From an optimization exercise on the open Yosys and OpenROAD flow, aimed at small area and a short achievable clock period; shortcuts taken in it are not production practice. Function was checked by simulation only, so behaviour that the tests miss may differ from the original. Some runs may be left out. An edit can pass the tests and still lose a function that they never use.

--- design.v ---
module mux #(
    parameter WIDTH = 8,
    parameter SEL_WIDTH = 1
)(
    input  wire [WIDTH*(1<<SEL_WIDTH)-1:0] data_in_flat,
    input  wire [SEL_WIDTH-1:0] sel,
    output wire [WIDTH-1:0] data_out
);
    wire [WIDTH-1:0] data_in [0:(1<<SEL_WIDTH)-1];
    genvar i;
    generate
        for (i = 0; i < (1<<SEL_WIDTH); i = i + 1) begin : UNPACK
            assign data_in[i] = data_in_flat[WIDTH*i +: WIDTH];
        end
    endgenerate
    assign data_out = data_in[sel];
endmodule
module ffd #(
    parameter WIDTH = 8
)(
    input  wire clk,
    input  wire rst,
    input  wire [WIDTH-1:0] d,
    output reg  [WIDTH-1:0] q
);
always @(posedge clk) begin
    if (rst)
        q <= {WIDTH{1'b0}};
    else
        q <= d;
end
endmodule
module m16_bit(
    input wire [15:0] a,
    input wire [15:0] b,
    output wire [15:0] ADD_OUT
);
    wire signed [16:0] A,B,OUT;
    assign A = {a[15], a};
    assign B = {b[15], b};
    assign OUT = A + B;
    mux #(
        .WIDTH(16),
        .SEL_WIDTH(2)
    ) mux_inst (
        .data_in_flat({OUT[15:0],16'h8000,16'h7FFF,OUT[15:0]}),
        .sel({OUT[16],OUT[15]}),                     
        .data_out(ADD_OUT)
    );
endmodule
module mac (
    input  wire       CLKEXT,
    input  wire       RST_MAC,
    input  wire       EN_MAC,
    input  wire [7:0] a,
    input  wire [7:0] b,
    input  wire [7:0] BIAS_IN,
    output wire [15:0] result
);
    wire signed [15:0] out_mult, out_16bit, out_mux;
    wire signed [7:0] A, B;
    assign A = EN_MAC ? $signed(a) : 8'b0;
    assign B = EN_MAC ? $signed(b) : 8'b0;
    assign out_mult = A * B;
    m16_bit adder_inst (
        .a(out_mult),
        .b(result),
        .ADD_OUT(out_16bit)
    );
    mux #(
        .WIDTH(16),
        .SEL_WIDTH(1)
    ) mux_inst (
        .data_in_flat({{8'b0,BIAS_IN},out_16bit}),
        .sel(RST_MAC),
        .data_out(out_mux)
    );
    ffd #(16) ffd_inst (
        .clk(CLKEXT),
        .rst(RST_MAC),
        .d(out_mux),
        .q(result)
    );
endmodule
module input_buffer (
    input  wire       CLKEXT,
    input  wire       CLR_BUF_IN,
    input  wire       EN_BUF_IN,
    input  wire [7:0] DA,
    input  wire [7:0] DB,
    input  wire [7:0] DC,
    input  wire [7:0] DD,
    output wire [7:0] DA_OUT,
    output wire [7:0] DB_OUT,
    output wire [7:0] DC_OUT,
    output wire [7:0] DD_OUT
);
    wire [31:0] data_in;
    assign data_in = EN_BUF_IN ? {DA, DB, DC, DD} : 32'b0;
    ffd  #(
        .WIDTH(8)
    ) uut1 (
        .clk(CLKEXT),
        .rst(CLR_BUF_IN),
        .d(data_in[31:24]),
        .q(DA_OUT)
    );
    ffd #(
        .WIDTH(8)
    ) uut2 (
        .clk(CLKEXT),
        .rst(CLR_BUF_IN),
        .d(data_in[23:16]),
        .q(DB_OUT)
    );
    ffd #(
        .WIDTH(8)
    ) uut3 (
        .clk(CLKEXT),
        .rst(CLR_BUF_IN),
        .d(data_in[15:8]),
        .q(DC_OUT)
    );
    ffd #(
        .WIDTH(8)
    ) uut4 (
        .clk(CLKEXT),
        .rst(CLR_BUF_IN),
        .d(data_in[7:0]),
        .q(DD_OUT)
    );
endmodule
module PISO #(
    parameter WIDTH = 8,
    parameter NUM_TAPS = 4
)(
    input                             CLR_PISO_OUT,
    input                             CLKEXT,
    input                             SHIFT_OUT,
    input                             EN_PISO_OUT,
    input  [WIDTH*NUM_TAPS-1:0]       DATA_IN,
    output [WIDTH-1:0]                DATA_OUT
);
    reg [WIDTH-1:0] reg_data [0:NUM_TAPS-1];
    integer i;
    reg [WIDTH*NUM_TAPS-1:0]       DATA_TEST;
    assign DATA_OUT = reg_data[NUM_TAPS-1];
    always @(posedge CLKEXT) begin
        DATA_TEST <= DATA_IN;
        if(CLR_PISO_OUT) begin
            for(i=0; i<NUM_TAPS; i=i+1) begin
                reg_data[i] <= 0;
            end
        end else if (!SHIFT_OUT) begin
            for(i=0; i<NUM_TAPS; i=i+1) begin
                reg_data[i] <= DATA_TEST[WIDTH*i +: WIDTH];
            end
        end else if (EN_PISO_OUT) begin
            for(i=NUM_TAPS-1; i>0; i=i-1) begin
                reg_data[i] <= reg_data[i-1];
            end
        end
    end
endmodule
module reLU (
    input wire CLKEXT,
    input wire RST,
    input wire [15:0] DATA_IN,
    input wire EN_reLU,
    input wire BYPASS_reLU,
    output wire [15:0] reLU_OUT
);
    wire mux_sel;
    wire [15:0] data_in_ff,data_in_ff1;
    assign data_in_ff = EN_reLU ? data_in_ff1 : 16'b0; 
    assign mux_sel = DATA_IN[15] & ~BYPASS_reLU;  
    mux #(
        .WIDTH(16),
        .SEL_WIDTH(1)
    ) mux_reLu (
        .data_in_flat({16'b0,DATA_IN}),
        .sel(mux_sel),
        .data_out(data_in_ff1)
    );
    ffd #(16) ffd_reLU (
        .clk(CLKEXT),
        .rst(RST),
        .d(data_in_ff),
        .q(reLU_OUT)
    );
endmodule
module auto_comparator (
    input  wire        CLKEXT,
    input  wire        RST_COMP,
    input  wire        EN_COMP,
    input  wire        TRIG,
    input  wire [15:0] IN1,
    input  wire [15:0] IN2,
    output reg  [15:0] LARGEST,
    output reg  [7:0]  INDEX
);
    reg [7:0] next_idx;
    always @(posedge CLKEXT) begin
        if (RST_COMP) begin
            LARGEST  <= 16'h8000;
            INDEX    <= 0;
            next_idx <= 1;
        end else if (EN_COMP && TRIG) begin
            if ($signed(IN1) > $signed(LARGEST) && $signed(IN1) >= $signed(IN2)) begin
                LARGEST <= IN1;
                INDEX   <= next_idx;
            end else if ($signed(IN2) > $signed(LARGEST)) begin
                LARGEST <= IN2;
                INDEX   <= next_idx;
            end
            next_idx <= next_idx + 1;
        end
    end
endmodule
module fifo #(
    parameter DATA_WIDTH = 8,
    parameter DEPTH = 128
)(
    input  wire                  CLKEXT,
    input  wire                  RST,
    input  wire                  WR_EN,
    input  wire                  RD_EN,
    input  wire [DATA_WIDTH-1:0] DATA_IN,
    output reg  [DATA_WIDTH-1:0] DATA_OUT,
    output wire                  FULL,
    output wire                  EMPTY
);
    reg [DATA_WIDTH-1:0] mem [0:DEPTH-1];
    reg [$clog2(DEPTH)-1:0] wr_ptr, rd_ptr;
    reg [$clog2(DEPTH):0] fifo_count;
    assign FULL  = (fifo_count == DEPTH);
    assign EMPTY = (fifo_count == 0);
    always @(posedge CLKEXT) begin
        if (RST) begin
            wr_ptr <= 0;
            rd_ptr <= 0;
            fifo_count <= 0;
            DATA_OUT <= 0;
        end else begin
            if (WR_EN && !FULL) begin
                mem[wr_ptr] <= DATA_IN;
                wr_ptr <= wr_ptr + 1;
            end
            if (RD_EN && !EMPTY) begin
                DATA_OUT <= mem[rd_ptr];
                rd_ptr <= rd_ptr + 1;
            end
            case ({WR_EN && !FULL, RD_EN && !EMPTY})
                2'b10: fifo_count <= fifo_count + 1;
                2'b01: fifo_count <= fifo_count - 1;
                default: fifo_count <= fifo_count;
            endcase
        end
    end
endmodule
module ssfr (
    input  wire        CLKEXT,
    input  wire        RST,
    input  wire [7:0]  DA,
    input  wire [7:0]  DB,
    input  wire        EN_CONFIG,
    output wire [15:0] SSFR
);
    reg [15:0] ssfr_reg;
    assign SSFR = ssfr_reg; 
    always @(posedge CLKEXT) begin
        if (RST) begin
            ssfr_reg <= 16'b0010_0010_1000_0000;
        end else if (EN_CONFIG) begin
            ssfr_reg <= {DA, DB};
        end
    end
endmodule
module fsm (
    input  wire        CLKEXT,
    input  wire        RST,
    input  wire        EN_FSM,
    input  wire [7:0]  DB,
    input  wire [7:0]  DD,
    output wire [15:0] CON_SIG
);
    localparam IDLE       = 3'b000;
    localparam BIAS       = 3'b001;
    localparam ACC        = 3'b010;
    localparam LAST       = 3'b011;
    localparam WAIT       = 3'b100;
    localparam OUT_IDLE   = 3'b000;
    localparam OUT_S1     = 3'b001;
    localparam OUT_S2     = 3'b010;
    localparam OUT_S3     = 3'b011;
    localparam OUT_S4     = 3'b100;
    localparam OUT_S5     = 3'b101;
    reg OUT_DONE;
    reg ACC_FLAG;
    reg CTR_OUT;
    reg EN_BUF_IN;
    reg CLR_BUF_IN;
    reg EN_MAC;
    reg RST_MAC;
    reg EN_reLU;
    reg SHIFT_OUT;
    reg EN_PISO_OUT;
    reg CLR_PISO_OUT;
    reg WR_EN;
    reg [2:0] state_acc,state_out;
    reg [15:0] counter;
    assign CON_SIG[15]  = EN_BUF_IN;
    assign CON_SIG[14]  = CLR_BUF_IN;
    assign CON_SIG[13]  = EN_MAC;
    assign CON_SIG[12]  = RST_MAC;
    assign CON_SIG[11]  = EN_reLU;
    assign CON_SIG[10]  = SHIFT_OUT;
    assign CON_SIG[9]   = EN_PISO_OUT;
    assign CON_SIG[8]   = CLR_PISO_OUT;
    assign CON_SIG[7]   = WR_EN;
    assign CON_SIG[6:0] = 7'b0000000;  
    always @(posedge CLKEXT) begin : DOWNCOUNTER
        if (RST) begin
            counter <= {DB, DD};
            CTR_OUT <= 1'b0;
        end else begin
            counter <= counter - 1;
            if (counter == 16'b1) begin
                CTR_OUT <= 1'b1;
            end else if (counter == 16'b0) begin
                counter <= {DB, DD};
                CTR_OUT <= 1'b0;
            end else begin
                CTR_OUT <= 1'b0;
            end
        end
    end
    always @(posedge CLKEXT) begin : FSM_OUT
        if (RST) begin
            SHIFT_OUT   <= 1'b0;
            EN_PISO_OUT <= 1'b0;
            WR_EN       <= 1'b0;
            OUT_DONE    <= 1'b0;
            state_out   <= OUT_IDLE;
        end
        else begin
            case (state_out)
                OUT_IDLE: begin
                    SHIFT_OUT   <= 1'b1;
                    EN_PISO_OUT <= 1'b0;
                    WR_EN       <= 1'b0;
                    OUT_DONE    <= 1'b0;
                    if (EN_reLU) begin
                        state_out <= OUT_S1;
                    end
                    else begin
                        state_out <= OUT_IDLE;
                    end
                end
                OUT_S1: begin
                    SHIFT_OUT   <= 1'b0;
                    EN_PISO_OUT <= 1'b1;
                    WR_EN       <= 1'b0;
                    OUT_DONE    <= 1'b0;
                    state_out   <= OUT_S2;
                end
                OUT_S2: begin
                    SHIFT_OUT   <= 1'b1;
                    EN_PISO_OUT <= 1'b1;
                    WR_EN       <= 1'b1;
                    OUT_DONE    <= 1'b0;
                    state_out   <= OUT_S3;
                end
                OUT_S3: begin
                    SHIFT_OUT   <= 1'b1;
                    EN_PISO_OUT <= 1'b1;
                    WR_EN       <= 1'b1;
                    OUT_DONE    <= 1'b0;
                    state_out   <= OUT_S4;
                end
                OUT_S4: begin
                    SHIFT_OUT   <= 1'b1;
                    EN_PISO_OUT <= 1'b1;
                    WR_EN       <= 1'b1;
                    OUT_DONE    <= 1'b0;
                    state_out   <= OUT_S5;
                end
                OUT_S5: begin
                    SHIFT_OUT   <= 1'b1;
                    EN_PISO_OUT <= 1'b0;
                    WR_EN       <= 1'b1;
                    OUT_DONE    <= 1'b1;
                    state_out   <= OUT_IDLE;
                end
                default: begin
                    SHIFT_OUT   <= 1'b0;
                    EN_PISO_OUT <= 1'b0;
                    WR_EN       <= 1'b0;
                    OUT_DONE    <= 1'b0;
                    state_out   <= OUT_IDLE;
                end
            endcase
        end
    end
    always @(posedge CLKEXT) begin : FSM_ACC
        if (RST) begin
            EN_BUF_IN    <= 1'b0;
            CLR_BUF_IN   <= 1'b1;
            EN_MAC       <= 1'b0;
            RST_MAC      <= 1'b1;
            CLR_PISO_OUT <= 1'b1;
            EN_reLU      <= 1'b0;
            ACC_FLAG     <= 1'b0;
            state_acc    <= IDLE;
        end
        else begin
            case(state_acc)
                IDLE: begin
                    EN_BUF_IN    <= 1'b0;
                    CLR_BUF_IN   <= 1'b1;
                    EN_MAC       <= 1'b0;
                    RST_MAC      <= 1'b0;
                    CLR_PISO_OUT <= 1'b1;
                    EN_reLU      <= 1'b0;
                    ACC_FLAG     <= 1'b0;
                    if (EN_FSM) begin
                        state_acc <= BIAS;
                    end
                    else begin
                        state_acc <= IDLE;
                    end
                end
                BIAS: begin
                    EN_BUF_IN    <= 1'b0;
                    CLR_BUF_IN   <= 1'b1;
                    EN_MAC       <= 1'b1;
                    RST_MAC      <= 1'b1;
                    CLR_PISO_OUT <= 1'b0;
                    state_acc    <= ACC;
                    if (ACC_FLAG) begin
                        EN_reLU  <= 1'b1;
                    end
                    else begin
                        EN_reLU  <= 1'b0;
                    end
                end
                ACC: begin
                    EN_BUF_IN    <= 1'b1;
                    CLR_BUF_IN   <= 1'b0;
                    EN_MAC       <= 1'b1;
                    RST_MAC      <= 1'b0;
                    CLR_PISO_OUT <= 1'b0;
                    EN_reLU      <= 1'b0;
                    ACC_FLAG     <= 1'b1;
                    if      (!EN_FSM & CTR_OUT) begin
                        state_acc <= LAST;
                    end
                    else if (EN_FSM & CTR_OUT)begin
                        state_acc <= BIAS;
                    end
                    else begin
                        state_acc <= ACC;
                    end
                end
                LAST: begin
                    EN_BUF_IN    <= 1'b0;
                    CLR_BUF_IN   <= 1'b0;
                    EN_MAC       <= 1'b1;
                    RST_MAC      <= 1'b0;
                    CLR_PISO_OUT <= 1'b0;
                    EN_reLU      <= 1'b1;
                    state_acc    <= WAIT;
                end
                WAIT: begin
                    EN_BUF_IN    <= 1'b0;
                    CLR_BUF_IN   <= 1'b0;
                    EN_MAC       <= 1'b0;
                    RST_MAC      <= 1'b0;
                    CLR_PISO_OUT <= 1'b0;
                    EN_reLU      <= 1'b0;
                    if (OUT_DONE) begin
                        state_acc <= IDLE;
                    end
                    else begin
                        state_acc <= WAIT;
                    end
                end
                default: begin
                    EN_BUF_IN    <= 1'b0;
                    CLR_BUF_IN   <= 1'b1;
                    EN_MAC       <= 1'b0;
                    RST_MAC      <= 1'b1;
                    CLR_PISO_OUT <= 1'b1;
                    EN_reLU      <= 1'b0;
                    ACC_FLAG     <= 1'b0;
                    state_acc    <= IDLE;
                end
            endcase
        end
    end
endmodule
module npu_core (
    input  wire        CLKEXT,
    input  wire        RST,
    input  wire [7:0]  DA,
    input  wire [7:0]  DB,
    input  wire [7:0]  DC,
    input  wire [7:0]  DD,
    input  wire        RD_EN,
    input  wire [15:0] SSFR,
    input  wire [15:0] CON_SIG,
    input  wire        SHIFT_DEB,
    input  wire        EN_PISO_DEB,
    input  wire        CLR_PISO_DEB,
    output wire [7:0]  DATA_OUT,
    output wire        FULL,
    output wire        EMPTY
);
    wire [7:0] DA_OUT;
    wire [7:0] DB_OUT;
    wire [7:0] DC_OUT;
    wire [7:0] DD_OUT;
    wire EN_BUF_IN;
    wire CLR_BUF_IN;
    wire EN_MAC;
    wire RST_MAC;
    wire EN_reLU;
    wire SHIFT_OUT;
    wire EN_PISO_OUT;
    wire CLR_PISO_OUT;
    wire WR_EN;
    wire [2:0] SEL_OUT;
    wire       BYPASS_reLU1;
    wire       BYPASS_reLU2;
    wire       EN_COMP;
    wire       RST_COMP;
    wire       EN_FIFO;
    wire       RST_FIFO;
    wire [15:0] RESULT_MAC1;
    wire [15:0] RESULT_MAC2;
    wire [7:0] DATA_OUT_PISO_DEB;
    wire [15:0] reLU_OUT1;
    wire [15:0] reLU_OUT2;
    wire [7:0] DATA_OUT_PISO_OUT;
    wire [7:0] DATA_OUT_FIFO;
    wire [15:0] LARGEST;
    wire [7:0]  INDEX;
    wire CLR_PISO_OUT_RST;
    wire RST_COMP_RST;
    wire CLR_PISO_DEB_RST;
    wire RST_MAC_RST;
    wire CLR_BUF_IN_RST;
    wire WR_EN_FIFO;
    wire RD_EN_FIFO;
    assign EN_BUF_IN      = CON_SIG[15];
    assign CLR_BUF_IN     = CON_SIG[14];
    assign EN_MAC         = CON_SIG[13];
    assign RST_MAC        = CON_SIG[12];
    assign EN_reLU        = CON_SIG[11];
    assign SHIFT_OUT      = CON_SIG[10];
    assign EN_PISO_OUT    = CON_SIG[9];
    assign CLR_PISO_OUT   = CON_SIG[8];
    assign WR_EN          = CON_SIG[7];
    assign SEL_OUT        = SSFR[15:13];
    assign BYPASS_reLU1    = SSFR[12];
    assign BYPASS_reLU2    = SSFR[11];
    assign EN_COMP        = SSFR[10];
    assign RST_COMP       = SSFR[9];
    assign EN_FIFO        = SSFR[8];
    assign RST_FIFO       = SSFR[7];
    assign CLR_PISO_OUT_RST = CLR_PISO_OUT | RST;
    assign RST_COMP_RST     = RST_COMP     | RST;
    assign CLR_PISO_DEB_RST = CLR_PISO_DEB | RST;
    assign RST_MAC_RST      = RST_MAC      | RST;
    assign CLR_BUF_IN_RST   = CLR_BUF_IN   | RST;
    assign RD_EN_FIFO = RD_EN & !EMPTY;
    assign WR_EN_FIFO = WR_EN & !FULL;
    input_buffer  BUFFER (
            .CLKEXT(CLKEXT),
            .CLR_BUF_IN(CLR_BUF_IN_RST),
            .EN_BUF_IN(EN_BUF_IN),
            .DA(DA),
            .DB(DB),
            .DC(DC),
            .DD(DD),
            .DA_OUT(DA_OUT),
            .DB_OUT(DB_OUT),
            .DC_OUT(DC_OUT),
            .DD_OUT(DD_OUT)
    );
    mac MAC1 (
            .CLKEXT(CLKEXT),
            .RST_MAC(RST_MAC_RST),
            .EN_MAC(EN_MAC),
            .a(DA_OUT),
            .b(DB_OUT),
            .BIAS_IN(DA_OUT),
            .result(RESULT_MAC1)
        );
    mac MAC2 (
            .CLKEXT(CLKEXT),
            .RST_MAC(RST_MAC_RST),
            .EN_MAC(EN_MAC),
            .a(DC_OUT),
            .b(DD_OUT),
            .BIAS_IN(DC_OUT),
            .result(RESULT_MAC2)
        );
    PISO #(
            .WIDTH(8),
            .NUM_TAPS(12)
    ) PISO_DEB (
            .CLR_PISO_OUT(CLR_PISO_DEB_RST),
            .CLKEXT(CLKEXT),
            .SHIFT_OUT(SHIFT_DEB),
            .EN_PISO_OUT(EN_PISO_DEB),
            .DATA_IN({SSFR[15:8], SSFR[7:0], CON_SIG[15:8], CON_SIG[7:0], RESULT_MAC2[15:8], RESULT_MAC2[7:0], RESULT_MAC1[15:8], RESULT_MAC1[7:0], DD_OUT, DC_OUT, DB_OUT, DA_OUT}),
            .DATA_OUT(DATA_OUT_PISO_DEB)
        );
    reLU reLU1 (
            .CLKEXT(CLKEXT),
            .RST(RST),
            .DATA_IN(RESULT_MAC1),
            .EN_reLU(EN_reLU),
            .BYPASS_reLU(BYPASS_reLU1),
            .reLU_OUT(reLU_OUT1)
        );
    reLU reLU2 (
            .CLKEXT(CLKEXT),
            .RST(RST),
            .DATA_IN(RESULT_MAC2),
            .EN_reLU(EN_reLU),
            .BYPASS_reLU(BYPASS_reLU2),
            .reLU_OUT(reLU_OUT2)
        );
    auto_comparator COMP (
            .CLKEXT(CLKEXT),
            .RST_COMP(RST_COMP_RST),
            .EN_COMP(EN_COMP),
            .TRIG(EN_reLU),
            .IN1(reLU_OUT1),
            .IN2(reLU_OUT2),
            .LARGEST(LARGEST),
            .INDEX(INDEX)
        );
    PISO #(
            .WIDTH(8),
            .NUM_TAPS(4)
    ) PISO_OUT (
            .CLR_PISO_OUT(CLR_PISO_OUT_RST),
            .CLKEXT(CLKEXT),
            .SHIFT_OUT(SHIFT_OUT),
            .EN_PISO_OUT(EN_PISO_OUT),
            .DATA_IN({reLU_OUT2[15:8], reLU_OUT2[7:0], reLU_OUT1[15:8], reLU_OUT1[7:0]}),
            .DATA_OUT(DATA_OUT_PISO_OUT)
        );
    fifo #(
            .DATA_WIDTH(8),
            .DEPTH(128)
    ) FIFO_OUT (
            .CLKEXT(CLKEXT),
            .RST(RST),
            .WR_EN(WR_EN_FIFO),
            .RD_EN(RD_EN_FIFO),
            .DATA_IN(DATA_OUT_PISO_OUT),
            .DATA_OUT(DATA_OUT_FIFO),
            .FULL(FULL),
            .EMPTY(EMPTY)
        );
    mux #(
            .WIDTH(8),
            .SEL_WIDTH(3)
        ) mux_inst (
            .data_in_flat({8'b0,8'b0,DATA_OUT_PISO_DEB,LARGEST[7:0],LARGEST[15:8],INDEX,DATA_OUT_PISO_OUT,DATA_OUT_FIFO}),
            .sel(SEL_OUT),                     
            .data_out(DATA_OUT)
        );
endmodule
module npu_top(
    input  wire        CLKEXT,
    input  wire        RST_GLO,
    input  wire        EN_FSM,
    input  wire        EN_CONFIG,
    input  wire [7:0]  DA,
    input  wire [7:0]  DB,
    input  wire [7:0]  DC,
    input  wire [7:0]  DD,
    input  wire        RD_EN,
    input  wire        EN_PISO_DEB,
    input  wire        CLR_PISO_DEB,
    input  wire        SHIFT_DEB,
    input  wire        SEL_CON,
    output wire [7:0]  D_OUT,
    output wire        FULL,
    output wire        EMPTY
);
    wire [15:0] SSFR;
    wire [15:0] CON_SIG;
    wire [15:0] CON_SIG_FSM;
    ssfr ssfr_inst (
        .CLKEXT(CLKEXT),
        .RST(RST_GLO),
        .DA(DA),
        .DB(DB),
        .EN_CONFIG(EN_CONFIG),
        .SSFR(SSFR)
    );
    fsm fsm_inst (
        .CLKEXT(CLKEXT),
        .RST(RST_GLO),
        .EN_FSM(EN_FSM),
        .DB(DB),
        .DD(DD),
        .CON_SIG(CON_SIG_FSM)
    );
    mux #(
        .WIDTH(16),
        .SEL_WIDTH(1)
    ) mux_top (
        .data_in_flat({CON_SIG_FSM,{DC,CON_SIG_FSM[7],7'b0000000}}),
        .sel(SEL_CON),
        .data_out(CON_SIG)
    );
    npu_core npu_core_inst (
        .CLKEXT(CLKEXT),
        .RST(RST_GLO),
        .DA(DA),
        .DB(DB),
        .DC(DC),
        .DD(DD),
        .RD_EN(RD_EN),
        .SSFR(SSFR),
        .CON_SIG(CON_SIG),
        .SHIFT_DEB(SHIFT_DEB),
        .EN_PISO_DEB(EN_PISO_DEB),
        .CLR_PISO_DEB(CLR_PISO_DEB),
        .DATA_OUT(D_OUT),
        .FULL(FULL),
        .EMPTY(EMPTY)
    );
endmodule
--- run.sh ---
#!/bin/bash
# synth_recipe.tcl (not shown) runs the flow's synth.tcl, then flattens the netlist and writes it again
# the make line also repeats each setting of config.mk as NAME=value (left out here)
make -C /OpenROAD-flow-scripts/flow DESIGN_CONFIG=/design/flow/config.mk WORK_HOME=/design/flow/orfs CLKGATE_MAP_FILE= SYNTH_SCRIPT=/design/flow/synth_recipe.tcl finish
--- config.mk ---
export PLATFORM = sky130hd
export DESIGN_NAME = npu_top
export DESIGN_NICKNAME = npu_top
export VERILOG_FILES = /design/flow/design.v
export SDC_FILE = /design/flow/constraint.sdc
export NUM_CORES = 4
export LEC_CHECK = 0
export CAP_MARGIN = 20
export CORE_MARGIN = 2
export CORE_UTILIZATION = 40
export SLEW_MARGIN = 20
--- constraint.sdc ---
create_clock -name core_clock -period 10.0 [get_ports {CLKEXT}]
set_input_delay 2.0000 -clock core_clock [delete_from_list [all_inputs] [get_ports {CLKEXT}]]
set_output_delay 2.0000 -clock core_clock [all_outputs]
set_load 0.01 [all_outputs]
==> run summary, run 1 <==
result of the run=no timing/DRC/antenna violations; count of antenna-violating nets left after detailed routing=0; Most used DFF post-synth=sky130_fd_sc_hd__edfxtp_1; fraction of area in non-clock buffers=1.25%; synthesized-area fraction occupied by ao, oa, aoi and oai cells=5.73%; GRT Total Usage=18.5%; via density per instance=5.42; Worst R2R Path Depth=22; cells traversed along the worst timing path=clkdlybuf4s50_1 > mux2_2 > buf_4 > nand2_1 > or2_2 > fa_1 > fa_1 > inv_1 > fa_1 > fa_1 > fa_1 > ha_1 > a21o_1 > a2111oi_0 > nor3_1 > o31a_1 > o21ai_0 > nand2b_1 > xnor2_1 > ha_1 > nor2_1 > a21oi_1 > nor2_1; CTS tree=yes; count of sequential standard cells=1481; Seq. cell area=0.0399 mm^2; total number of H-tree levels=4; kind of cell adding the most delay to the critical path=adder cells; routed wire length per instance=23.3 um; Detailed Place HPWL=92.3 mm; data arrival time at the worst-slack endpoint=9400 ps; startpoint of the worst setup timing path=SEL_CON; Async SR Flop Fraction=0%; met2 track demand over resource=28.6%; setup repair after global routing missed its margin=no; number of hold violations in the final report=0; number of DRC markers in iteration 0=2945; worst-path cell with the longest stage delay=sky130_fd_sc_hd__a2111oi_0; final-layout fill cell count=13400; number of buffers inserted during clock tree synthesis=153; RD Place Congestion=0.829; Ys Warns=13; DR pass1 iterations=6; area of the multi-input gates=0.0205 mm^2; number of antenna repair diodes=4; synthesized area per cell=15.3 um^2; WL met2=67.4 mm; Multi-Input Combinational=2143; cell at the root of the clock tree=sky130_fd_sc_hd__clkbuf_16; min-delay worst type=reg -> reg; area of placed instances=0.0647 mm^2
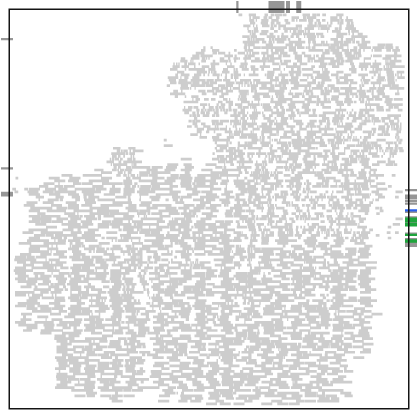
Figure 1: run 1, I/O pins on the die edge.
(1 px per um) Pins as bars across the die edge, other pins in gray.
| port | color | pins | direction | edge |
|---|---|---|---|---|
| `EN_CONFIG` | blue | 1 | input | right |
| `D_OUT` | green | 8 | output | right |
all pins by edge: 23 right, 23 top, 5 left
y dimension of the die: 398 um
Port Buffers: 50
die width: 398 um

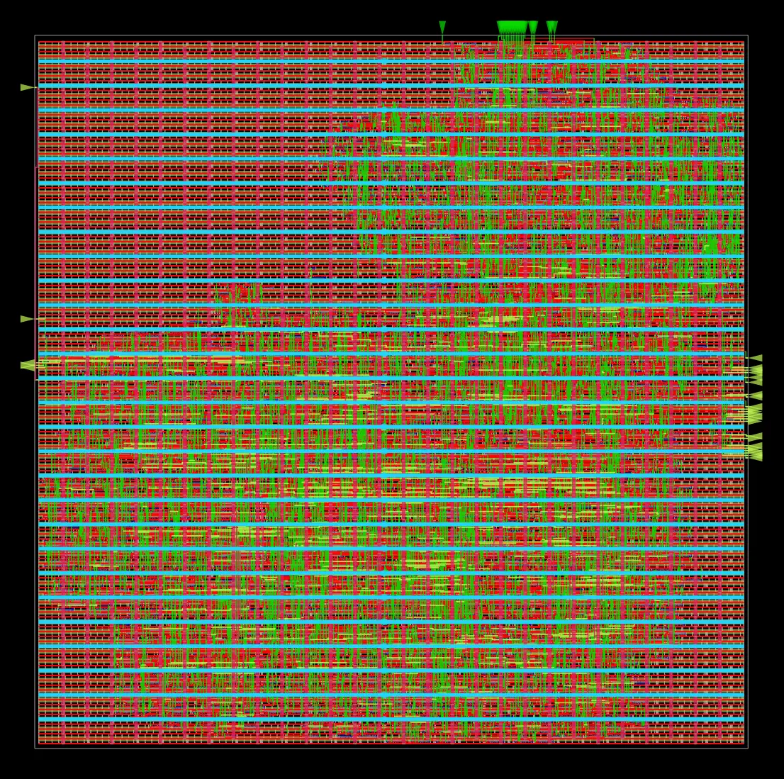
Figure 2: run 1, final layout.
final standard cell area without fillers: 0.0697 mm^2
aggregate routed wire length: 146 mm
non-filler instance count after layout: 6269
number of cell rows: 144
die outline area: 0.158 mm^2

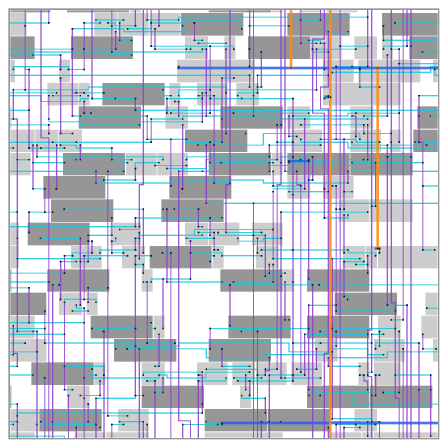
Figure 3: run 1, layout detail.
Window x 274 to 324, y 274 to 324 um. Cells in gray, sequential cells in the stronger gray; small squares are vias.
| layer | color |
|---|---|
| metal 1 | cyan |
| metal 4 | orange |
| metal 2 | purple |
| metal 3 | blue |
sequential cells in the window: 36
netlist names of flops here include: `npu_core_inst.PISO_DEB.reg_data` (24), `npu_core_inst.PISO_DEB.DATA_TEST` (12)
cells with their middle in the window: 104
most frequent: dfxtp_1 (36), mux2i_1 (25), a211oi_1 (20)

Figure 4. Routed clock nets over the placement (run 1).
(1 px per um)
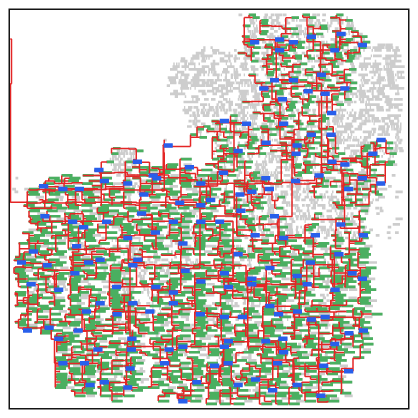

--- run 2 (changed files replaced; the others as in run 1) ---
==> design.v <==
module npu_top(
    input  wire        CLKEXT,
    input  wire        RST_GLO,
    input  wire        EN_FSM,
    input  wire        EN_CONFIG,
    input  wire [7:0]  DA,
    input  wire [7:0]  DB,
    input  wire [7:0]  DC,
    input  wire [7:0]  DD,
    input  wire        RD_EN,
    input  wire        EN_PISO_DEB,
    input  wire        CLR_PISO_DEB,
    input  wire        SHIFT_DEB,
    input  wire        SEL_CON,
    output wire [7:0]  D_OUT,
    output wire        FULL,
    output wire        EMPTY
);
    wire RST = RST_GLO;
    reg [15:0] ssfr;
    always @(posedge CLKEXT)
        if (RST)            ssfr <= 16'h2280;
        else if (EN_CONFIG) ssfr <= {DA, DB};
    localparam IDLE = 3'd0, BIAS = 3'd1, ACC = 3'd2, LAST = 3'd3, WAIT = 3'd4;
    localparam O_IDLE = 3'd0, O_S1 = 3'd1, O_S2 = 3'd2, O_S3 = 3'd3, O_S4 = 3'd4, O_S5 = 3'd5;
    reg [15:0] counter;
    reg        ctr_out;
    reg [2:0]  state_acc, state_out;
    reg        out_done, acc_flag;
    reg        f_en_buf, f_clr_buf, f_en_mac, f_rst_mac, f_en_relu, f_clr_piso;
    reg        f_shift, f_en_piso, f_wr;
    always @(posedge CLKEXT) begin
        if (RST) begin
            counter <= {DB, DD};
            ctr_out <= 1'b0;
        end else begin
            ctr_out <= (counter == 16'd1);
            counter <= (counter == 16'd0) ? {DB, DD} : counter - 16'd1;
        end
    end
    always @(posedge CLKEXT) begin
        if (RST) begin
            f_shift <= 1'b0; f_en_piso <= 1'b0; f_wr <= 1'b0; out_done <= 1'b0;
            state_out <= O_IDLE;
        end else begin
            case (state_out)
                O_IDLE: begin
                    f_shift <= 1'b1; f_en_piso <= 1'b0; f_wr <= 1'b0; out_done <= 1'b0;
                    state_out <= f_en_relu ? O_S1 : O_IDLE;
                end
                O_S1: begin
                    f_shift <= 1'b0; f_en_piso <= 1'b1; f_wr <= 1'b0; out_done <= 1'b0;
                    state_out <= O_S2;
                end
                O_S2, O_S3, O_S4: begin
                    f_shift <= 1'b1; f_en_piso <= 1'b1; f_wr <= 1'b1; out_done <= 1'b0;
                    state_out <= state_out + 3'd1;
                end
                O_S5: begin
                    f_shift <= 1'b1; f_en_piso <= 1'b0; f_wr <= 1'b1; out_done <= 1'b1;
                    state_out <= O_IDLE;
                end
                default: begin
                    f_shift <= 1'b0; f_en_piso <= 1'b0; f_wr <= 1'b0; out_done <= 1'b0;
                    state_out <= O_IDLE;
                end
            endcase
        end
    end
    always @(posedge CLKEXT) begin
        if (RST) begin
            f_en_buf <= 1'b0; f_clr_buf <= 1'b1; f_en_mac <= 1'b0; f_rst_mac <= 1'b1;
            f_clr_piso <= 1'b1; f_en_relu <= 1'b0; acc_flag <= 1'b0;
            state_acc <= IDLE;
        end else begin
            case (state_acc)
                IDLE: begin
                    f_en_buf <= 1'b0; f_clr_buf <= 1'b1; f_en_mac <= 1'b0; f_rst_mac <= 1'b0;
                    f_clr_piso <= 1'b1; f_en_relu <= 1'b0; acc_flag <= 1'b0;
                    state_acc <= EN_FSM ? BIAS : IDLE;
                end
                BIAS: begin
                    f_en_buf <= 1'b0; f_clr_buf <= 1'b1; f_en_mac <= 1'b1; f_rst_mac <= 1'b1;
                    f_clr_piso <= 1'b0; f_en_relu <= acc_flag;
                    state_acc <= ACC;
                end
                ACC: begin
                    f_en_buf <= 1'b1; f_clr_buf <= 1'b0; f_en_mac <= 1'b1; f_rst_mac <= 1'b0;
                    f_clr_piso <= 1'b0; f_en_relu <= 1'b0; acc_flag <= 1'b1;
                    state_acc <= !ctr_out ? ACC : (EN_FSM ? BIAS : LAST);
                end
                LAST: begin
                    f_en_buf <= 1'b0; f_clr_buf <= 1'b0; f_en_mac <= 1'b1; f_rst_mac <= 1'b0;
                    f_clr_piso <= 1'b0; f_en_relu <= 1'b1;
                    state_acc <= WAIT;
                end
                WAIT: begin
                    f_en_buf <= 1'b0; f_clr_buf <= 1'b0; f_en_mac <= 1'b0; f_rst_mac <= 1'b0;
                    f_clr_piso <= 1'b0; f_en_relu <= 1'b0;
                    state_acc <= out_done ? IDLE : WAIT;
                end
                default: begin
                    f_en_buf <= 1'b0; f_clr_buf <= 1'b1; f_en_mac <= 1'b0; f_rst_mac <= 1'b1;
                    f_clr_piso <= 1'b1; f_en_relu <= 1'b0; acc_flag <= 1'b0;
                    state_acc <= IDLE;
                end
            endcase
        end
    end
    wire c_en_buf   = SEL_CON ? f_en_buf   : DC[7];
    wire c_clr_buf  = SEL_CON ? f_clr_buf  : DC[6];
    wire c_en_mac   = SEL_CON ? f_en_mac   : DC[5];
    wire c_rst_mac  = SEL_CON ? f_rst_mac  : DC[4];
    wire c_en_relu  = SEL_CON ? f_en_relu  : DC[3];
    wire c_shift    = SEL_CON ? f_shift    : DC[2];
    wire c_en_piso  = SEL_CON ? f_en_piso  : DC[1];
    wire c_clr_piso = SEL_CON ? f_clr_piso : DC[0];
    wire [8:0] con_hi = {c_en_buf, c_clr_buf, c_en_mac, c_rst_mac, c_en_relu,
                         c_shift, c_en_piso, c_clr_piso, f_wr};    
    reg [7:0] bA, bB, bC, bD;
    wire ld_buf = c_en_buf & ~c_clr_buf & ~RST;
    always @(posedge CLKEXT) begin
        bA <= ld_buf ? DA : 8'd0;
        bB <= ld_buf ? DB : 8'd0;
        bC <= ld_buf ? DC : 8'd0;
        bD <= ld_buf ? DD : 8'd0;
    end
    reg [15:0] dt_ssfr;
    reg [8:0]  dt_con;       
    reg [7:0]  dt_a, dt_b, dt_c, dt_d;
    reg        rst_d;
    always @(posedge CLKEXT) begin
        dt_ssfr <= ssfr;
        dt_con  <= con_hi;
        dt_a <= bA; dt_b <= bB; dt_c <= bC; dt_d <= bD;
        rst_d <= RST;
    end
    reg  signed [15:0] prod1, prod2;
    reg         [15:0] acc1_d, acc2_d;
    always @(posedge CLKEXT) begin
        prod1 <= $signed(bA) * $signed(bB);
        prod2 <= $signed(bC) * $signed(bD);
    end
    wire m_en  = dt_con[6];             
    wire m_clr = dt_con[5] | rst_d;     
    function [15:0] sat_add;
        input [15:0] a;
        input [15:0] b;
        reg   [16:0] s;
        begin
            s = {a[15], a} + {b[15], b};
            if (s[16] != s[15]) sat_add = s[16] ? 16'h8000 : 16'h7FFF;
            else                sat_add = s[15:0];
        end
    endfunction
    wire [15:0] acc1_now = m_clr ? 16'd0 : sat_add(acc1_d, m_en ? prod1 : 16'd0);
    wire [15:0] acc2_now = m_clr ? 16'd0 : sat_add(acc2_d, m_en ? prod2 : 16'd0);
    always @(posedge CLKEXT) begin
        acc1_d <= acc1_now;
        acc2_d <= acc2_now;
    end
    wire r_en = dt_con[4] & ~rst_d;     
    wire [15:0] relu1 = (r_en & ~(acc1_d[15] & ~dt_ssfr[12])) ? acc1_d : 16'd0;
    wire [15:0] relu2 = (r_en & ~(acc2_d[15] & ~dt_ssfr[11])) ? acc2_d : 16'd0;
    reg [15:0] largest;
    reg [7:0]  index, next_idx;
    wire c1 = ($signed(relu1) > $signed(largest)) && ($signed(relu1) >= $signed(relu2));
    wire c2 = $signed(relu2) > $signed(largest);
    reg [15:0] largest_n;
    reg [7:0]  index_n, next_idx_n;
    always @* begin
        largest_n = largest; index_n = index; next_idx_n = next_idx;
        if (RST | ssfr[9]) begin
            largest_n = 16'h8000; index_n = 8'd0; next_idx_n = 8'd1;
        end else if (ssfr[10] & c_en_relu) begin
            if (c1) begin largest_n = relu1; index_n = next_idx; end
            else if (c2) begin largest_n = relu2; index_n = next_idx; end
            next_idx_n = next_idx + 8'd1;
        end
    end
    always @(posedge CLKEXT) begin
        largest <= largest_n; index <= index_n; next_idx <= next_idx_n;
    end
    reg [31:0] dt_out;
    reg [7:0]  po [0:3];
    reg [7:0]  po3_n;
    wire po_clr = c_clr_piso | RST;
    always @(posedge CLKEXT) dt_out <= {relu2, relu1};
    always @* begin
        if (po_clr)        po3_n = 8'd0;
        else if (!c_shift) po3_n = dt_out[31:24];
        else if (c_en_piso) po3_n = po[2];
        else               po3_n = po[3];
    end
    integer i;
    always @(posedge CLKEXT) begin
        if (po_clr) begin
            for (i = 0; i < 4; i = i + 1) po[i] <= 8'd0;
        end else if (!c_shift) begin
            for (i = 0; i < 4; i = i + 1) po[i] <= dt_out[8*i +: 8];
        end else if (c_en_piso) begin
            for (i = 3; i > 0; i = i - 1) po[i] <= po[i-1];
        end
    end
    wire [95:0] deb_in = {dt_ssfr, dt_con, 7'd0, acc2_d, acc1_d, dt_d, dt_c, dt_b, dt_a};
    reg [7:0] pd [0:11];
    reg [7:0] pd11_n;
    wire pd_clr = CLR_PISO_DEB | RST;
    always @* begin
        if (pd_clr)           pd11_n = 8'd0;
        else if (!SHIFT_DEB)  pd11_n = deb_in[95:88];
        else if (EN_PISO_DEB) pd11_n = pd[10];
        else                  pd11_n = pd[11];
    end
    integer j;
    always @(posedge CLKEXT) begin
        if (pd_clr) begin
            for (j = 0; j < 12; j = j + 1) pd[j] <= 8'd0;
        end else if (!SHIFT_DEB) begin
            for (j = 0; j < 12; j = j + 1) pd[j] <= deb_in[8*j +: 8];
        end else if (EN_PISO_DEB) begin
            for (j = 11; j > 0; j = j - 1) pd[j] <= pd[j-1];
        end
    end
    reg [7:0] mem [0:127];
    reg [6:0] wr_ptr, rd_ptr;
    reg       full_r, empty_r;
    reg [7:0] rdata;
    wire wr = f_wr & ~full_r;
    wire rd = RD_EN & ~empty_r;
    wire [7:0] rdata_n = RST ? 8'd0 : (rd ? mem[rd_ptr] : rdata);
    always @(posedge CLKEXT) begin
        if (wr) mem[wr_ptr] <= po[3];
    end
    always @(posedge CLKEXT) begin
        rdata <= rdata_n;
        if (RST) begin
            wr_ptr <= 7'd0; rd_ptr <= 7'd0; full_r <= 1'b0; empty_r <= 1'b1;
        end else begin
            if (wr) wr_ptr <= wr_ptr + 7'd1;
            if (rd) rd_ptr <= rd_ptr + 7'd1;
            full_r  <= (full_r & ~rd) | (wr & ~rd & (wr_ptr + 7'd1 == rd_ptr));
            empty_r <= (empty_r & ~wr) | (rd & ~wr & (rd_ptr + 7'd1 == wr_ptr));
        end
    end
    wire [2:0] sel_n = RST ? 3'd1 : (EN_CONFIG ? DA[7:5] : ssfr[15:13]);
    reg  [7:0] dout_n;
    always @* begin
        case (sel_n)
            3'd0: dout_n = rdata_n;
            3'd1: dout_n = po3_n;
            3'd2: dout_n = index_n;
            3'd3: dout_n = largest_n[15:8];
            3'd4: dout_n = largest_n[7:0];
            3'd5: dout_n = pd11_n;
            default: dout_n = 8'd0;
        endcase
    end
    reg [7:0] dout;
    always @(posedge CLKEXT) dout <= dout_n;
    assign D_OUT = dout;
    assign FULL  = full_r;
    assign EMPTY = empty_r;
endmodule
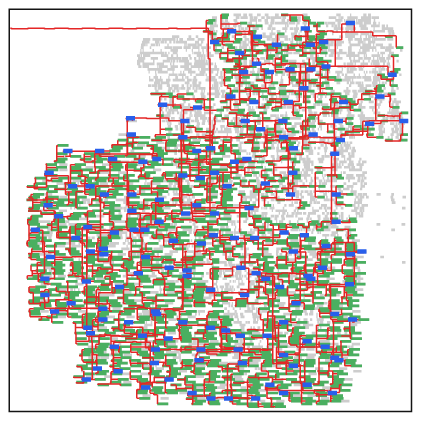
Figure 5: run 2, routed clock nets over the placement.
(1 px per um)
[clock drivers] blue | count: 157
[flip-flops] green | count: 1459
[clock wires] red | length: 17200 um
flops lie: all over the die
routed clock nets: 158
later-pin clock latency in the skew report: 800 ps

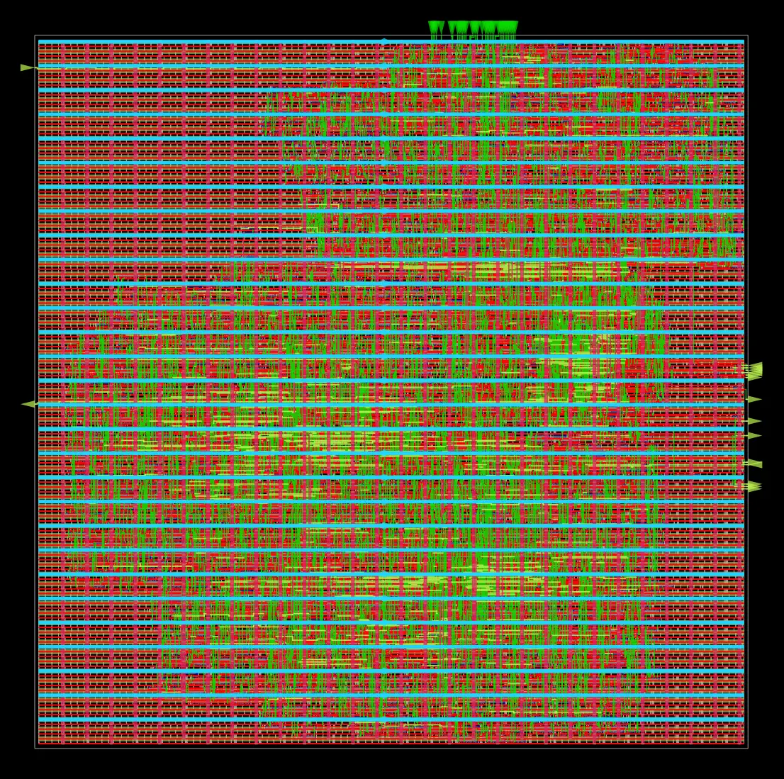
Figure 6: run 2, final layout.
y dimension of the die: 401 um
Layout Utilization: 45.3%
non-filler instance count after layout: 6571

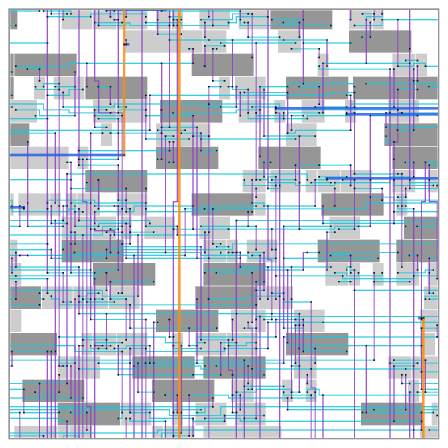
Figure 7: run 2, layout detail.
Window x 276 to 326, y 276 to 326 um. Cells in gray, sequential cells in the stronger gray; small squares are vias.
| layer | color |
|---|---|
| metal 4 | orange |
| metal 2 | purple |
| metal 1 | cyan |
| metal 3 | blue |
most frequent: nor2_1 (33), mux2i_1 (32), dfxtp_1 (32)
sequential cells in the window: 32
cells with their middle in the window: 130
netlist names of flops here include: `pd` (30)

==> run 2 against run 1 <==
  * Synthesized area rose by 1.4%
  * Synthesized cell count rose by 6.6%
  * Critical path type is now reg -> reg
  * Highest routed layer unchanged
  * Global-route usage rose by 0.83 points
  * Utilization barely moved
  * First-iteration DRC count rose by 29%
  * Clock skew rose by 1.2 ps
  * Largest cell class unchanged
  * Still clean
==> run summary, run 2 <==
final standard cell area without fillers=0.0707 mm^2; via density per instance=5.51; fraction of area in non-clock buffers=1.24%; synthesized-area fraction occupied by ao, oa, aoi and oai cells=6.36%; GRT Total Usage=19.3%; result of the run=no timing/DRC/antenna violations; area of the multi-input gates=0.0217 mm^2; count of antenna-violating nets left after detailed routing=0; data arrival time at the worst-slack endpoint=5800 ps; Async SR Flop Fraction=0%; Multi-Input Combinational=2425; die width=401 um; die outline area=0.161 mm^2; number of buffers inserted during clock tree synthesis=157; cells traversed along the worst timing path=buf_12 > buf_4 > mux4_2 > a221oi_1 > o21ai_0 > a311oi_1 > a211oi_1 > o2bb2ai_1 > a311oi_1 > nand4_1; Seq. cell area=0.0395 mm^2; number of cell rows=145; clk buf depth=3; Worst R2R Path Depth=10; clock-cell share of area=7.27%; Ys Warns=3; final-layout fill cell count=13700; synthesized area per cell=14.5 um^2; routed wire length per instance=23.8 um; worst-path cell with the longest stage delay=sky130_fd_sc_hd__dfxtp_4; Port Buffers=50; DR pass1 iterations=5; Detailed Place HPWL=103 mm; number of antenna repair diodes=2; post-route setup slack=4850 ps; total number of H-tree levels=4; cell at the root of the clock tree=sky130_fd_sc_hd__clkbuf_16; CTS tree=yes; kind of cell adding the most delay to the critical path=compound AO/OA/AOI/OAI gates; min-delay worst type=reg -> reg; RD Place Congestion=0.892; count of sequential standard cells=1459; biggest cell category by area in the final layout=registers; number of DRC markers in iteration 0=3809; number of hold violations in the final report=0; setup repair after global routing missed its margin=no; Most used DFF post-synth=sky130_fd_sc_hd__edfxtp_1; WL met2=72.3 mm
Figure 8. I/O pins on the die edge (run 2).
(1 px per um) Pins as bars across the die edge, other pins in gray.
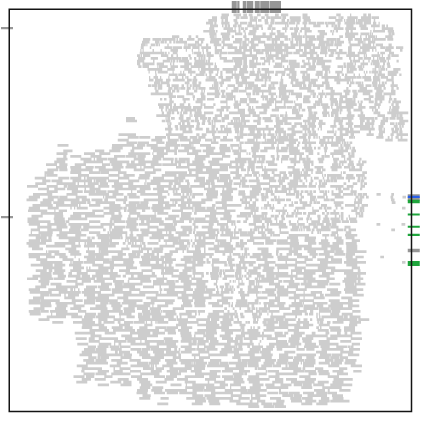

==> run 3, diff against run 2 <==
--- a/config.mk
+++ b/config.mk
@@ -7,5 +7,5 @@
 export LEC_CHECK = 0
 export CAP_MARGIN = 20
 export CORE_MARGIN = 2
-export CORE_UTILIZATION = 40
+export CORE_UTILIZATION = 65
 export SLEW_MARGIN = 20
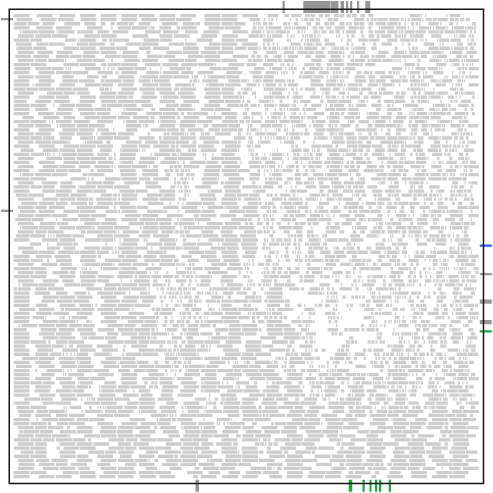
Figure 9: run 3, I/O pins on the die edge.
(1.5 px per um) Pins as bars across the die edge, other pins in gray.
| port | color | pins | direction | edge |
|---|---|---|---|---|
| `EN_CONFIG` | blue | 1 | input | right |
| `D_OUT` | green | 8 | output | 7 bottom, 1 right |
all pins by edge: 33 top, 9 bottom, 7 right, 2 left

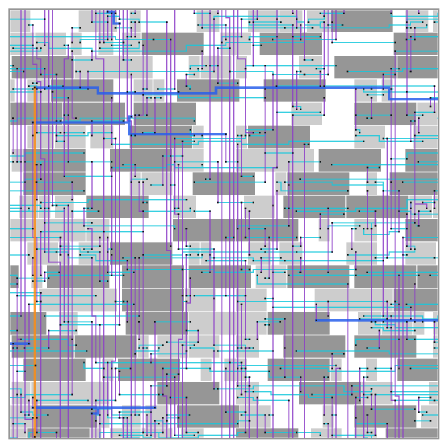
Figure 10: run 3, layout detail.
Window x 211 to 261, y 211 to 261 um. Cells in gray, sequential cells in the stronger gray; small squares are vias.
| layer | color |
|---|---|
| metal 1 | cyan |
| metal 4 | orange |
| metal 2 | purple |
| metal 3 | blue |
cells with their middle in the window: 144
netlist names of flops here include: `pd` (27), `dt_c` (6), `bA` (5)
sequential cells in the window: 54
most frequent: dfxtp_1 (54), mux2i_1 (26), nor2_1 (23)

==> run 3 against run 2 <==
  * Routed wire length fell by 2.0%
  * Sequential share of layout area is 1.2 points higher
  * Clock skew down 43 ps
  * Non-clock buffer count rose by 6
  * Clock-buffer cell count fell by 9
  * Still clean on timing, DRC and antenna
  * Critical path type is now in -> reg
  * Sequential cell count unchanged
  * Final cell count shrank 12%
  * Utilization increased by 27 points
  * Synthesized area is the same
  * Register-to-register slack better by 220 ps
==> run summary, run 3 <==
result of the run=no timing/DRC/antenna violations; later-pin clock latency in the skew report=770 ps; number of antenna repair diodes=3; synthesized area per cell=14.5 um^2; final-layout fill cell count=6352; cell at the root of the clock tree=sky130_fd_sc_hd__clkbuf_16; cells traversed along the worst timing path=clkdlybuf4s50_1 > nor2b_1 > a211oi_2 > inv_1 > nand2_1 > nor2_1 > a222oi_1 > nor2_1 > or4_1; Async SR Flop Fraction=0%; Seq. cell area=0.0395 mm^2; Layout Utilization=71.9%; clock-cell share of area=6.57%; die width=315 um; worst-path cell with the longest stage delay=sky130_fd_sc_hd__clkdlybuf4s50_1; startpoint of the worst setup timing path=EN_CONFIG; Most used DFF post-synth=sky130_fd_sc_hd__edfxtp_1; non-filler instance count after layout=5765; WL met2=74.1 mm; count of antenna-violating nets left after detailed routing=0; Multi-Input Combinational=2425; via density per instance=6.33; clk buf depth=3; Port Buffers=50; post-route setup slack=4980 ps; Detailed Place HPWL=100 mm; min-delay worst type=reg -> reg; met2 track demand over resource=50.1%; RD Place Congestion=0.964
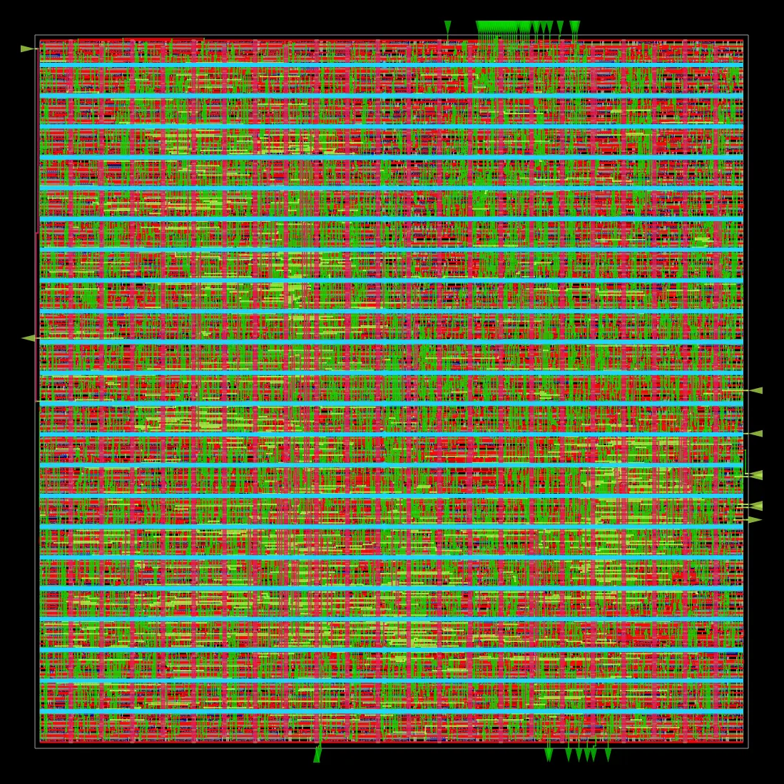
Figure 11: run 3, final layout.
aggregate routed wire length: 153 mm
count of pins on the block boundary: 51
die outline area: 0.0993 mm^2
number of cell rows: 114

Figure 12. Register map, names as in the netlist (run 3).
(1 px per um) Other sequential cells in the stronger gray, the rest of the logic in the fainter gray.
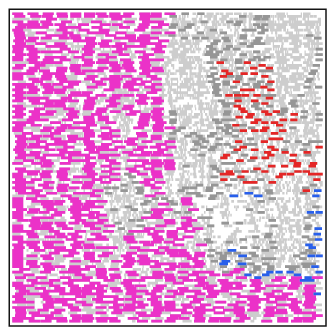

## Run 4: files that changed since run 3, shown whole
==> design.v <==
module acc_step (
    input  wire [15:0] acc,
    input  wire [15:0] ps,
    input  wire [15:0] pc,
    input  wire        psg,
    input  wire        clr,
    output wire [15:0] nxt
);
    wire [15:0] t_s = acc ^ ps ^ pc;
    wire [15:0] t_c = (acc & ps) | (pc & (acc ^ ps));
    wire [15:0] sum;
    add16 ADD (.x(t_s), .y({t_c[14:0], 1'b0}), .z(sum));
    wire ovf = (acc[15] == psg) & (sum[15] != acc[15]);
    assign nxt = clr ? 16'd0 : (ovf ? (acc[15] ? 16'h8000 : 16'h7FFF) : sum);
endmodule
module booth8_cs(input wire [7:0] a, input wire [7:0] b, output wire [15:0] s, output wire [15:0] c);
    wire [8:0] b9 = {b, 1'b0};
    wire one0 = b9[1] ^ b9[0];
    wire two0 = (b9[2] & ~b9[1] & ~b9[0]) | (~b9[2] & b9[1] & b9[0]);
    wire neg0 = b9[2] & ~(b9[1] & b9[0]);
    wire m0_0 = ((one0 & a[0]) | (two0 & 1'b0)) ^ neg0;
    wire m0_1 = ((one0 & a[1]) | (two0 & a[0])) ^ neg0;
    wire m0_2 = ((one0 & a[2]) | (two0 & a[1])) ^ neg0;
    wire m0_3 = ((one0 & a[3]) | (two0 & a[2])) ^ neg0;
    wire m0_4 = ((one0 & a[4]) | (two0 & a[3])) ^ neg0;
    wire m0_5 = ((one0 & a[5]) | (two0 & a[4])) ^ neg0;
    wire m0_6 = ((one0 & a[6]) | (two0 & a[5])) ^ neg0;
    wire m0_7 = ((one0 & a[7]) | (two0 & a[6])) ^ neg0;
    wire m0_8 = ((one0 & a[7]) | (two0 & a[7])) ^ neg0;
    wire m0_9 = ((one0 & a[7]) | (two0 & a[7])) ^ neg0;
    wire ns0 = ~m0_9;
    wire one1 = b9[3] ^ b9[2];
    wire two1 = (b9[4] & ~b9[3] & ~b9[2]) | (~b9[4] & b9[3] & b9[2]);
    wire neg1 = b9[4] & ~(b9[3] & b9[2]);
    wire m1_0 = ((one1 & a[0]) | (two1 & 1'b0)) ^ neg1;
    wire m1_1 = ((one1 & a[1]) | (two1 & a[0])) ^ neg1;
    wire m1_2 = ((one1 & a[2]) | (two1 & a[1])) ^ neg1;
    wire m1_3 = ((one1 & a[3]) | (two1 & a[2])) ^ neg1;
    wire m1_4 = ((one1 & a[4]) | (two1 & a[3])) ^ neg1;
    wire m1_5 = ((one1 & a[5]) | (two1 & a[4])) ^ neg1;
    wire m1_6 = ((one1 & a[6]) | (two1 & a[5])) ^ neg1;
    wire m1_7 = ((one1 & a[7]) | (two1 & a[6])) ^ neg1;
    wire m1_8 = ((one1 & a[7]) | (two1 & a[7])) ^ neg1;
    wire m1_9 = ((one1 & a[7]) | (two1 & a[7])) ^ neg1;
    wire ns1 = ~m1_9;
    wire one2 = b9[5] ^ b9[4];
    wire two2 = (b9[6] & ~b9[5] & ~b9[4]) | (~b9[6] & b9[5] & b9[4]);
    wire neg2 = b9[6] & ~(b9[5] & b9[4]);
    wire m2_0 = ((one2 & a[0]) | (two2 & 1'b0)) ^ neg2;
    wire m2_1 = ((one2 & a[1]) | (two2 & a[0])) ^ neg2;
    wire m2_2 = ((one2 & a[2]) | (two2 & a[1])) ^ neg2;
    wire m2_3 = ((one2 & a[3]) | (two2 & a[2])) ^ neg2;
    wire m2_4 = ((one2 & a[4]) | (two2 & a[3])) ^ neg2;
    wire m2_5 = ((one2 & a[5]) | (two2 & a[4])) ^ neg2;
    wire m2_6 = ((one2 & a[6]) | (two2 & a[5])) ^ neg2;
    wire m2_7 = ((one2 & a[7]) | (two2 & a[6])) ^ neg2;
    wire m2_8 = ((one2 & a[7]) | (two2 & a[7])) ^ neg2;
    wire m2_9 = ((one2 & a[7]) | (two2 & a[7])) ^ neg2;
    wire ns2 = ~m2_9;
    wire one3 = b9[7] ^ b9[6];
    wire two3 = (b9[8] & ~b9[7] & ~b9[6]) | (~b9[8] & b9[7] & b9[6]);
    wire neg3 = b9[8] & ~(b9[7] & b9[6]);
    wire m3_0 = ((one3 & a[0]) | (two3 & 1'b0)) ^ neg3;
    wire m3_1 = ((one3 & a[1]) | (two3 & a[0])) ^ neg3;
    wire m3_2 = ((one3 & a[2]) | (two3 & a[1])) ^ neg3;
    wire m3_3 = ((one3 & a[3]) | (two3 & a[2])) ^ neg3;
    wire m3_4 = ((one3 & a[4]) | (two3 & a[3])) ^ neg3;
    wire m3_5 = ((one3 & a[5]) | (two3 & a[4])) ^ neg3;
    wire m3_6 = ((one3 & a[6]) | (two3 & a[5])) ^ neg3;
    wire m3_7 = ((one3 & a[7]) | (two3 & a[6])) ^ neg3;
    wire m3_8 = ((one3 & a[7]) | (two3 & a[7])) ^ neg3;
    wire m3_9 = ((one3 & a[7]) | (two3 & a[7])) ^ neg3;
    wire ns3 = ~m3_9;
    wire ts1 = m0_6 ^ m1_4;
    wire tc2 = m0_6 & m1_4;
    wire ts3 = m0_7 ^ m1_5;
    wire tc4 = m0_7 & m1_5;
    wire ts5 = m0_8 ^ m1_6;
    wire tc6 = m0_8 & m1_6;
    wire ts7 = ns0 ^ m1_7 ^ m2_5;
    wire tc8 = (ns0 & m1_7) | (m2_5 & (ns0 ^ m1_7));
    wire ts9 = m1_8 ^ m2_6;
    wire tc10 = m1_8 & m2_6;
    wire ts11 = m0_4 ^ m1_2;
    wire tc12 = m0_4 & m1_2;
    wire ts13 = m0_5 ^ m1_3;
    wire tc14 = m0_5 & m1_3;
    wire ts15 = m2_2 ^ m3_0 ^ neg3;
    wire tc16 = (m2_2 & m3_0) | (neg3 & (m2_2 ^ m3_0));
    wire ts17 = m2_3 ^ m3_1 ^ tc2;
    wire tc18 = (m2_3 & m3_1) | (tc2 & (m2_3 ^ m3_1));
    wire ts19 = m2_4 ^ m3_2 ^ tc4;
    wire tc20 = (m2_4 & m3_2) | (tc4 & (m2_4 ^ m3_2));
    wire ts21 = m3_3 ^ 1'b1 ^ tc6;
    wire tc22 = (m3_3 & 1'b1) | (tc6 & (m3_3 ^ 1'b1));
    wire ts23 = m3_4 ^ 1'b1 ^ tc8;
    wire tc24 = (m3_4 & 1'b1) | (tc8 & (m3_4 ^ 1'b1));
    wire ts25 = ns1 ^ m2_7 ^ m3_5;
    wire tc26 = (ns1 & m2_7) | (m3_5 & (ns1 ^ m2_7));
    wire ts27 = m2_8 ^ m3_6;
    wire tc28 = m2_8 & m3_6;
    wire ts29 = m0_2 ^ m1_0;
    wire tc30 = m0_2 & m1_0;
    wire ts31 = m0_3 ^ m1_1;
    wire tc32 = m0_3 & m1_1;
    wire ts33 = m2_0 ^ neg2 ^ ts11;
    wire tc34 = (m2_0 & neg2) | (ts11 & (m2_0 ^ neg2));
    wire ts35 = m2_1 ^ tc12 ^ ts13;
    wire tc36 = (m2_1 & tc12) | (ts13 & (m2_1 ^ tc12));
    wire ts37 = ts1 ^ tc14 ^ ts15;
    wire tc38 = (ts1 & tc14) | (ts15 & (ts1 ^ tc14));
    wire ts39 = ts3 ^ tc16 ^ ts17;
    wire tc40 = (ts3 & tc16) | (ts17 & (ts3 ^ tc16));
    wire ts41 = ts5 ^ tc18 ^ ts19;
    wire tc42 = (ts5 & tc18) | (ts19 & (ts5 ^ tc18));
    wire ts43 = ts7 ^ tc20 ^ ts21;
    wire tc44 = (ts7 & tc20) | (ts21 & (ts7 ^ tc20));
    wire ts45 = ts9 ^ tc22 ^ ts23;
    wire tc46 = (ts9 & tc22) | (ts23 & (ts9 ^ tc22));
    wire ts47 = tc10 ^ tc24 ^ ts25;
    wire tc48 = (tc10 & tc24) | (ts25 & (tc10 ^ tc24));
    wire ts49 = 1'b1 ^ tc26 ^ ts27;
    wire tc50 = (1'b1 & tc26) | (ts27 & (1'b1 ^ tc26));
    wire ts51 = ns2 ^ m3_7 ^ tc28;
    wire tc52 = (ns2 & m3_7) | (tc28 & (ns2 ^ m3_7));
    wire ts53 = m3_8 ^ 1'b1;
    wire tc54 = m3_8 & 1'b1;
    assign s[0] = m0_0;
    assign c[0] = neg0;
    assign s[1] = m0_1;
    assign c[1] = 1'b0;
    assign s[2] = neg1;
    assign c[2] = ts29;
    assign s[3] = tc30;
    assign c[3] = ts31;
    assign s[4] = tc32;
    assign c[4] = ts33;
    assign s[5] = tc34;
    assign c[5] = ts35;
    assign s[6] = tc36;
    assign c[6] = ts37;
    assign s[7] = tc38;
    assign c[7] = ts39;
    assign s[8] = tc40;
    assign c[8] = ts41;
    assign s[9] = tc42;
    assign c[9] = ts43;
    assign s[10] = tc44;
    assign c[10] = ts45;
    assign s[11] = tc46;
    assign c[11] = ts47;
    assign s[12] = tc48;
    assign c[12] = ts49;
    assign s[13] = tc50;
    assign c[13] = ts51;
    assign s[14] = tc52;
    assign c[14] = ts53;
    assign s[15] = ns3;
    assign c[15] = tc54;
endmodule
module add16(input wire [15:0] x, input wire [15:0] y, output wire [15:0] z);
    wire [15:0] g0 = x & y;
    wire [15:0] p0 = x ^ y;
    wire g1_1 = g0[1] | (p0[1] & g0[0]);
    wire g1_3 = g0[3] | (p0[3] & g0[2]);
    wire p1_3 = p0[3] & p0[2];
    wire g1_5 = g0[5] | (p0[5] & g0[4]);
    wire p1_5 = p0[5] & p0[4];
    wire g1_7 = g0[7] | (p0[7] & g0[6]);
    wire p1_7 = p0[7] & p0[6];
    wire g1_9 = g0[9] | (p0[9] & g0[8]);
    wire p1_9 = p0[9] & p0[8];
    wire g1_11 = g0[11] | (p0[11] & g0[10]);
    wire p1_11 = p0[11] & p0[10];
    wire g1_13 = g0[13] | (p0[13] & g0[12]);
    wire p1_13 = p0[13] & p0[12];
    wire g1_15 = g0[15] | (p0[15] & g0[14]);
    wire p1_15 = p0[15] & p0[14];
    wire g2_2 = g0[2] | (p0[2] & g1_1);
    wire g2_3 = g1_3 | (p1_3 & g1_1);
    wire g2_6 = g0[6] | (p0[6] & g1_5);
    wire p2_6 = p0[6] & p1_5;
    wire g2_7 = g1_7 | (p1_7 & g1_5);
    wire p2_7 = p1_7 & p1_5;
    wire g2_10 = g0[10] | (p0[10] & g1_9);
    wire p2_10 = p0[10] & p1_9;
    wire g2_11 = g1_11 | (p1_11 & g1_9);
    wire p2_11 = p1_11 & p1_9;
    wire g2_14 = g0[14] | (p0[14] & g1_13);
    wire p2_14 = p0[14] & p1_13;
    wire g2_15 = g1_15 | (p1_15 & g1_13);
    wire p2_15 = p1_15 & p1_13;
    wire g3_4 = g0[4] | (p0[4] & g2_3);
    wire g3_5 = g1_5 | (p1_5 & g2_3);
    wire g3_6 = g2_6 | (p2_6 & g2_3);
    wire g3_7 = g2_7 | (p2_7 & g2_3);
    wire g3_12 = g0[12] | (p0[12] & g2_11);
    wire p3_12 = p0[12] & p2_11;
    wire g3_13 = g1_13 | (p1_13 & g2_11);
    wire p3_13 = p1_13 & p2_11;
    wire g3_14 = g2_14 | (p2_14 & g2_11);
    wire p3_14 = p2_14 & p2_11;
    wire g3_15 = g2_15 | (p2_15 & g2_11);
    wire p3_15 = p2_15 & p2_11;
    wire g4_8 = g0[8] | (p0[8] & g3_7);
    wire g4_9 = g1_9 | (p1_9 & g3_7);
    wire g4_10 = g2_10 | (p2_10 & g3_7);
    wire g4_11 = g2_11 | (p2_11 & g3_7);
    wire g4_12 = g3_12 | (p3_12 & g3_7);
    wire g4_13 = g3_13 | (p3_13 & g3_7);
    wire g4_14 = g3_14 | (p3_14 & g3_7);
    wire g4_15 = g3_15 | (p3_15 & g3_7);
    assign z[0] = p0[0];
    assign z[1] = p0[1] ^ g0[0];
    assign z[2] = p0[2] ^ g1_1;
    assign z[3] = p0[3] ^ g2_2;
    assign z[4] = p0[4] ^ g2_3;
    assign z[5] = p0[5] ^ g3_4;
    assign z[6] = p0[6] ^ g3_5;
    assign z[7] = p0[7] ^ g3_6;
    assign z[8] = p0[8] ^ g3_7;
    assign z[9] = p0[9] ^ g4_8;
    assign z[10] = p0[10] ^ g4_9;
    assign z[11] = p0[11] ^ g4_10;
    assign z[12] = p0[12] ^ g4_11;
    assign z[13] = p0[13] ^ g4_12;
    assign z[14] = p0[14] ^ g4_13;
    assign z[15] = p0[15] ^ g4_14;
endmodule
module npu_top(
    input  wire        CLKEXT,
    input  wire        RST_GLO,
    input  wire        EN_FSM,
    input  wire        EN_CONFIG,
    input  wire [7:0]  DA,
    input  wire [7:0]  DB,
    input  wire [7:0]  DC,
    input  wire [7:0]  DD,
    input  wire        RD_EN,
    input  wire        EN_PISO_DEB,
    input  wire        CLR_PISO_DEB,
    input  wire        SHIFT_DEB,
    input  wire        SEL_CON,
    output wire [7:0]  D_OUT,
    output wire        FULL,
    output wire        EMPTY
);
    wire RST = RST_GLO;
    reg [15:0] ssfr;
    always @(posedge CLKEXT)
        if (RST)            ssfr <= 16'h2280;
        else if (EN_CONFIG) ssfr <= {DA, DB};
    localparam IDLE = 3'd0, BIAS = 3'd1, ACC = 3'd2, LAST = 3'd3, WAIT = 3'd4;
    localparam O_IDLE = 3'd0, O_S1 = 3'd1, O_S2 = 3'd2, O_S3 = 3'd3, O_S4 = 3'd4, O_S5 = 3'd5;
    reg [15:0] counter;
    reg        ctr_out;
    reg [2:0]  state_acc, state_out;
    reg        out_done, acc_flag;
    reg        f_en_buf, f_clr_buf, f_en_mac, f_rst_mac, f_en_relu, f_clr_piso;
    reg        f_shift, f_en_piso, f_wr;
    always @(posedge CLKEXT) begin
        if (RST) begin
            counter <= {DB, DD};
            ctr_out <= 1'b0;
        end else begin
            ctr_out <= (counter == 16'd1);
            counter <= (counter == 16'd0) ? {DB, DD} : counter - 16'd1;
        end
    end
    always @(posedge CLKEXT) begin
        if (RST) begin
            f_shift <= 1'b0; f_en_piso <= 1'b0; f_wr <= 1'b0; out_done <= 1'b0;
            state_out <= O_IDLE;
        end else begin
            case (state_out)
                O_IDLE: begin
                    f_shift <= 1'b1; f_en_piso <= 1'b0; f_wr <= 1'b0; out_done <= 1'b0;
                    state_out <= f_en_relu ? O_S1 : O_IDLE;
                end
                O_S1: begin
                    f_shift <= 1'b0; f_en_piso <= 1'b1; f_wr <= 1'b0; out_done <= 1'b0;
                    state_out <= O_S2;
                end
                O_S2, O_S3, O_S4: begin
                    f_shift <= 1'b1; f_en_piso <= 1'b1; f_wr <= 1'b1; out_done <= 1'b0;
                    state_out <= state_out + 3'd1;
                end
                O_S5: begin
                    f_shift <= 1'b1; f_en_piso <= 1'b0; f_wr <= 1'b1; out_done <= 1'b1;
                    state_out <= O_IDLE;
                end
                default: begin
                    f_shift <= 1'b0; f_en_piso <= 1'b0; f_wr <= 1'b0; out_done <= 1'b0;
                    state_out <= O_IDLE;
                end
            endcase
        end
    end
    always @(posedge CLKEXT) begin
        if (RST) begin
            f_en_buf <= 1'b0; f_clr_buf <= 1'b1; f_en_mac <= 1'b0; f_rst_mac <= 1'b1;
            f_clr_piso <= 1'b1; f_en_relu <= 1'b0; acc_flag <= 1'b0;
            state_acc <= IDLE;
        end else begin
            case (state_acc)
                IDLE: begin
                    f_en_buf <= 1'b0; f_clr_buf <= 1'b1; f_en_mac <= 1'b0; f_rst_mac <= 1'b0;
                    f_clr_piso <= 1'b1; f_en_relu <= 1'b0; acc_flag <= 1'b0;
                    state_acc <= EN_FSM ? BIAS : IDLE;
                end
                BIAS: begin
                    f_en_buf <= 1'b0; f_clr_buf <= 1'b1; f_en_mac <= 1'b1; f_rst_mac <= 1'b1;
                    f_clr_piso <= 1'b0; f_en_relu <= acc_flag;
                    state_acc <= ACC;
                end
                ACC: begin
                    f_en_buf <= 1'b1; f_clr_buf <= 1'b0; f_en_mac <= 1'b1; f_rst_mac <= 1'b0;
                    f_clr_piso <= 1'b0; f_en_relu <= 1'b0; acc_flag <= 1'b1;
                    state_acc <= !ctr_out ? ACC : (EN_FSM ? BIAS : LAST);
                end
                LAST: begin
                    f_en_buf <= 1'b0; f_clr_buf <= 1'b0; f_en_mac <= 1'b1; f_rst_mac <= 1'b0;
                    f_clr_piso <= 1'b0; f_en_relu <= 1'b1;
                    state_acc <= WAIT;
                end
                WAIT: begin
                    f_en_buf <= 1'b0; f_clr_buf <= 1'b0; f_en_mac <= 1'b0; f_rst_mac <= 1'b0;
                    f_clr_piso <= 1'b0; f_en_relu <= 1'b0;
                    state_acc <= out_done ? IDLE : WAIT;
                end
                default: begin
                    f_en_buf <= 1'b0; f_clr_buf <= 1'b1; f_en_mac <= 1'b0; f_rst_mac <= 1'b1;
                    f_clr_piso <= 1'b1; f_en_relu <= 1'b0; acc_flag <= 1'b0;
                    state_acc <= IDLE;
                end
            endcase
        end
    end
    wire c_en_buf   = SEL_CON ? f_en_buf   : DC[7];
    wire c_clr_buf  = SEL_CON ? f_clr_buf  : DC[6];
    wire c_en_mac   = SEL_CON ? f_en_mac   : DC[5];
    wire c_rst_mac  = SEL_CON ? f_rst_mac  : DC[4];
    wire c_en_relu  = SEL_CON ? f_en_relu  : DC[3];
    wire c_shift    = SEL_CON ? f_shift    : DC[2];
    wire c_en_piso  = SEL_CON ? f_en_piso  : DC[1];
    wire c_clr_piso = SEL_CON ? f_clr_piso : DC[0];
    wire [8:0] con_hi = {c_en_buf, c_clr_buf, c_en_mac, c_rst_mac, c_en_relu,
                         c_shift, c_en_piso, c_clr_piso, f_wr};    
    reg [7:0] bA, bB, bC, bD;
    wire ld_buf = c_en_buf & ~c_clr_buf & ~RST;
    always @(posedge CLKEXT) begin
        bA <= ld_buf ? DA : 8'd0;
        bB <= ld_buf ? DB : 8'd0;
        bC <= ld_buf ? DC : 8'd0;
        bD <= ld_buf ? DD : 8'd0;
    end
    reg [15:0] dt_ssfr;
    reg [8:0]  dt_con;       
    reg [7:0]  dt_a, dt_b, dt_c, dt_d;
    reg        rst_d;
    always @(posedge CLKEXT) begin
        dt_ssfr <= ssfr;
        dt_con  <= con_hi;
        dt_a <= bA; dt_b <= bB; dt_c <= bC; dt_d <= bD;
        rst_d <= RST;
    end
    wire [15:0] s1, c1w, s2, c2w;
    booth8_cs MUL1 (.a(bA), .b(bB), .s(s1), .c(c1w));
    booth8_cs MUL2 (.a(bC), .b(bD), .s(s2), .c(c2w));
    wire sg1 = (bA[7] ^ bB[7]) & (|bA) & (|bB);
    wire sg2 = (bC[7] ^ bD[7]) & (|bC) & (|bD);
    reg [15:0] ps1, pc1, ps2, pc2;
    reg        psg1, psg2;
    reg [15:0] acc1_d, acc2_d;
    always @(posedge CLKEXT) begin
        ps1 <= c_en_mac ? s1 : 16'd0;
        pc1 <= c_en_mac ? c1w : 16'd0;
        ps2 <= c_en_mac ? s2 : 16'd0;
        pc2 <= c_en_mac ? c2w : 16'd0;
        psg1 <= c_en_mac & sg1;
        psg2 <= c_en_mac & sg2;
    end
    wire m_clr = dt_con[5] | rst_d;     
    wire [15:0] acc1_now, acc2_now;
    acc_step ACC1 (.acc(acc1_d), .ps(ps1), .pc(pc1), .psg(psg1), .clr(m_clr), .nxt(acc1_now));
    acc_step ACC2 (.acc(acc2_d), .ps(ps2), .pc(pc2), .psg(psg2), .clr(m_clr), .nxt(acc2_now));
    always @(posedge CLKEXT) begin
        acc1_d <= acc1_now;
        acc2_d <= acc2_now;
    end
    wire r_en = dt_con[4] & ~rst_d;     
    reg [15:0] largest;
    reg [7:0]  index, next_idx;
    wire g1 = r_en & ~(acc1_d[15] & ~dt_ssfr[12]);
    wire g2 = r_en & ~(acc2_d[15] & ~dt_ssfr[11]);
    wire [15:0] relu1 = g1 ? acc1_d : 16'd0;
    wire [15:0] relu2 = g2 ? acc2_d : 16'd0;
    wire a1_gt_l  = $signed(acc1_d) > $signed(largest);
    wire a2_gt_l  = $signed(acc2_d) > $signed(largest);
    wire a1_ge_a2 = $signed(acc1_d) >= $signed(acc2_d);
    wire r1_gt_l  = g1 ? a1_gt_l : largest[15];
    wire r2_gt_l  = g2 ? a2_gt_l : largest[15];
    wire r1_ge_r2 = g1 ? (g2 ? a1_ge_a2 : ~acc1_d[15])
                       : (g2 ? (acc2_d[15] | (acc2_d == 16'd0)) : 1'b1);
    wire c1 = r1_gt_l & r1_ge_r2;
    wire c2 = r2_gt_l;
    reg [15:0] largest_n;
    reg [7:0]  index_n, next_idx_n;
    always @* begin
        largest_n = largest; index_n = index; next_idx_n = next_idx;
        if (RST | ssfr[9]) begin
            largest_n = 16'h8000; index_n = 8'd0; next_idx_n = 8'd1;
        end else if (ssfr[10] & c_en_relu) begin
            if (c1) begin largest_n = relu1; index_n = next_idx; end
            else if (c2) begin largest_n = relu2; index_n = next_idx; end
            next_idx_n = next_idx + 8'd1;
        end
    end
    always @(posedge CLKEXT) begin
        largest <= largest_n; index <= index_n; next_idx <= next_idx_n;
    end
    reg [31:0] dt_out;
    reg [7:0]  po [0:3];
    reg [7:0]  po3_n;
    wire po_clr = c_clr_piso | RST;
    always @(posedge CLKEXT) dt_out <= {relu2, relu1};
    always @* begin
        if (po_clr)        po3_n = 8'd0;
        else if (!c_shift) po3_n = dt_out[31:24];
        else if (c_en_piso) po3_n = po[2];
        else               po3_n = po[3];
    end
    integer i;
    always @(posedge CLKEXT) begin
        if (po_clr) begin
            for (i = 0; i < 4; i = i + 1) po[i] <= 8'd0;
        end else if (!c_shift) begin
            for (i = 0; i < 4; i = i + 1) po[i] <= dt_out[8*i +: 8];
        end else if (c_en_piso) begin
            for (i = 3; i > 0; i = i - 1) po[i] <= po[i-1];
        end
    end
    wire [95:0] deb_in = {dt_ssfr, dt_con, 7'd0, acc2_d, acc1_d, dt_d, dt_c, dt_b, dt_a};
    reg [7:0] pd [0:11];
    reg [7:0] pd11_n;
    wire pd_clr = CLR_PISO_DEB | RST;
    always @* begin
        if (pd_clr)           pd11_n = 8'd0;
        else if (!SHIFT_DEB)  pd11_n = deb_in[95:88];
        else if (EN_PISO_DEB) pd11_n = pd[10];
        else                  pd11_n = pd[11];
    end
    integer j;
    always @(posedge CLKEXT) begin
        if (pd_clr) begin
            for (j = 0; j < 12; j = j + 1) pd[j] <= 8'd0;
        end else if (!SHIFT_DEB) begin
            for (j = 0; j < 12; j = j + 1) pd[j] <= deb_in[8*j +: 8];
        end else if (EN_PISO_DEB) begin
            for (j = 11; j > 0; j = j - 1) pd[j] <= pd[j-1];
        end
    end
    reg [7:0] mem [0:127];
    reg [6:0] wr_ptr, rd_ptr;
    reg       full_r, empty_r;
    reg [7:0] rdata;
    wire wr = f_wr & ~full_r;
    wire rd = RD_EN & ~empty_r;
    wire [7:0] rdata_n = RST ? 8'd0 : (rd ? mem[rd_ptr] : rdata);
    always @(posedge CLKEXT) begin
        if (wr) mem[wr_ptr] <= po[3];
    end
    always @(posedge CLKEXT) begin
        rdata <= rdata_n;
        if (RST) begin
            wr_ptr <= 7'd0; rd_ptr <= 7'd0; full_r <= 1'b0; empty_r <= 1'b1;
        end else begin
            if (wr) wr_ptr <= wr_ptr + 7'd1;
            if (rd) rd_ptr <= rd_ptr + 7'd1;
            full_r  <= (full_r & ~rd) | (wr & ~rd & (wr_ptr + 7'd1 == rd_ptr));
            empty_r <= (empty_r & ~wr) | (rd & ~wr & (rd_ptr + 7'd1 == wr_ptr));
        end
    end
    wire [2:0] sel_n = RST ? 3'd1 : (EN_CONFIG ? DA[7:5] : ssfr[15:13]);
    reg  [7:0] dout_n;
    always @* begin
        case (sel_n)
            3'd0: dout_n = rdata_n;
            3'd1: dout_n = po3_n;
            3'd2: dout_n = index_n;
            3'd3: dout_n = largest_n[15:8];
            3'd4: dout_n = largest_n[7:0];
            3'd5: dout_n = pd11_n;
            default: dout_n = 8'd0;
        endcase
    end
    reg [7:0] dout;
    always @(posedge CLKEXT) dout <= dout_n;
    assign D_OUT = dout;
    assign FULL  = full_r;
    assign EMPTY = empty_r;
endmodule
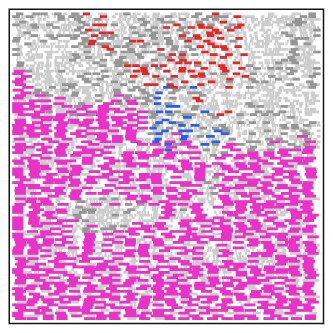
Figure 13: run 4, register map, names as in the netlist.
(1 px per um) Other sequential cells in the stronger gray, the rest of the logic in the fainter gray.
| name in the netlist | color | sequential cells |
|---|---|---|
| `po` | blue | 32 |
| `pd` | red | 96 |
| `mem` | magenta | 1024 |

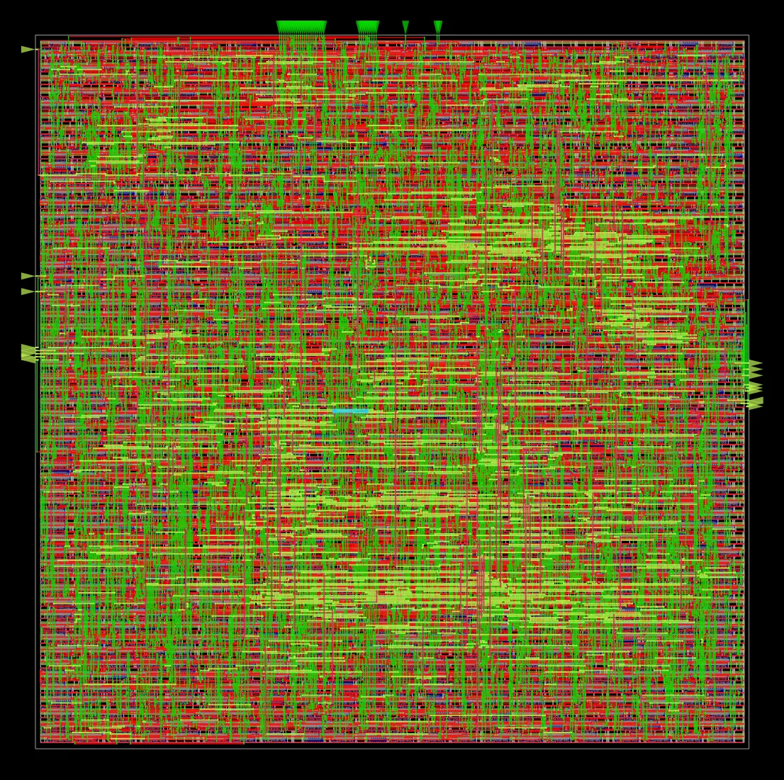
Figure 14: run 4, the routed nets.
aggregate routed wire length: 162 mm
WL met2: 70.6 mm
length of routed wiring on met1: 70.6 mm
Met3 Routed Length: 17.1 mm

==> run 4 against run 3 <==
  * Utilization rose by 0.17 points
  * Register-to-register slack improved by 310 ps
  * Final cell count fell by 1.4%
  * Clock-buffer cell count rose by 8
  * Sequential share of layout area rose by 1.7 points
  * Critical path type unchanged
  * Critical path depth fell by 3
  * Clock skew fell by 5.0 ps
  * Die area fell by 1.6%
  * Synthesized cell count fell by 1.2%
  * Global-route usage rose by 1.9 points
==> run summary, run 4 <==
result of the run=no timing/DRC/antenna violations; count of pins on the block boundary=51; CTS tree=yes; post-route setup slack=5330 ps; number of antenna repair diodes=4; RD Place Congestion=0.917; clock-cell share of area=7.00%; Largest regs=mem x1024, pd x96; number of cell rows=113; die outline area=0.0977 mm^2; biggest cell category by area in the final layout=registers; Layout Utilization=72.1%; kind of cell adding the most delay to the critical path=simple AND/OR/NAND/NOR gates; min-delay worst type=reg -> reg; Bufs and invs on worst path=1; multi-input gate share of the layout cell area=29.8%; routed wire length per instance=28.4 um; clk buf depth=3; count of antenna-violating nets left after detailed routing=0; number of buffers inserted during clock tree synthesis=148; number of DRC markers in iteration 0=5171; Detailed Place HPWL=106 mm; Async SR Flop Fraction=0%; count of sequential standard cells=1489; worst setup timing slack at the placement stage=4650 ps; Worst R2R Path Depth=11; cell at the root of the clock tree=sky130_fd_sc_hd__clkbuf_16; final standard cell area without fillers=0.0683 mm^2; Most used DFF post-synth=sky130_fd_sc_hd__edfxtp_1; number of clock sinks=1489; Port Buffers=50; data arrival time at the worst-slack endpoint=5300 ps; area of placed instances=0.0635 mm^2; cells traversed along the worst timing path=clkdlybuf4s50_1 > mux2_2 > and2_1 > nand2_1 > a32oi_1 > nand4_1; synthesized area per cell=14.4 um^2; fraction of area in non-clock buffers=1.57%; via density per instance=6.53; count of distinct cell types in the synthesized netlist=77; Ys Warns=3; post-cts sizing count=0; later-pin clock latency in the skew report=760 ps; setup repair after global routing missed its margin=no; number of hold violations in the final report=0; worst-path cell with the longest stage delay=sky130_fd_sc_hd__clkdlybuf4s50_1; met2 track demand over resource=47.5%; synthesized-area fraction occupied by ao, oa, aoi and oai cells=6.93%; DR pass1 iterations=6
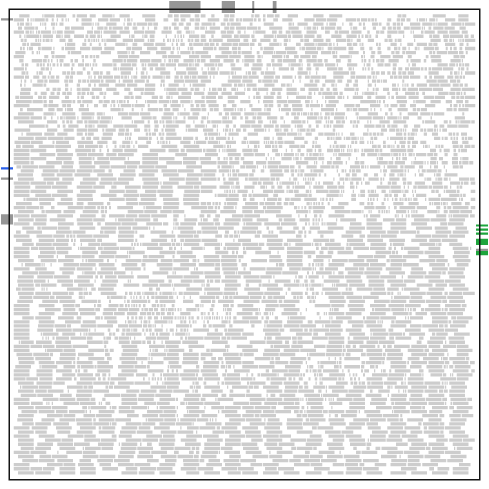
Figure 15: run 4, I/O pins on the die edge.
(1.5 px per um) Pins as bars across the die edge, other pins in gray.
| port | color | pins | direction | edge |
|---|---|---|---|---|
| `D_OUT` | green | 8 | output | right |
| `EN_CONFIG` | blue | 1 | input | left |
y dimension of the die: 313 um
die width: 313 um

==> run 5, diff against run 4 <==
--- a/config.mk
+++ b/config.mk
@@ -8,4 +8,5 @@
 export CAP_MARGIN = 20
 export CORE_MARGIN = 2
 export CORE_UTILIZATION = 65
+export SETUP_SLACK_MARGIN = 5
 export SLEW_MARGIN = 20
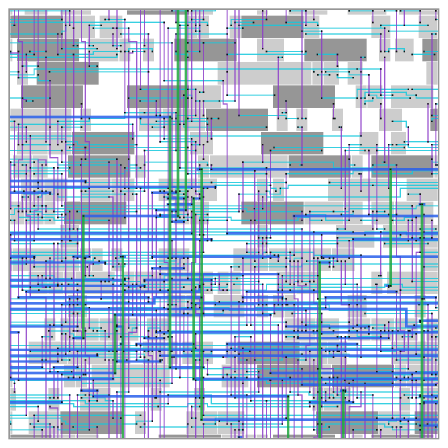
Figure 16: run 5, layout detail.
Window x 209 to 259, y 209 to 259 um. Cells in gray, sequential cells in the stronger gray; small squares are vias.
| layer | color |
|---|---|
| metal 2 | purple |
| metal 3 | blue |
| metal 1 | cyan |
| metal 4 | green |
cells with their middle in the window: 169
sequential cells in the window: 22
netlist names of flops here include: `pd` (9), `largest` (4), `acc2_d` (2)
most frequent: dfxtp_1 (22), inv_1 (21), nor2_1 (20)

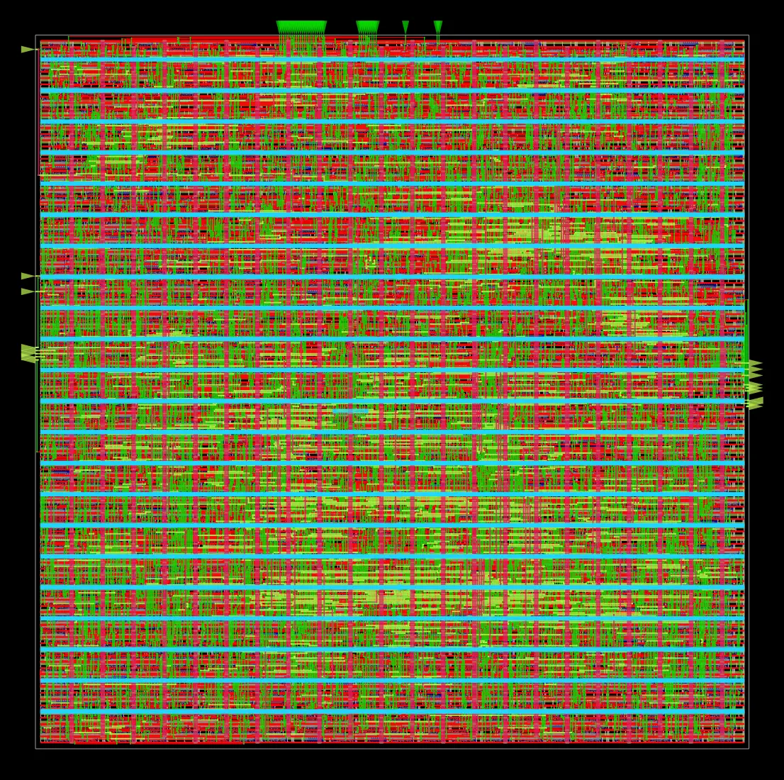
Figure 17: run 5, final layout.
Layout Utilization: 72.1%
non-filler instance count after layout: 5687
number of cell rows: 113

==> run 5 against run 4 <==
  * Still clean
  * Setup slack unchanged
  * Synthesized area is the same
  * Final cell count stayed put
  * Critical endpoint unchanged
==> run summary, run 5 <==
final standard cell area without fillers=0.0683 mm^2; worst-path cell with the longest stage delay=sky130_fd_sc_hd__clkdlybuf4s50_1; result of the run=no timing/DRC/antenna violations; RD Place Congestion=0.917; cells traversed along the worst timing path=clkdlybuf4s50_1 > mux2_2 > and2_1 > nand2_1 > a32oi_1 > nand4_1; setup repair after global routing missed its margin=no; die width=313 um; post-cts sizing count=0; count of distinct cell types in the synthesized netlist=77; number of clock sinks=1489; startpoint of the worst setup timing path=SEL_CON; number of antenna repair diodes=4; final-layout fill cell count=6191; number of DRC markers in iteration 0=5171; number of buffers inserted during clock tree synthesis=148; area of placed instances=0.0635 mm^2; kind of cell adding the most delay to the critical path=simple AND/OR/NAND/NOR gates; min-delay worst type=reg -> reg; area of the multi-input gates=0.0203 mm^2; total number of H-tree levels=4; count of sequential standard cells=1489; Bufs and invs on worst path=1; Worst R2R Path Depth=11; data arrival time at the worst-slack endpoint=5300 ps; count of pins on the block boundary=51; number of hold violations in the final report=0; synthesized-area fraction occupied by ao, oa, aoi and oai cells=6.93%; die outline area=0.0977 mm^2; cell at the root of the clock tree=sky130_fd_sc_hd__clkbuf_16; Seq. cell area=0.0401 mm^2; synthesized area per cell=14.4 um^2; biggest cell category by area in the final layout=registers; count of antenna-violating nets left after detailed routing=0; GRT Total Usage=33.2%; length of routed wiring on met1=70.6 mm; Largest regs=mem x1024, pd x96
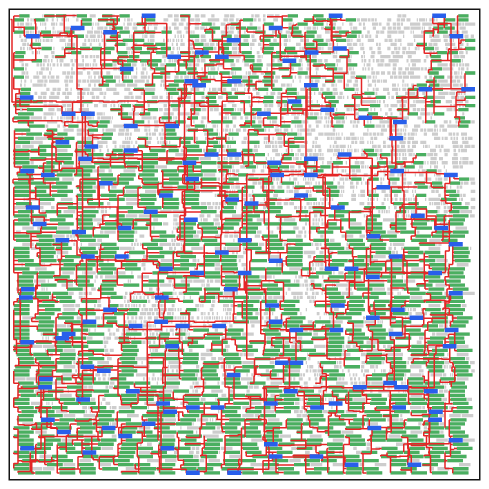
Figure 18: run 5, routed clock nets over the placement.
(1.5 px per um)
[clock wires] red | length: 15700 um
[flip-flops] green | count: 1489
[clock drivers] blue | count: 148
flops lie: all over the die
routed clock nets: 149
clock skew: 21.9 ps
later-pin clock latency in the skew report: 760 ps

==> run 6, diff against run 5 <==
--- a/design.v
+++ b/design.v
@@ -6,10 +6,7 @@
     input  wire        clr,
     output wire [15:0] nxt
 );
-    wire [15:0] t_s = acc ^ ps ^ pc;
-    wire [15:0] t_c = (acc & ps) | (pc & (acc ^ ps));
-    wire [15:0] sum;
-    add16 ADD (.x(t_s), .y({t_c[14:0], 1'b0}), .z(sum));
+    wire [15:0] sum = acc + ps + pc;
     wire ovf = (acc[15] == psg) & (sum[15] != acc[15]);
     assign nxt = clr ? 16'd0 : (ovf ? (acc[15] ? 16'h8000 : 16'h7FFF) : sum);
 endmodule
@@ -461,24 +458,27 @@
         end
     end
     reg [7:0] mem [0:127];
-    reg [6:0] wr_ptr, rd_ptr;
+    reg [6:0] wr_ptr, rp1;
     reg       full_r, empty_r;
-    reg [7:0] rdata;
+    reg [7:0] rdata, head;
     wire wr = f_wr & ~full_r;
     wire rd = RD_EN & ~empty_r;
-    wire [7:0] rdata_n = RST ? 8'd0 : (rd ? mem[rd_ptr] : rdata);
+    wire one_left = (rp1 == wr_ptr);            
+    wire [7:0] rdata_n = RST ? 8'd0 : (rd ? head : rdata);
     always @(posedge CLKEXT) begin
         if (wr) mem[wr_ptr] <= po[3];
     end
     always @(posedge CLKEXT) begin
         rdata <= rdata_n;
+        if (rd) head <= (wr & one_left) ? po[3] : mem[rp1];
+        else if (wr & empty_r) head <= po[3];
         if (RST) begin
-            wr_ptr <= 7'd0; rd_ptr <= 7'd0; full_r <= 1'b0; empty_r <= 1'b1;
+            wr_ptr <= 7'd0; rp1 <= 7'd1; full_r <= 1'b0; empty_r <= 1'b1;
         end else begin
             if (wr) wr_ptr <= wr_ptr + 7'd1;
-            if (rd) rd_ptr <= rd_ptr + 7'd1;
-            full_r  <= (full_r & ~rd) | (wr & ~rd & (wr_ptr + 7'd1 == rd_ptr));
-            empty_r <= (empty_r & ~wr) | (rd & ~wr & (rd_ptr + 7'd1 == wr_ptr));
+            if (rd) rp1 <= rp1 + 7'd1;
+            full_r  <= (full_r & ~rd) | (wr & ~rd & (wr_ptr + 7'd2 == rp1));
+            empty_r <= (empty_r & ~wr) | (rd & ~wr & one_left);
         end
     end
     wire [2:0] sel_n = RST ? 3'd1 : (EN_CONFIG ? DA[7:5] : ssfr[15:13]);
==> flow/run.sh (new file) <==
#!/bin/bash
set -euo pipefail
bash standard.sh SETUP_SLACK_MARGIN=7 finish > standard_flow.log 2>&1
==> standard.sh (new file) <==
#!/bin/bash
# synth_recipe.tcl (not shown) runs the flow's synth.tcl, then flattens the netlist and writes it again
# the make line also repeats each setting of config.mk as NAME=value (left out here)
make -C /OpenROAD-flow-scripts/flow DESIGN_CONFIG=/design/flow/config.mk WORK_HOME=/design/flow/orfs CLKGATE_MAP_FILE= SYNTH_SCRIPT=/design/flow/synth_recipe.tcl "${@:-finish}"
--- a/config.mk
+++ b/config.mk
@@ -8,5 +8,4 @@
 export CAP_MARGIN = 20
 export CORE_MARGIN = 2
 export CORE_UTILIZATION = 65
-export SETUP_SLACK_MARGIN = 5
 export SLEW_MARGIN = 20
removed: run.sh
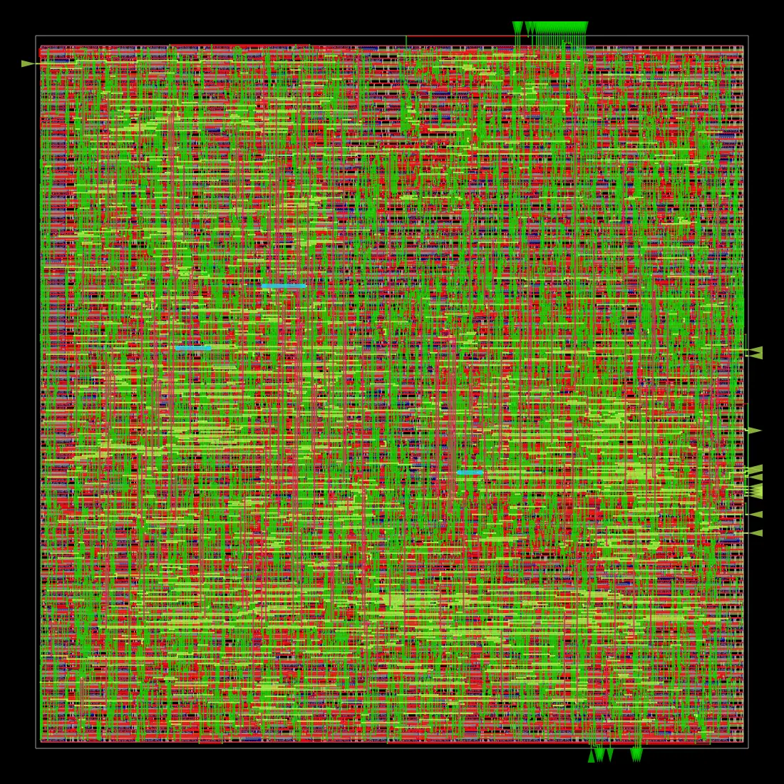
Figure 19: run 6, the routed nets.
WL met2: 82.1 mm
aggregate routed wire length: 169 mm
Top Metal Used: met5

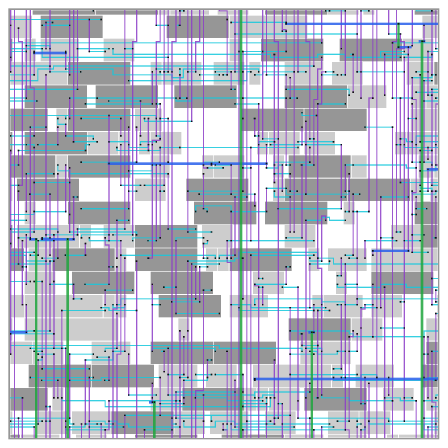
Figure 20: run 6, layout detail.
Window x 209 to 259, y 209 to 259 um. Cells in gray, sequential cells in the stronger gray; small squares are vias.
| layer | color |
|---|---|
| metal 4 | green |
| metal 2 | purple |
| metal 1 | cyan |
| metal 3 | blue |
most frequent: dfxtp_1 (41), mux2i_1 (31), nor2_1 (29)
netlist names of flops here include: `pd` (18), `dt_ssfr` (10), `ssfr` (10)
cells with their middle in the window: 134
sequential cells in the window: 41

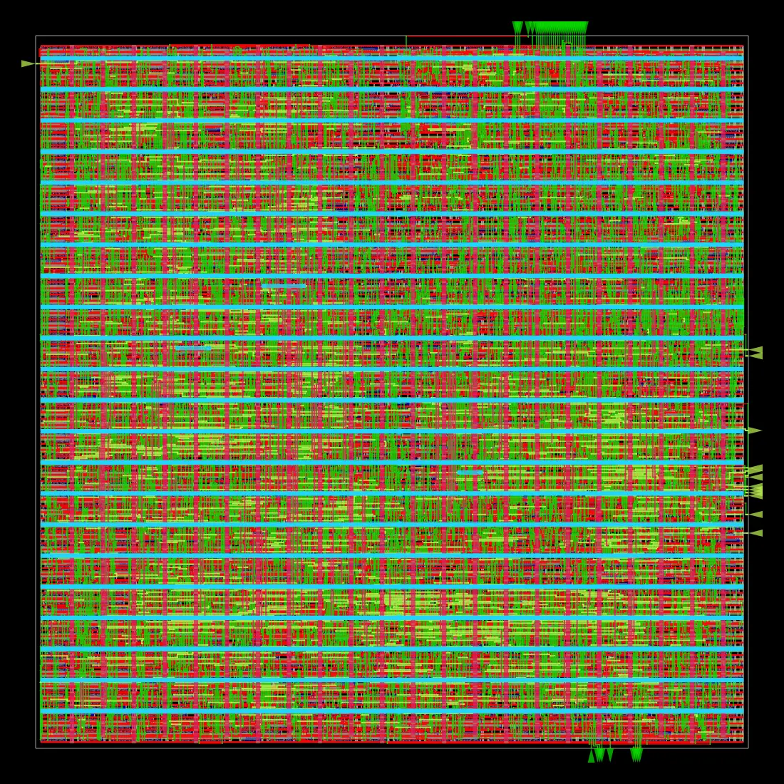
Figure 21: run 6, final layout.
y dimension of the die: 312 um
non-filler instance count after layout: 5498
die outline area: 0.0972 mm^2
die width: 312 um

==> run 6 against run 5 <==
  * Still clean on timing, DRC and antenna
  * Critical path depth increased by 4
  * Sequential cell count is 8 higher
  * Register-to-register slack gained 1400 ps
  * Final cell count is 3.3% lower
  * Utilization is 4.7 points higher
  * Clock-buffer cell count decreased by 10
  * Global-route usage rose by 1.9 points
  * Die area fell by 0.52%
  * Routed wire length rose by 4.3%
  * Fmax rose by 43%
  * First-iteration DRC count decreased by 8.4%
  * Highest routed layer unchanged
==> run summary, run 6 <==
clock skew=39.4 ps; total number of H-tree levels=4; synthesized area per cell=15.6 um^2; worst setup timing slack at the placement stage=4710 ps; number of antenna repair diodes=2; area of the multi-input gates=0.0214 mm^2; multi-input gate share of the layout cell area=29.7%; Ys Warns=3; setup repair after global routing missed its margin=yes; fraction of area in non-clock buffers=4.42%; count of sequential standard cells=1497; cell at the root of the clock tree=sky130_fd_sc_hd__clkbuf_16; startpoint of the worst setup timing path=acc2_d[14]; cells traversed along the worst timing path=inv_1 > ha_1 > nand4_1 > a2111oi_2 > nor4b_2 > mux2_4 > and4_4 > nor2_4 > mux2_4 > a2111o_1; GRT Total Usage=35.2%; number of hold violations in the final report=0; number of DRC markers in iteration 0=4739; Port Buffers=50; Detailed Place HPWL=96.5 mm; length of routed wiring on met1=63.1 mm; data arrival time at the worst-slack endpoint=3880 ps; Worst R2R Path Depth=10; area of placed instances=0.0635 mm^2; result of the run=no timing/DRC/antenna violations; kind of cell adding the most delay to the critical path=compound AO/OA/AOI/OAI gates; Layout Utilization=76.8%; RD Place Congestion=0.911; count of distinct cell types in the synthesized netlist=68; later-pin clock latency in the skew report=770 ps; number of cell rows=112; Async SR Flop Fraction=0%; met2 track demand over resource=56.4%; Met3 Routed Length=16.3 mm; count of pins on the block boundary=51
Figure 22. Register map, names as in the netlist (run 6).
(1 px per um) Other sequential cells in the stronger gray, the rest of the logic in the fainter gray.
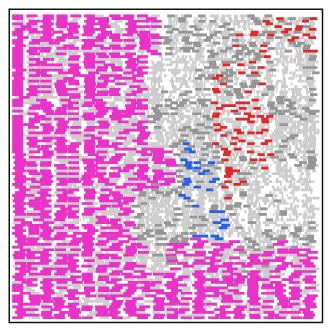

==> run 7, diff against run 6 <==
--- a/design.v
+++ b/design.v
@@ -438,25 +438,22 @@
         end
     end
     wire [95:0] deb_in = {dt_ssfr, dt_con, 7'd0, acc2_d, acc1_d, dt_d, dt_c, dt_b, dt_a};
-    reg [7:0] pd [0:11];
-    reg [7:0] pd11_n;
-    wire pd_clr = CLR_PISO_DEB | RST;
-    always @* begin
-        if (pd_clr)           pd11_n = 8'd0;
-        else if (!SHIFT_DEB)  pd11_n = deb_in[95:88];
-        else if (EN_PISO_DEB) pd11_n = pd[10];
-        else                  pd11_n = pd[11];
-    end
+    reg  [7:0] pd [0:11];
+    wire pd_clr   = CLR_PISO_DEB | RST;
+    wire pd_load  = ~pd_clr & ~SHIFT_DEB;
+    wire pd_shift = ~pd_clr & SHIFT_DEB & EN_PISO_DEB;
+    wire pd_hold  = ~pd_clr & SHIFT_DEB & ~EN_PISO_DEB;
+    reg  [7:0] pd_n [0:11];
     integer j;
-    always @(posedge CLKEXT) begin
-        if (pd_clr) begin
-            for (j = 0; j < 12; j = j + 1) pd[j] <= 8'd0;
-        end else if (!SHIFT_DEB) begin
-            for (j = 0; j < 12; j = j + 1) pd[j] <= deb_in[8*j +: 8];
-        end else if (EN_PISO_DEB) begin
-            for (j = 11; j > 0; j = j - 1) pd[j] <= pd[j-1];
-        end
+    always @* begin
+        pd_n[0] = ({8{pd_load}} & deb_in[7:0]) | ({8{pd_shift | pd_hold}} & pd[0]);
+        for (j = 1; j < 12; j = j + 1)
+            pd_n[j] = ({8{pd_load}} & deb_in[8*j +: 8]) | ({8{pd_shift}} & pd[j-1])
+                    | ({8{pd_hold}} & pd[j]);
     end
+    wire [7:0] pd11_n = pd_n[11];
+    always @(posedge CLKEXT)
+        for (j = 0; j < 12; j = j + 1) pd[j] <= pd_n[j];
     reg [7:0] mem [0:127];
     reg [6:0] wr_ptr, rp1;
     reg       full_r, empty_r;
==> flow/run.sh (replaced) <==
#!/bin/bash
set -euo pipefail
bash standard.sh SETUP_SLACK_MARGIN=6.75 finish > standard_flow.log 2>&1
--- a/config.mk
+++ b/config.mk
@@ -8,4 +8,6 @@
 export CAP_MARGIN = 20
 export CORE_MARGIN = 2
 export CORE_UTILIZATION = 65
+export CTS_CLUSTER_DIAMETER = 60
+export CTS_CLUSTER_SIZE = 30
 export SLEW_MARGIN = 20
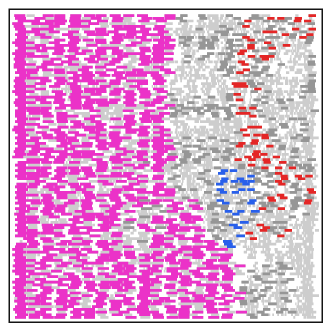
Figure 23: run 7, register map, names as in the netlist.
(1 px per um) Other sequential cells in the stronger gray, the rest of the logic in the fainter gray.
| name in the netlist | color | sequential cells |
|---|---|---|
| `pd` | red | 96 |
| `mem` | magenta | 1024 |
| `po` | blue | 32 |
not colored: 345
share of cell area taken by flip-flops and latches: 58.6%
Layout Utilization: 73.9%
Seq. cell area: 0.0405 mm^2

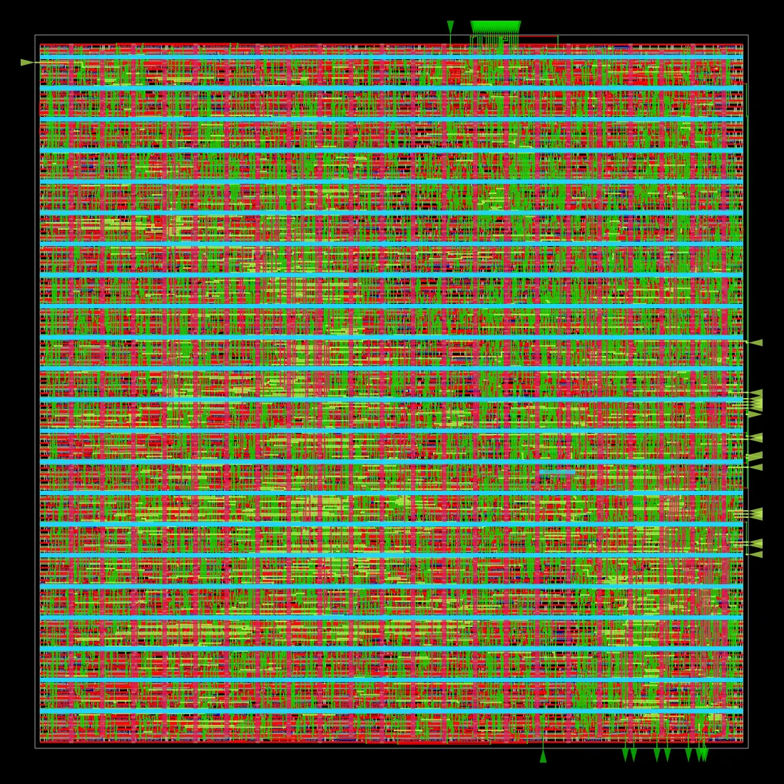
Figure 24: run 7, final layout.
aggregate routed wire length: 155 mm
non-filler instance count after layout: 5368
y dimension of the die: 312 um
die outline area: 0.0971 mm^2
number of cell rows: 112

==> run 7 against run 6 <==
  * Cell area is 3.9% lower
  * Setup slack better by 3.1 ps
  * Via count shrank 4.0%
  * Worst hold slack improved by 5.5 ps
  * Critical path depth rose by 2
  * Synthesized cell count grew 0.23%
  * Critical path type unchanged
==> run summary, run 7 <==
clk buf depth=3; Met3 Routed Length=12.1 mm; later-pin clock latency in the skew report=720 ps; biggest cell category by area in the final layout=registers; startpoint of the worst setup timing path=acc2_d[1]; synthesized-area fraction occupied by ao, oa, aoi and oai cells=4.98%; number of hold violations in the final report=0; GRT Total Usage=31.9%; multi-input gate share of the layout cell area=29.9%; routed wire length per instance=28.9 um; Largest regs=mem x1024, pd x96; worst setup timing slack at the placement stage=4840 ps; result of the run=no timing/DRC/antenna violations; cell at the root of the clock tree=sky130_fd_sc_hd__clkbuf_16; die width=312 um; count of distinct cell types in the synthesized netlist=71; post-route setup slack=6750 ps; Port Buffers=50; synthesized area per cell=15.6 um^2; length of routed wiring on met1=58.8 mm; Async SR Flop Fraction=0%; setup repair after global routing missed its margin=yes; count of antenna-violating nets left after detailed routing=0; count of sequential standard cells=1497; total number of H-tree levels=3; DR pass1 iterations=5; clock skew=57.6 ps; Ys Warns=4; area of placed instances=0.0632 mm^2; RD Place Congestion=0.911; final standard cell area without fillers=0.0691 mm^2; Top Metal Used=met5; post-cts sizing count=252; Worst R2R Path Depth=12; clock-cell share of area=5.35%; final-layout fill cell count=5721; WL met2=76.8 mm; data arrival time at the worst-slack endpoint=3880 ps
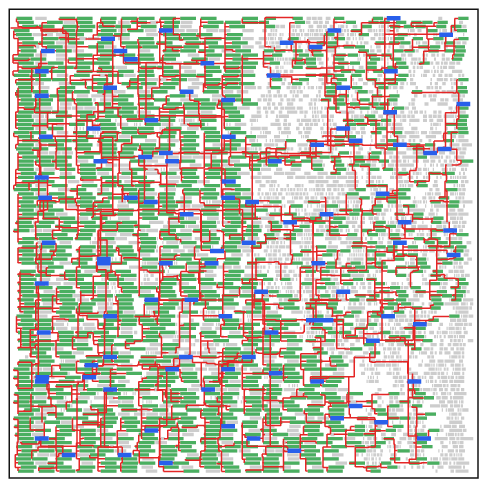
Figure 25: run 7, routed clock nets over the placement.
(1.5 px per um)
[flip-flops] green | count: 1497
[clock wires] red | length: 14600 um
[clock drivers] blue | count: 99
flops lie: all over the die

Figure 26. Layout detail (run 7).
Window x 209 to 259, y 209 to 259 um. Cells in gray, sequential cells in the stronger gray; small squares are vias.
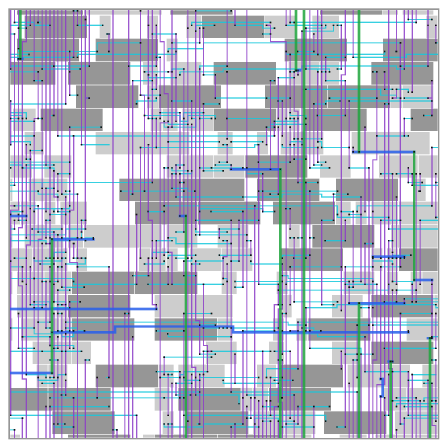

==> run 8, diff against run 7 <==
--- a/config.mk
+++ b/config.mk
@@ -5,6 +5,7 @@
 export SDC_FILE = /design/flow/constraint.sdc
 export NUM_CORES = 4
 export LEC_CHECK = 0
+export ABC_AREA = 1
 export CAP_MARGIN = 20
 export CORE_MARGIN = 2
 export CORE_UTILIZATION = 65
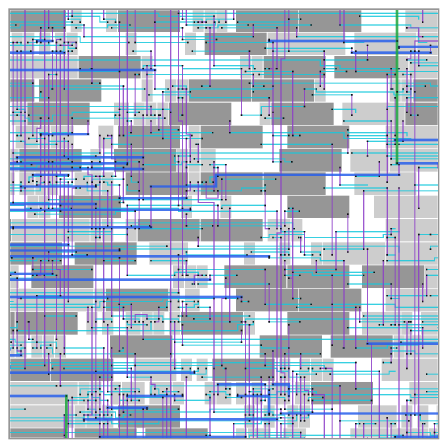
Figure 27: run 8, layout detail.
Window x 211 to 261, y 211 to 261 um. Cells in gray, sequential cells in the stronger gray; small squares are vias.
| layer | color |
|---|---|
| metal 3 | blue |
| metal 2 | purple |
| metal 1 | cyan |
| metal 4 | green |
most frequent: dfxtp_1 (48), nand2_1 (45), nor2_1 (25)
sequential cells in the window: 48
netlist names of flops here include: `pd` (15), `ps2` (14), `pc2` (12)
cells with their middle in the window: 180

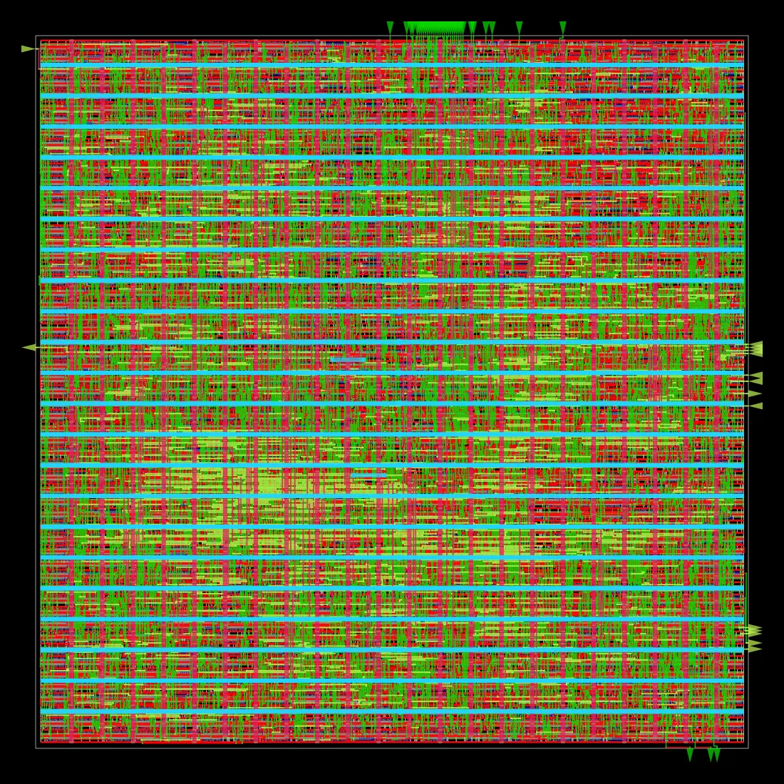
Figure 28: run 8, final layout.
die outline area: 0.0992 mm^2
Layout Utilization: 72.2%
die width: 315 um
aggregate routed wire length: 174 mm

==> run 8 against run 7 <==
  * Critical path depth down 10
  * Synthesized cell count is 51% higher
  * Register-to-register slack worse by 50 ps
  * Worst hold slack worse by 1.7 ps
  * Still clean on timing, DRC and antenna
  * Critical endpoint is now FULL
  * Via count increased by 28%
  * Synthesized area grew 2.2%
  * Sequential cell count unchanged
  * Final cell count is 36% higher
==> run summary, run 8 <==
result of the run=no timing/DRC/antenna violations; length of routed wiring on met1=70.3 mm; non-filler instance count after layout=7274; Multi-Input Combinational=3744; CTS tree=yes; Worst R2R Path Depth=7; number of cell rows=114; clock skew=59.7 ps; GRT Total Usage=34.6%; Top Metal Used=met5; setup repair after global routing missed its margin=yes; Ys Warns=4; Async SR Flop Fraction=0%; clk buf depth=3; count of sequential standard cells=1497; cells traversed along the worst timing path=buf_4 > buf_6; Largest regs=mem x1024, pd x96; clock-cell share of area=6.29%; Most used DFF post-synth=sky130_fd_sc_hd__edfxtp_1; synthesized area per cell=10.6 um^2; count of pins on the block boundary=51; post-route setup slack=6670 ps; worst-path cell with the longest stage delay=sky130_fd_sc_hd__dfxtp_2; met2 track demand over resource=53.7%; WL met2=80.1 mm; fraction of area in non-clock buffers=2.36%; count of antenna-violating nets left after detailed routing=0; later-pin clock latency in the skew report=750 ps; final standard cell area without fillers=0.0695 mm^2; Detailed Place HPWL=104 mm; startpoint of the worst setup timing path=full_r; area of the multi-input gates=0.0199 mm^2; number of hold violations in the final report=0; RD Place Congestion=0.924; Bufs and invs on worst path=2; post-cts sizing count=156; total number of H-tree levels=3; DR pass1 iterations=8; multi-input gate share of the layout cell area=28.7%; kind of cell adding the most delay to the critical path=flip-flops; synthesized-area fraction occupied by ao, oa, aoi and oai cells=12.1%
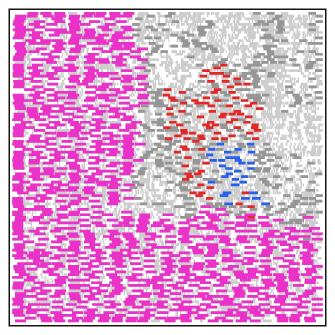
Figure 29: run 8, register map, names as in the netlist.
(1 px per um) Other sequential cells in the stronger gray, the rest of the logic in the fainter gray.
| name in the netlist | color | sequential cells |
|---|---|---|
| `mem` | magenta | 1024 |
| `pd` | red | 96 |
| `po` | blue | 32 |
not colored: 345
Seq. cell area: 0.0404 mm^2
share of cell area taken by flip-flops and latches: 58.0%

Figure 30. The routed nets (run 8).
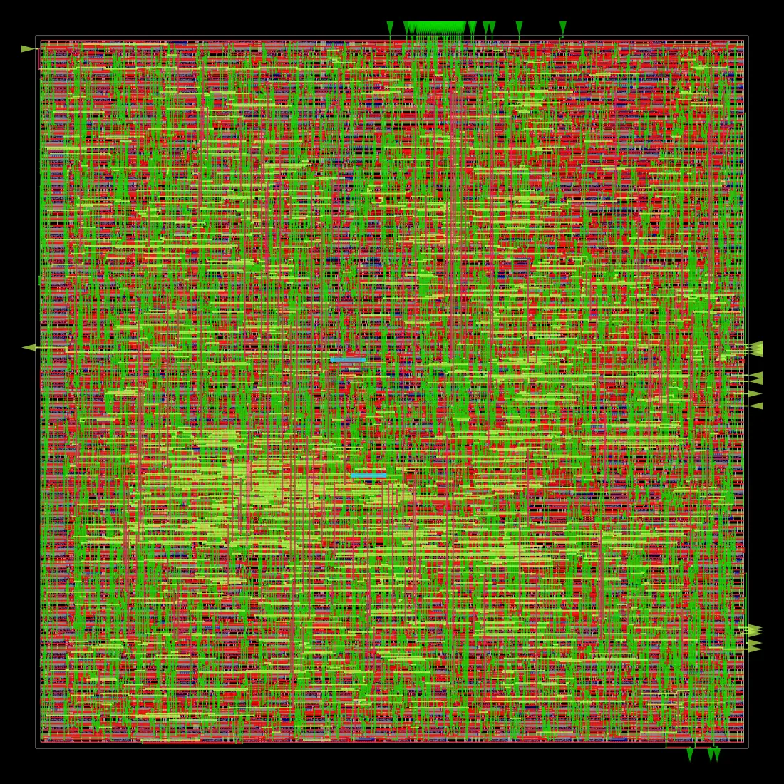

==> run 9, diff against run 8 <==
--- a/config.mk
+++ b/config.mk
@@ -5,10 +5,9 @@
 export SDC_FILE = /design/flow/constraint.sdc
 export NUM_CORES = 4
 export LEC_CHECK = 0
-export ABC_AREA = 1
-export CAP_MARGIN = 20
+export CAP_MARGIN = 10
 export CORE_MARGIN = 2
 export CORE_UTILIZATION = 65
 export CTS_CLUSTER_DIAMETER = 60
 export CTS_CLUSTER_SIZE = 30
-export SLEW_MARGIN = 20
+export SLEW_MARGIN = 10
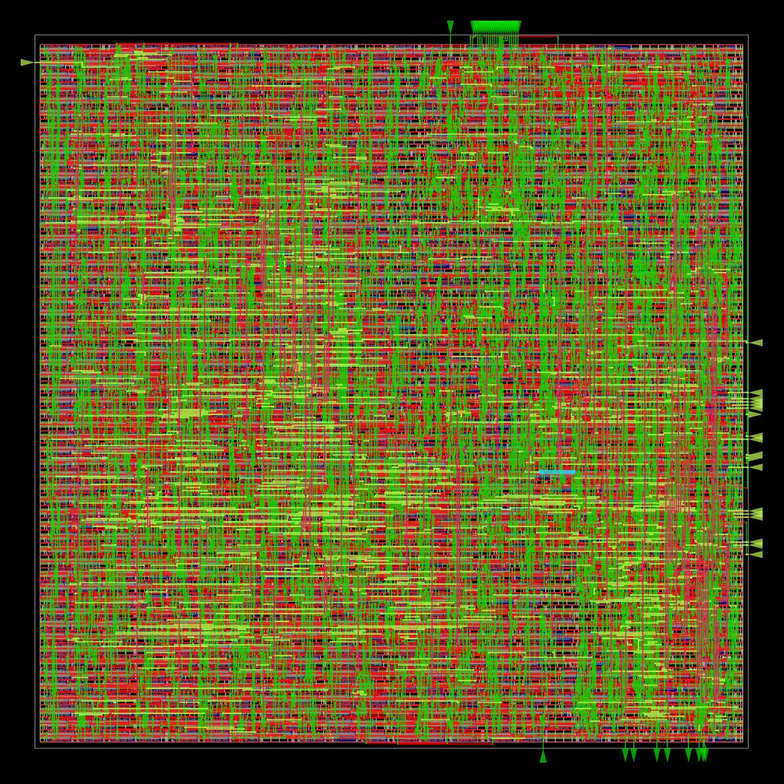
Figure 31: run 9, the routed nets.
length of routed wiring on met1: 59.2 mm
WL met2: 77.3 mm
aggregate routed wire length: 155 mm

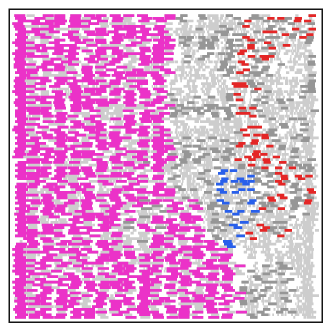
Figure 32: run 9, register map, names as in the netlist.
(1 px per um) Other sequential cells in the stronger gray, the rest of the logic in the fainter gray.
| name in the netlist | color | sequential cells |
|---|---|---|
| `po` | blue | 32 |
| `mem` | magenta | 1024 |
| `pd` | red | 96 |
not colored: 345
Seq. cell area: 0.0405 mm^2
share of cell area taken by flip-flops and latches: 58.7%

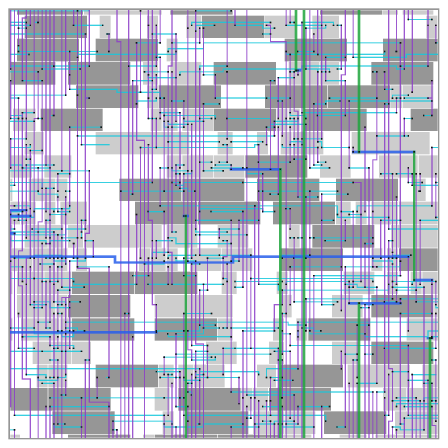
Figure 33: run 9, layout detail.
Window x 209 to 259, y 209 to 259 um. Cells in gray, sequential cells in the stronger gray; small squares are vias.
| layer | color |
|---|---|
| metal 1 | cyan |
| metal 2 | purple |
| metal 4 | green |
| metal 3 | blue |
netlist names of flops here include: `pd` (12), `ssfr` (6), `dt_ssfr` (5)
sequential cells in the window: 45
cells with their middle in the window: 149
most frequent: dfxtp_1 (45), mux2i_1 (19), nand2_1 (17)

==> run 9 against run 8 <==
  * Via count shrank 21%
  * Cell area fell by 0.74%
  * Critical path depth up 13
  * First-iteration DRC count is 31% lower
  * Synthesized area fell by 2.1%
  * Worst hold slack gained 2.0 ps
  * Register-to-register slack gained 40 ps
==> run summary, run 9 <==
result of the run=no timing/DRC/antenna violations; later-pin clock latency in the skew report=720 ps; clk buf depth=3; Top Metal Used=met5; CTS tree=yes; Multi-Input Combinational=2137; area of placed instances=0.0632 mm^2; number of hold violations in the final report=0; routed wire length per instance=29.0 um; number of buffers inserted during clock tree synthesis=99; worst-path cell with the longest stage delay=sky130_fd_sc_hd__or4_1; cell at the root of the clock tree=sky130_fd_sc_hd__clkbuf_16; fraction of area in non-clock buffers=3.24%; Most used DFF post-synth=sky130_fd_sc_hd__edfxtp_1; count of distinct cell types in the synthesized netlist=71; min-delay worst type=reg -> reg; post-cts sizing count=252; final-layout fill cell count=5712; clock-cell share of area=5.35%; synthesized area per cell=15.6 um^2; post-route setup slack=6740 ps; Bufs and invs on worst path=5; Ys Warns=4; Largest regs=mem x1024, pd x96; Worst R2R Path Depth=15; Async SR Flop Fraction=0%; Detailed Place HPWL=94.6 mm; GRT Total Usage=31.9%; y dimension of the die=312 um; Met3 Routed Length=11.9 mm; number of clock sinks=1497; cells traversed along the worst timing path=buf_8 > inv_2 > ha_1 > and4_1 > nand4_1 > o21ai_1 > or4_1 > o211ai_1 > buf_4 > nor2_2 > buf_6 > buf_12 > a22oi_1 > a2bb2oi_1 > nor2_1; RD Place Congestion=0.911; Port Buffers=50; count of antenna-violating nets left after detailed routing=0; number of cell rows=112; worst setup timing slack at the placement stage=4840 ps; die outline area=0.0971 mm^2; final standard cell area without fillers=0.0690 mm^2; area of the multi-input gates=0.0207 mm^2
Figure 34. Routed clock nets over the placement (run 9).
(1.5 px per um)
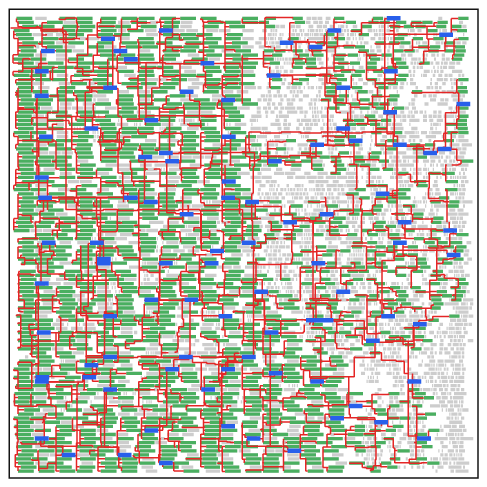

==> run 10, diff against run 9 <==
==> config.mk (replaced) <==
export PLATFORM = sky130hd
export DESIGN_NAME = npu_top
export DESIGN_NICKNAME = npu_top
export VERILOG_FILES = /design/flow/design.v
export SDC_FILE = /design/flow/constraint.sdc
export NUM_CORES = 4
export LEC_CHECK = 0
export CAP_MARGIN = 20
export CORE_MARGIN = 2
export CORE_UTILIZATION = 65
export CTS_CLUSTER_DIAMETER = 50
export CTS_CLUSTER_SIZE = 24
export SLEW_MARGIN = 20
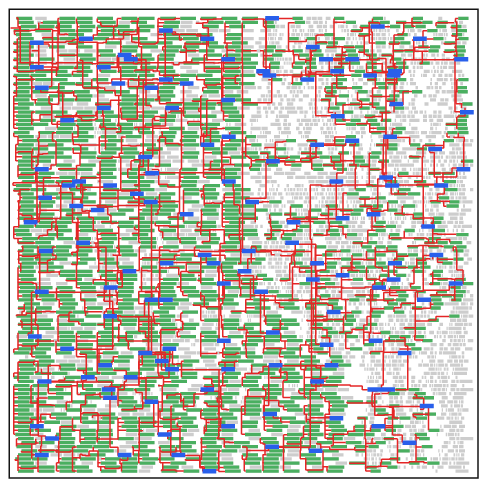
Figure 35: run 10, routed clock nets over the placement.
(1.5 px per um)
[clock wires] red | length: 15700 um
[clock drivers] blue | count: 132
[flip-flops] green | count: 1497
routed clock nets: 133
later-pin clock latency in the skew report: 770 ps
clock skew: 34.0 ps

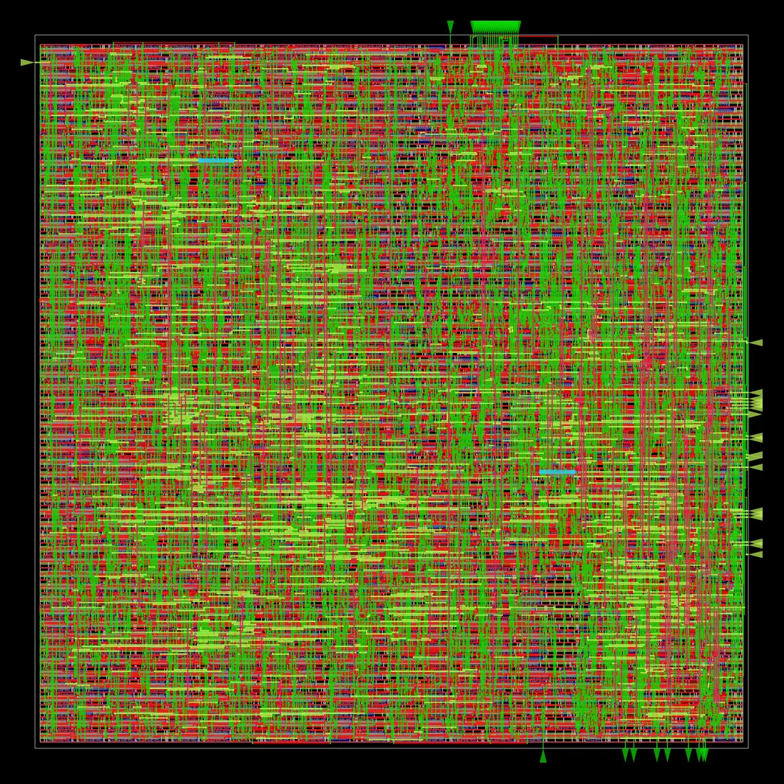
Figure 36: run 10, the routed nets.
length of routed wiring on met1: 59.0 mm
Met3 Routed Length: 13.6 mm
aggregate routed wire length: 160 mm
count of vias placed by the detailed router: 35800
routed wire length per instance: 29.4 um

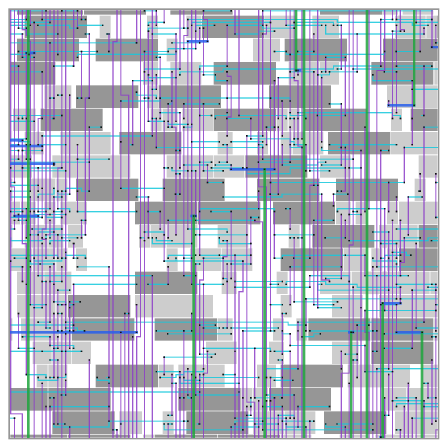
Figure 37: run 10, layout detail.
Window x 209 to 259, y 209 to 259 um. Cells in gray, sequential cells in the stronger gray; small squares are vias.
| layer | color |
|---|---|
| metal 4 | green |
| metal 1 | cyan |
| metal 2 | purple |
| metal 3 | blue |
most frequent: dfxtp_1 (44), mux2i_1 (19), nand2_1 (17)
sequential cells in the window: 44
netlist names of flops here include: `pd` (12), `ssfr` (6), `dt_ssfr` (5)
cells with their middle in the window: 151

==> run 10 against run 9 <==
  * Still clean
  * Routed wire length rose by 3.1%
  * Fmax hardly changed
  * Worst hold slack got worse by 12 ps
  * Setup slack better by 3.0 ps
  * Critical path depth fell by 1
  * Global-route usage increased by 1.0 points
  * Clock-buffer cell count increased by 45
  * Critical path type unchanged
  * Largest cell class unchanged
==> run summary, run 10 <==
result of the run=no timing/DRC/antenna violations; area of placed instances=0.0632 mm^2; startpoint of the worst setup timing path=acc2_d[0]; post-cts sizing count=256; met3 usage=6.42%; Ys Warns=4; Multi-Input Combinational=2136; CTS tree=yes; min-delay worst type=reg -> reg; fraction of area in non-clock buffers=3.37%; number of clock sinks=1497; synthesized-area fraction occupied by ao, oa, aoi and oai cells=4.98%; met2 track demand over resource=53.8%; Largest regs=mem x1024, pd x96; number of cell rows=112; WL met2=79.8 mm; Worst R2R Path Depth=14; most repeated cell in the gate-level netlist after synthesis=sky130_fd_sc_hd__edfxtp_1; die width=312 um; kind of cell adding the most delay to the critical path=compound AO/OA/AOI/OAI gates; GRT Total Usage=33.0%; post-route setup slack=6740 ps; non-filler instance count after layout=5440; Async SR Flop Fraction=0%; number of antenna repair diodes=2; DR pass1 iterations=6; Bufs and invs on worst path=3; y dimension of the die=312 um; Layout Utilization=75.0%; share of cell area taken by flip-flops and latches=57.8%; Port Buffers=50; count of sequential standard cells=1497; die outline area=0.0971 mm^2; cell at the root of the clock tree=sky130_fd_sc_hd__clkbuf_16; number of DRC markers in iteration 0=4037; Most used DFF post-synth=sky130_fd_sc_hd__edfxtp_1; worst-path cell with the longest stage delay=sky130_fd_sc_hd__or3_4; area of the multi-input gates=0.0207 mm^2; biggest cell category by area in the final layout=registers; Top Metal Used=met5; final standard cell area without fillers=0.0701 mm^2; data arrival time at the worst-slack endpoint=3920 ps; clock-cell share of area=6.51%; number of hold violations in the final report=0; final-layout fill cell count=5571; count of pins on the block boundary=51; multi-input gate share of the layout cell area=29.6%; clk buf depth=3; total number of H-tree levels=4; synthesized area per cell=15.6 um^2; setup repair after global routing missed its margin=yes; cells traversed along the worst timing path=clkinvlp_4 > fa_2 > inv_2 > ha_4 > fa_2 > a211oi_4 > o21ai_2 > nand2_2 > o2111ai_2 > a2111o_1 > o211a_4 > or3_4 > buf_12 > a21oi_1

==> static timing again, ports no longer ideal <==
In the flow no input, the clock included, has a driving cell. The finished layouts below were timed again as built, in two steps. Step 1 sets driving cells, clkbuf_16 on the clock port and buf_2 on the other inputs (assumed; they add their load-dependent delay and slew). Step 2 adds t to the input delays and takes it off the output delays; t is the mean of the earliest and latest rising clock arrival at the registers after step 1. Input paths then give back, and output paths get back, about the clock's delay inside the block. Slacks: ideal / step 1 / step 2; pairs: ideal / step 1.
run | t (ns) | setup WS [ns] | worst setup path after step 2 | clock arrival spread, ns
run 1 | 0.831 | 1.306 / 1.353 / 0.522 | input to register | 0.069 / 0.069
run 2 | 0.847 | 4.853 / 4.853 / 4.410 | input to register | 0.077 / 0.077
run 3 | 0.824 | 4.975 / 4.947 / 4.124 | input to register | 0.028 / 0.027
run 4 | 0.825 | 5.332 / 5.374 / 4.549 | input to register | 0.024 / 0.025
run 5 | 0.825 | 5.332 / 5.374 / 4.549 | input to register | 0.024 / 0.025
run 6 | 0.833 | 6.745 / 6.688 / 5.995 | input to register | 0.041 / 0.041
run 7 | 0.772 | 6.748 / 6.721 / 6.020 | input to register | 0.077 / 0.077
run 8 | 0.795 | 6.674 / 6.600 / 5.994 | input to register | 0.067 / 0.066
run 9 | 0.772 | 6.739 / 6.721 / 5.988 | input to register | 0.077 / 0.077
run 10 | 0.824 | 6.742 / 6.678 / 5.901 | input to register | 0.047 / 0.047
After both steps setup and hold are still met in every run listed. The setup slack of run 3, which loses most, moves by -0.028 ns with the drivers and by -0.851 ns with both steps.
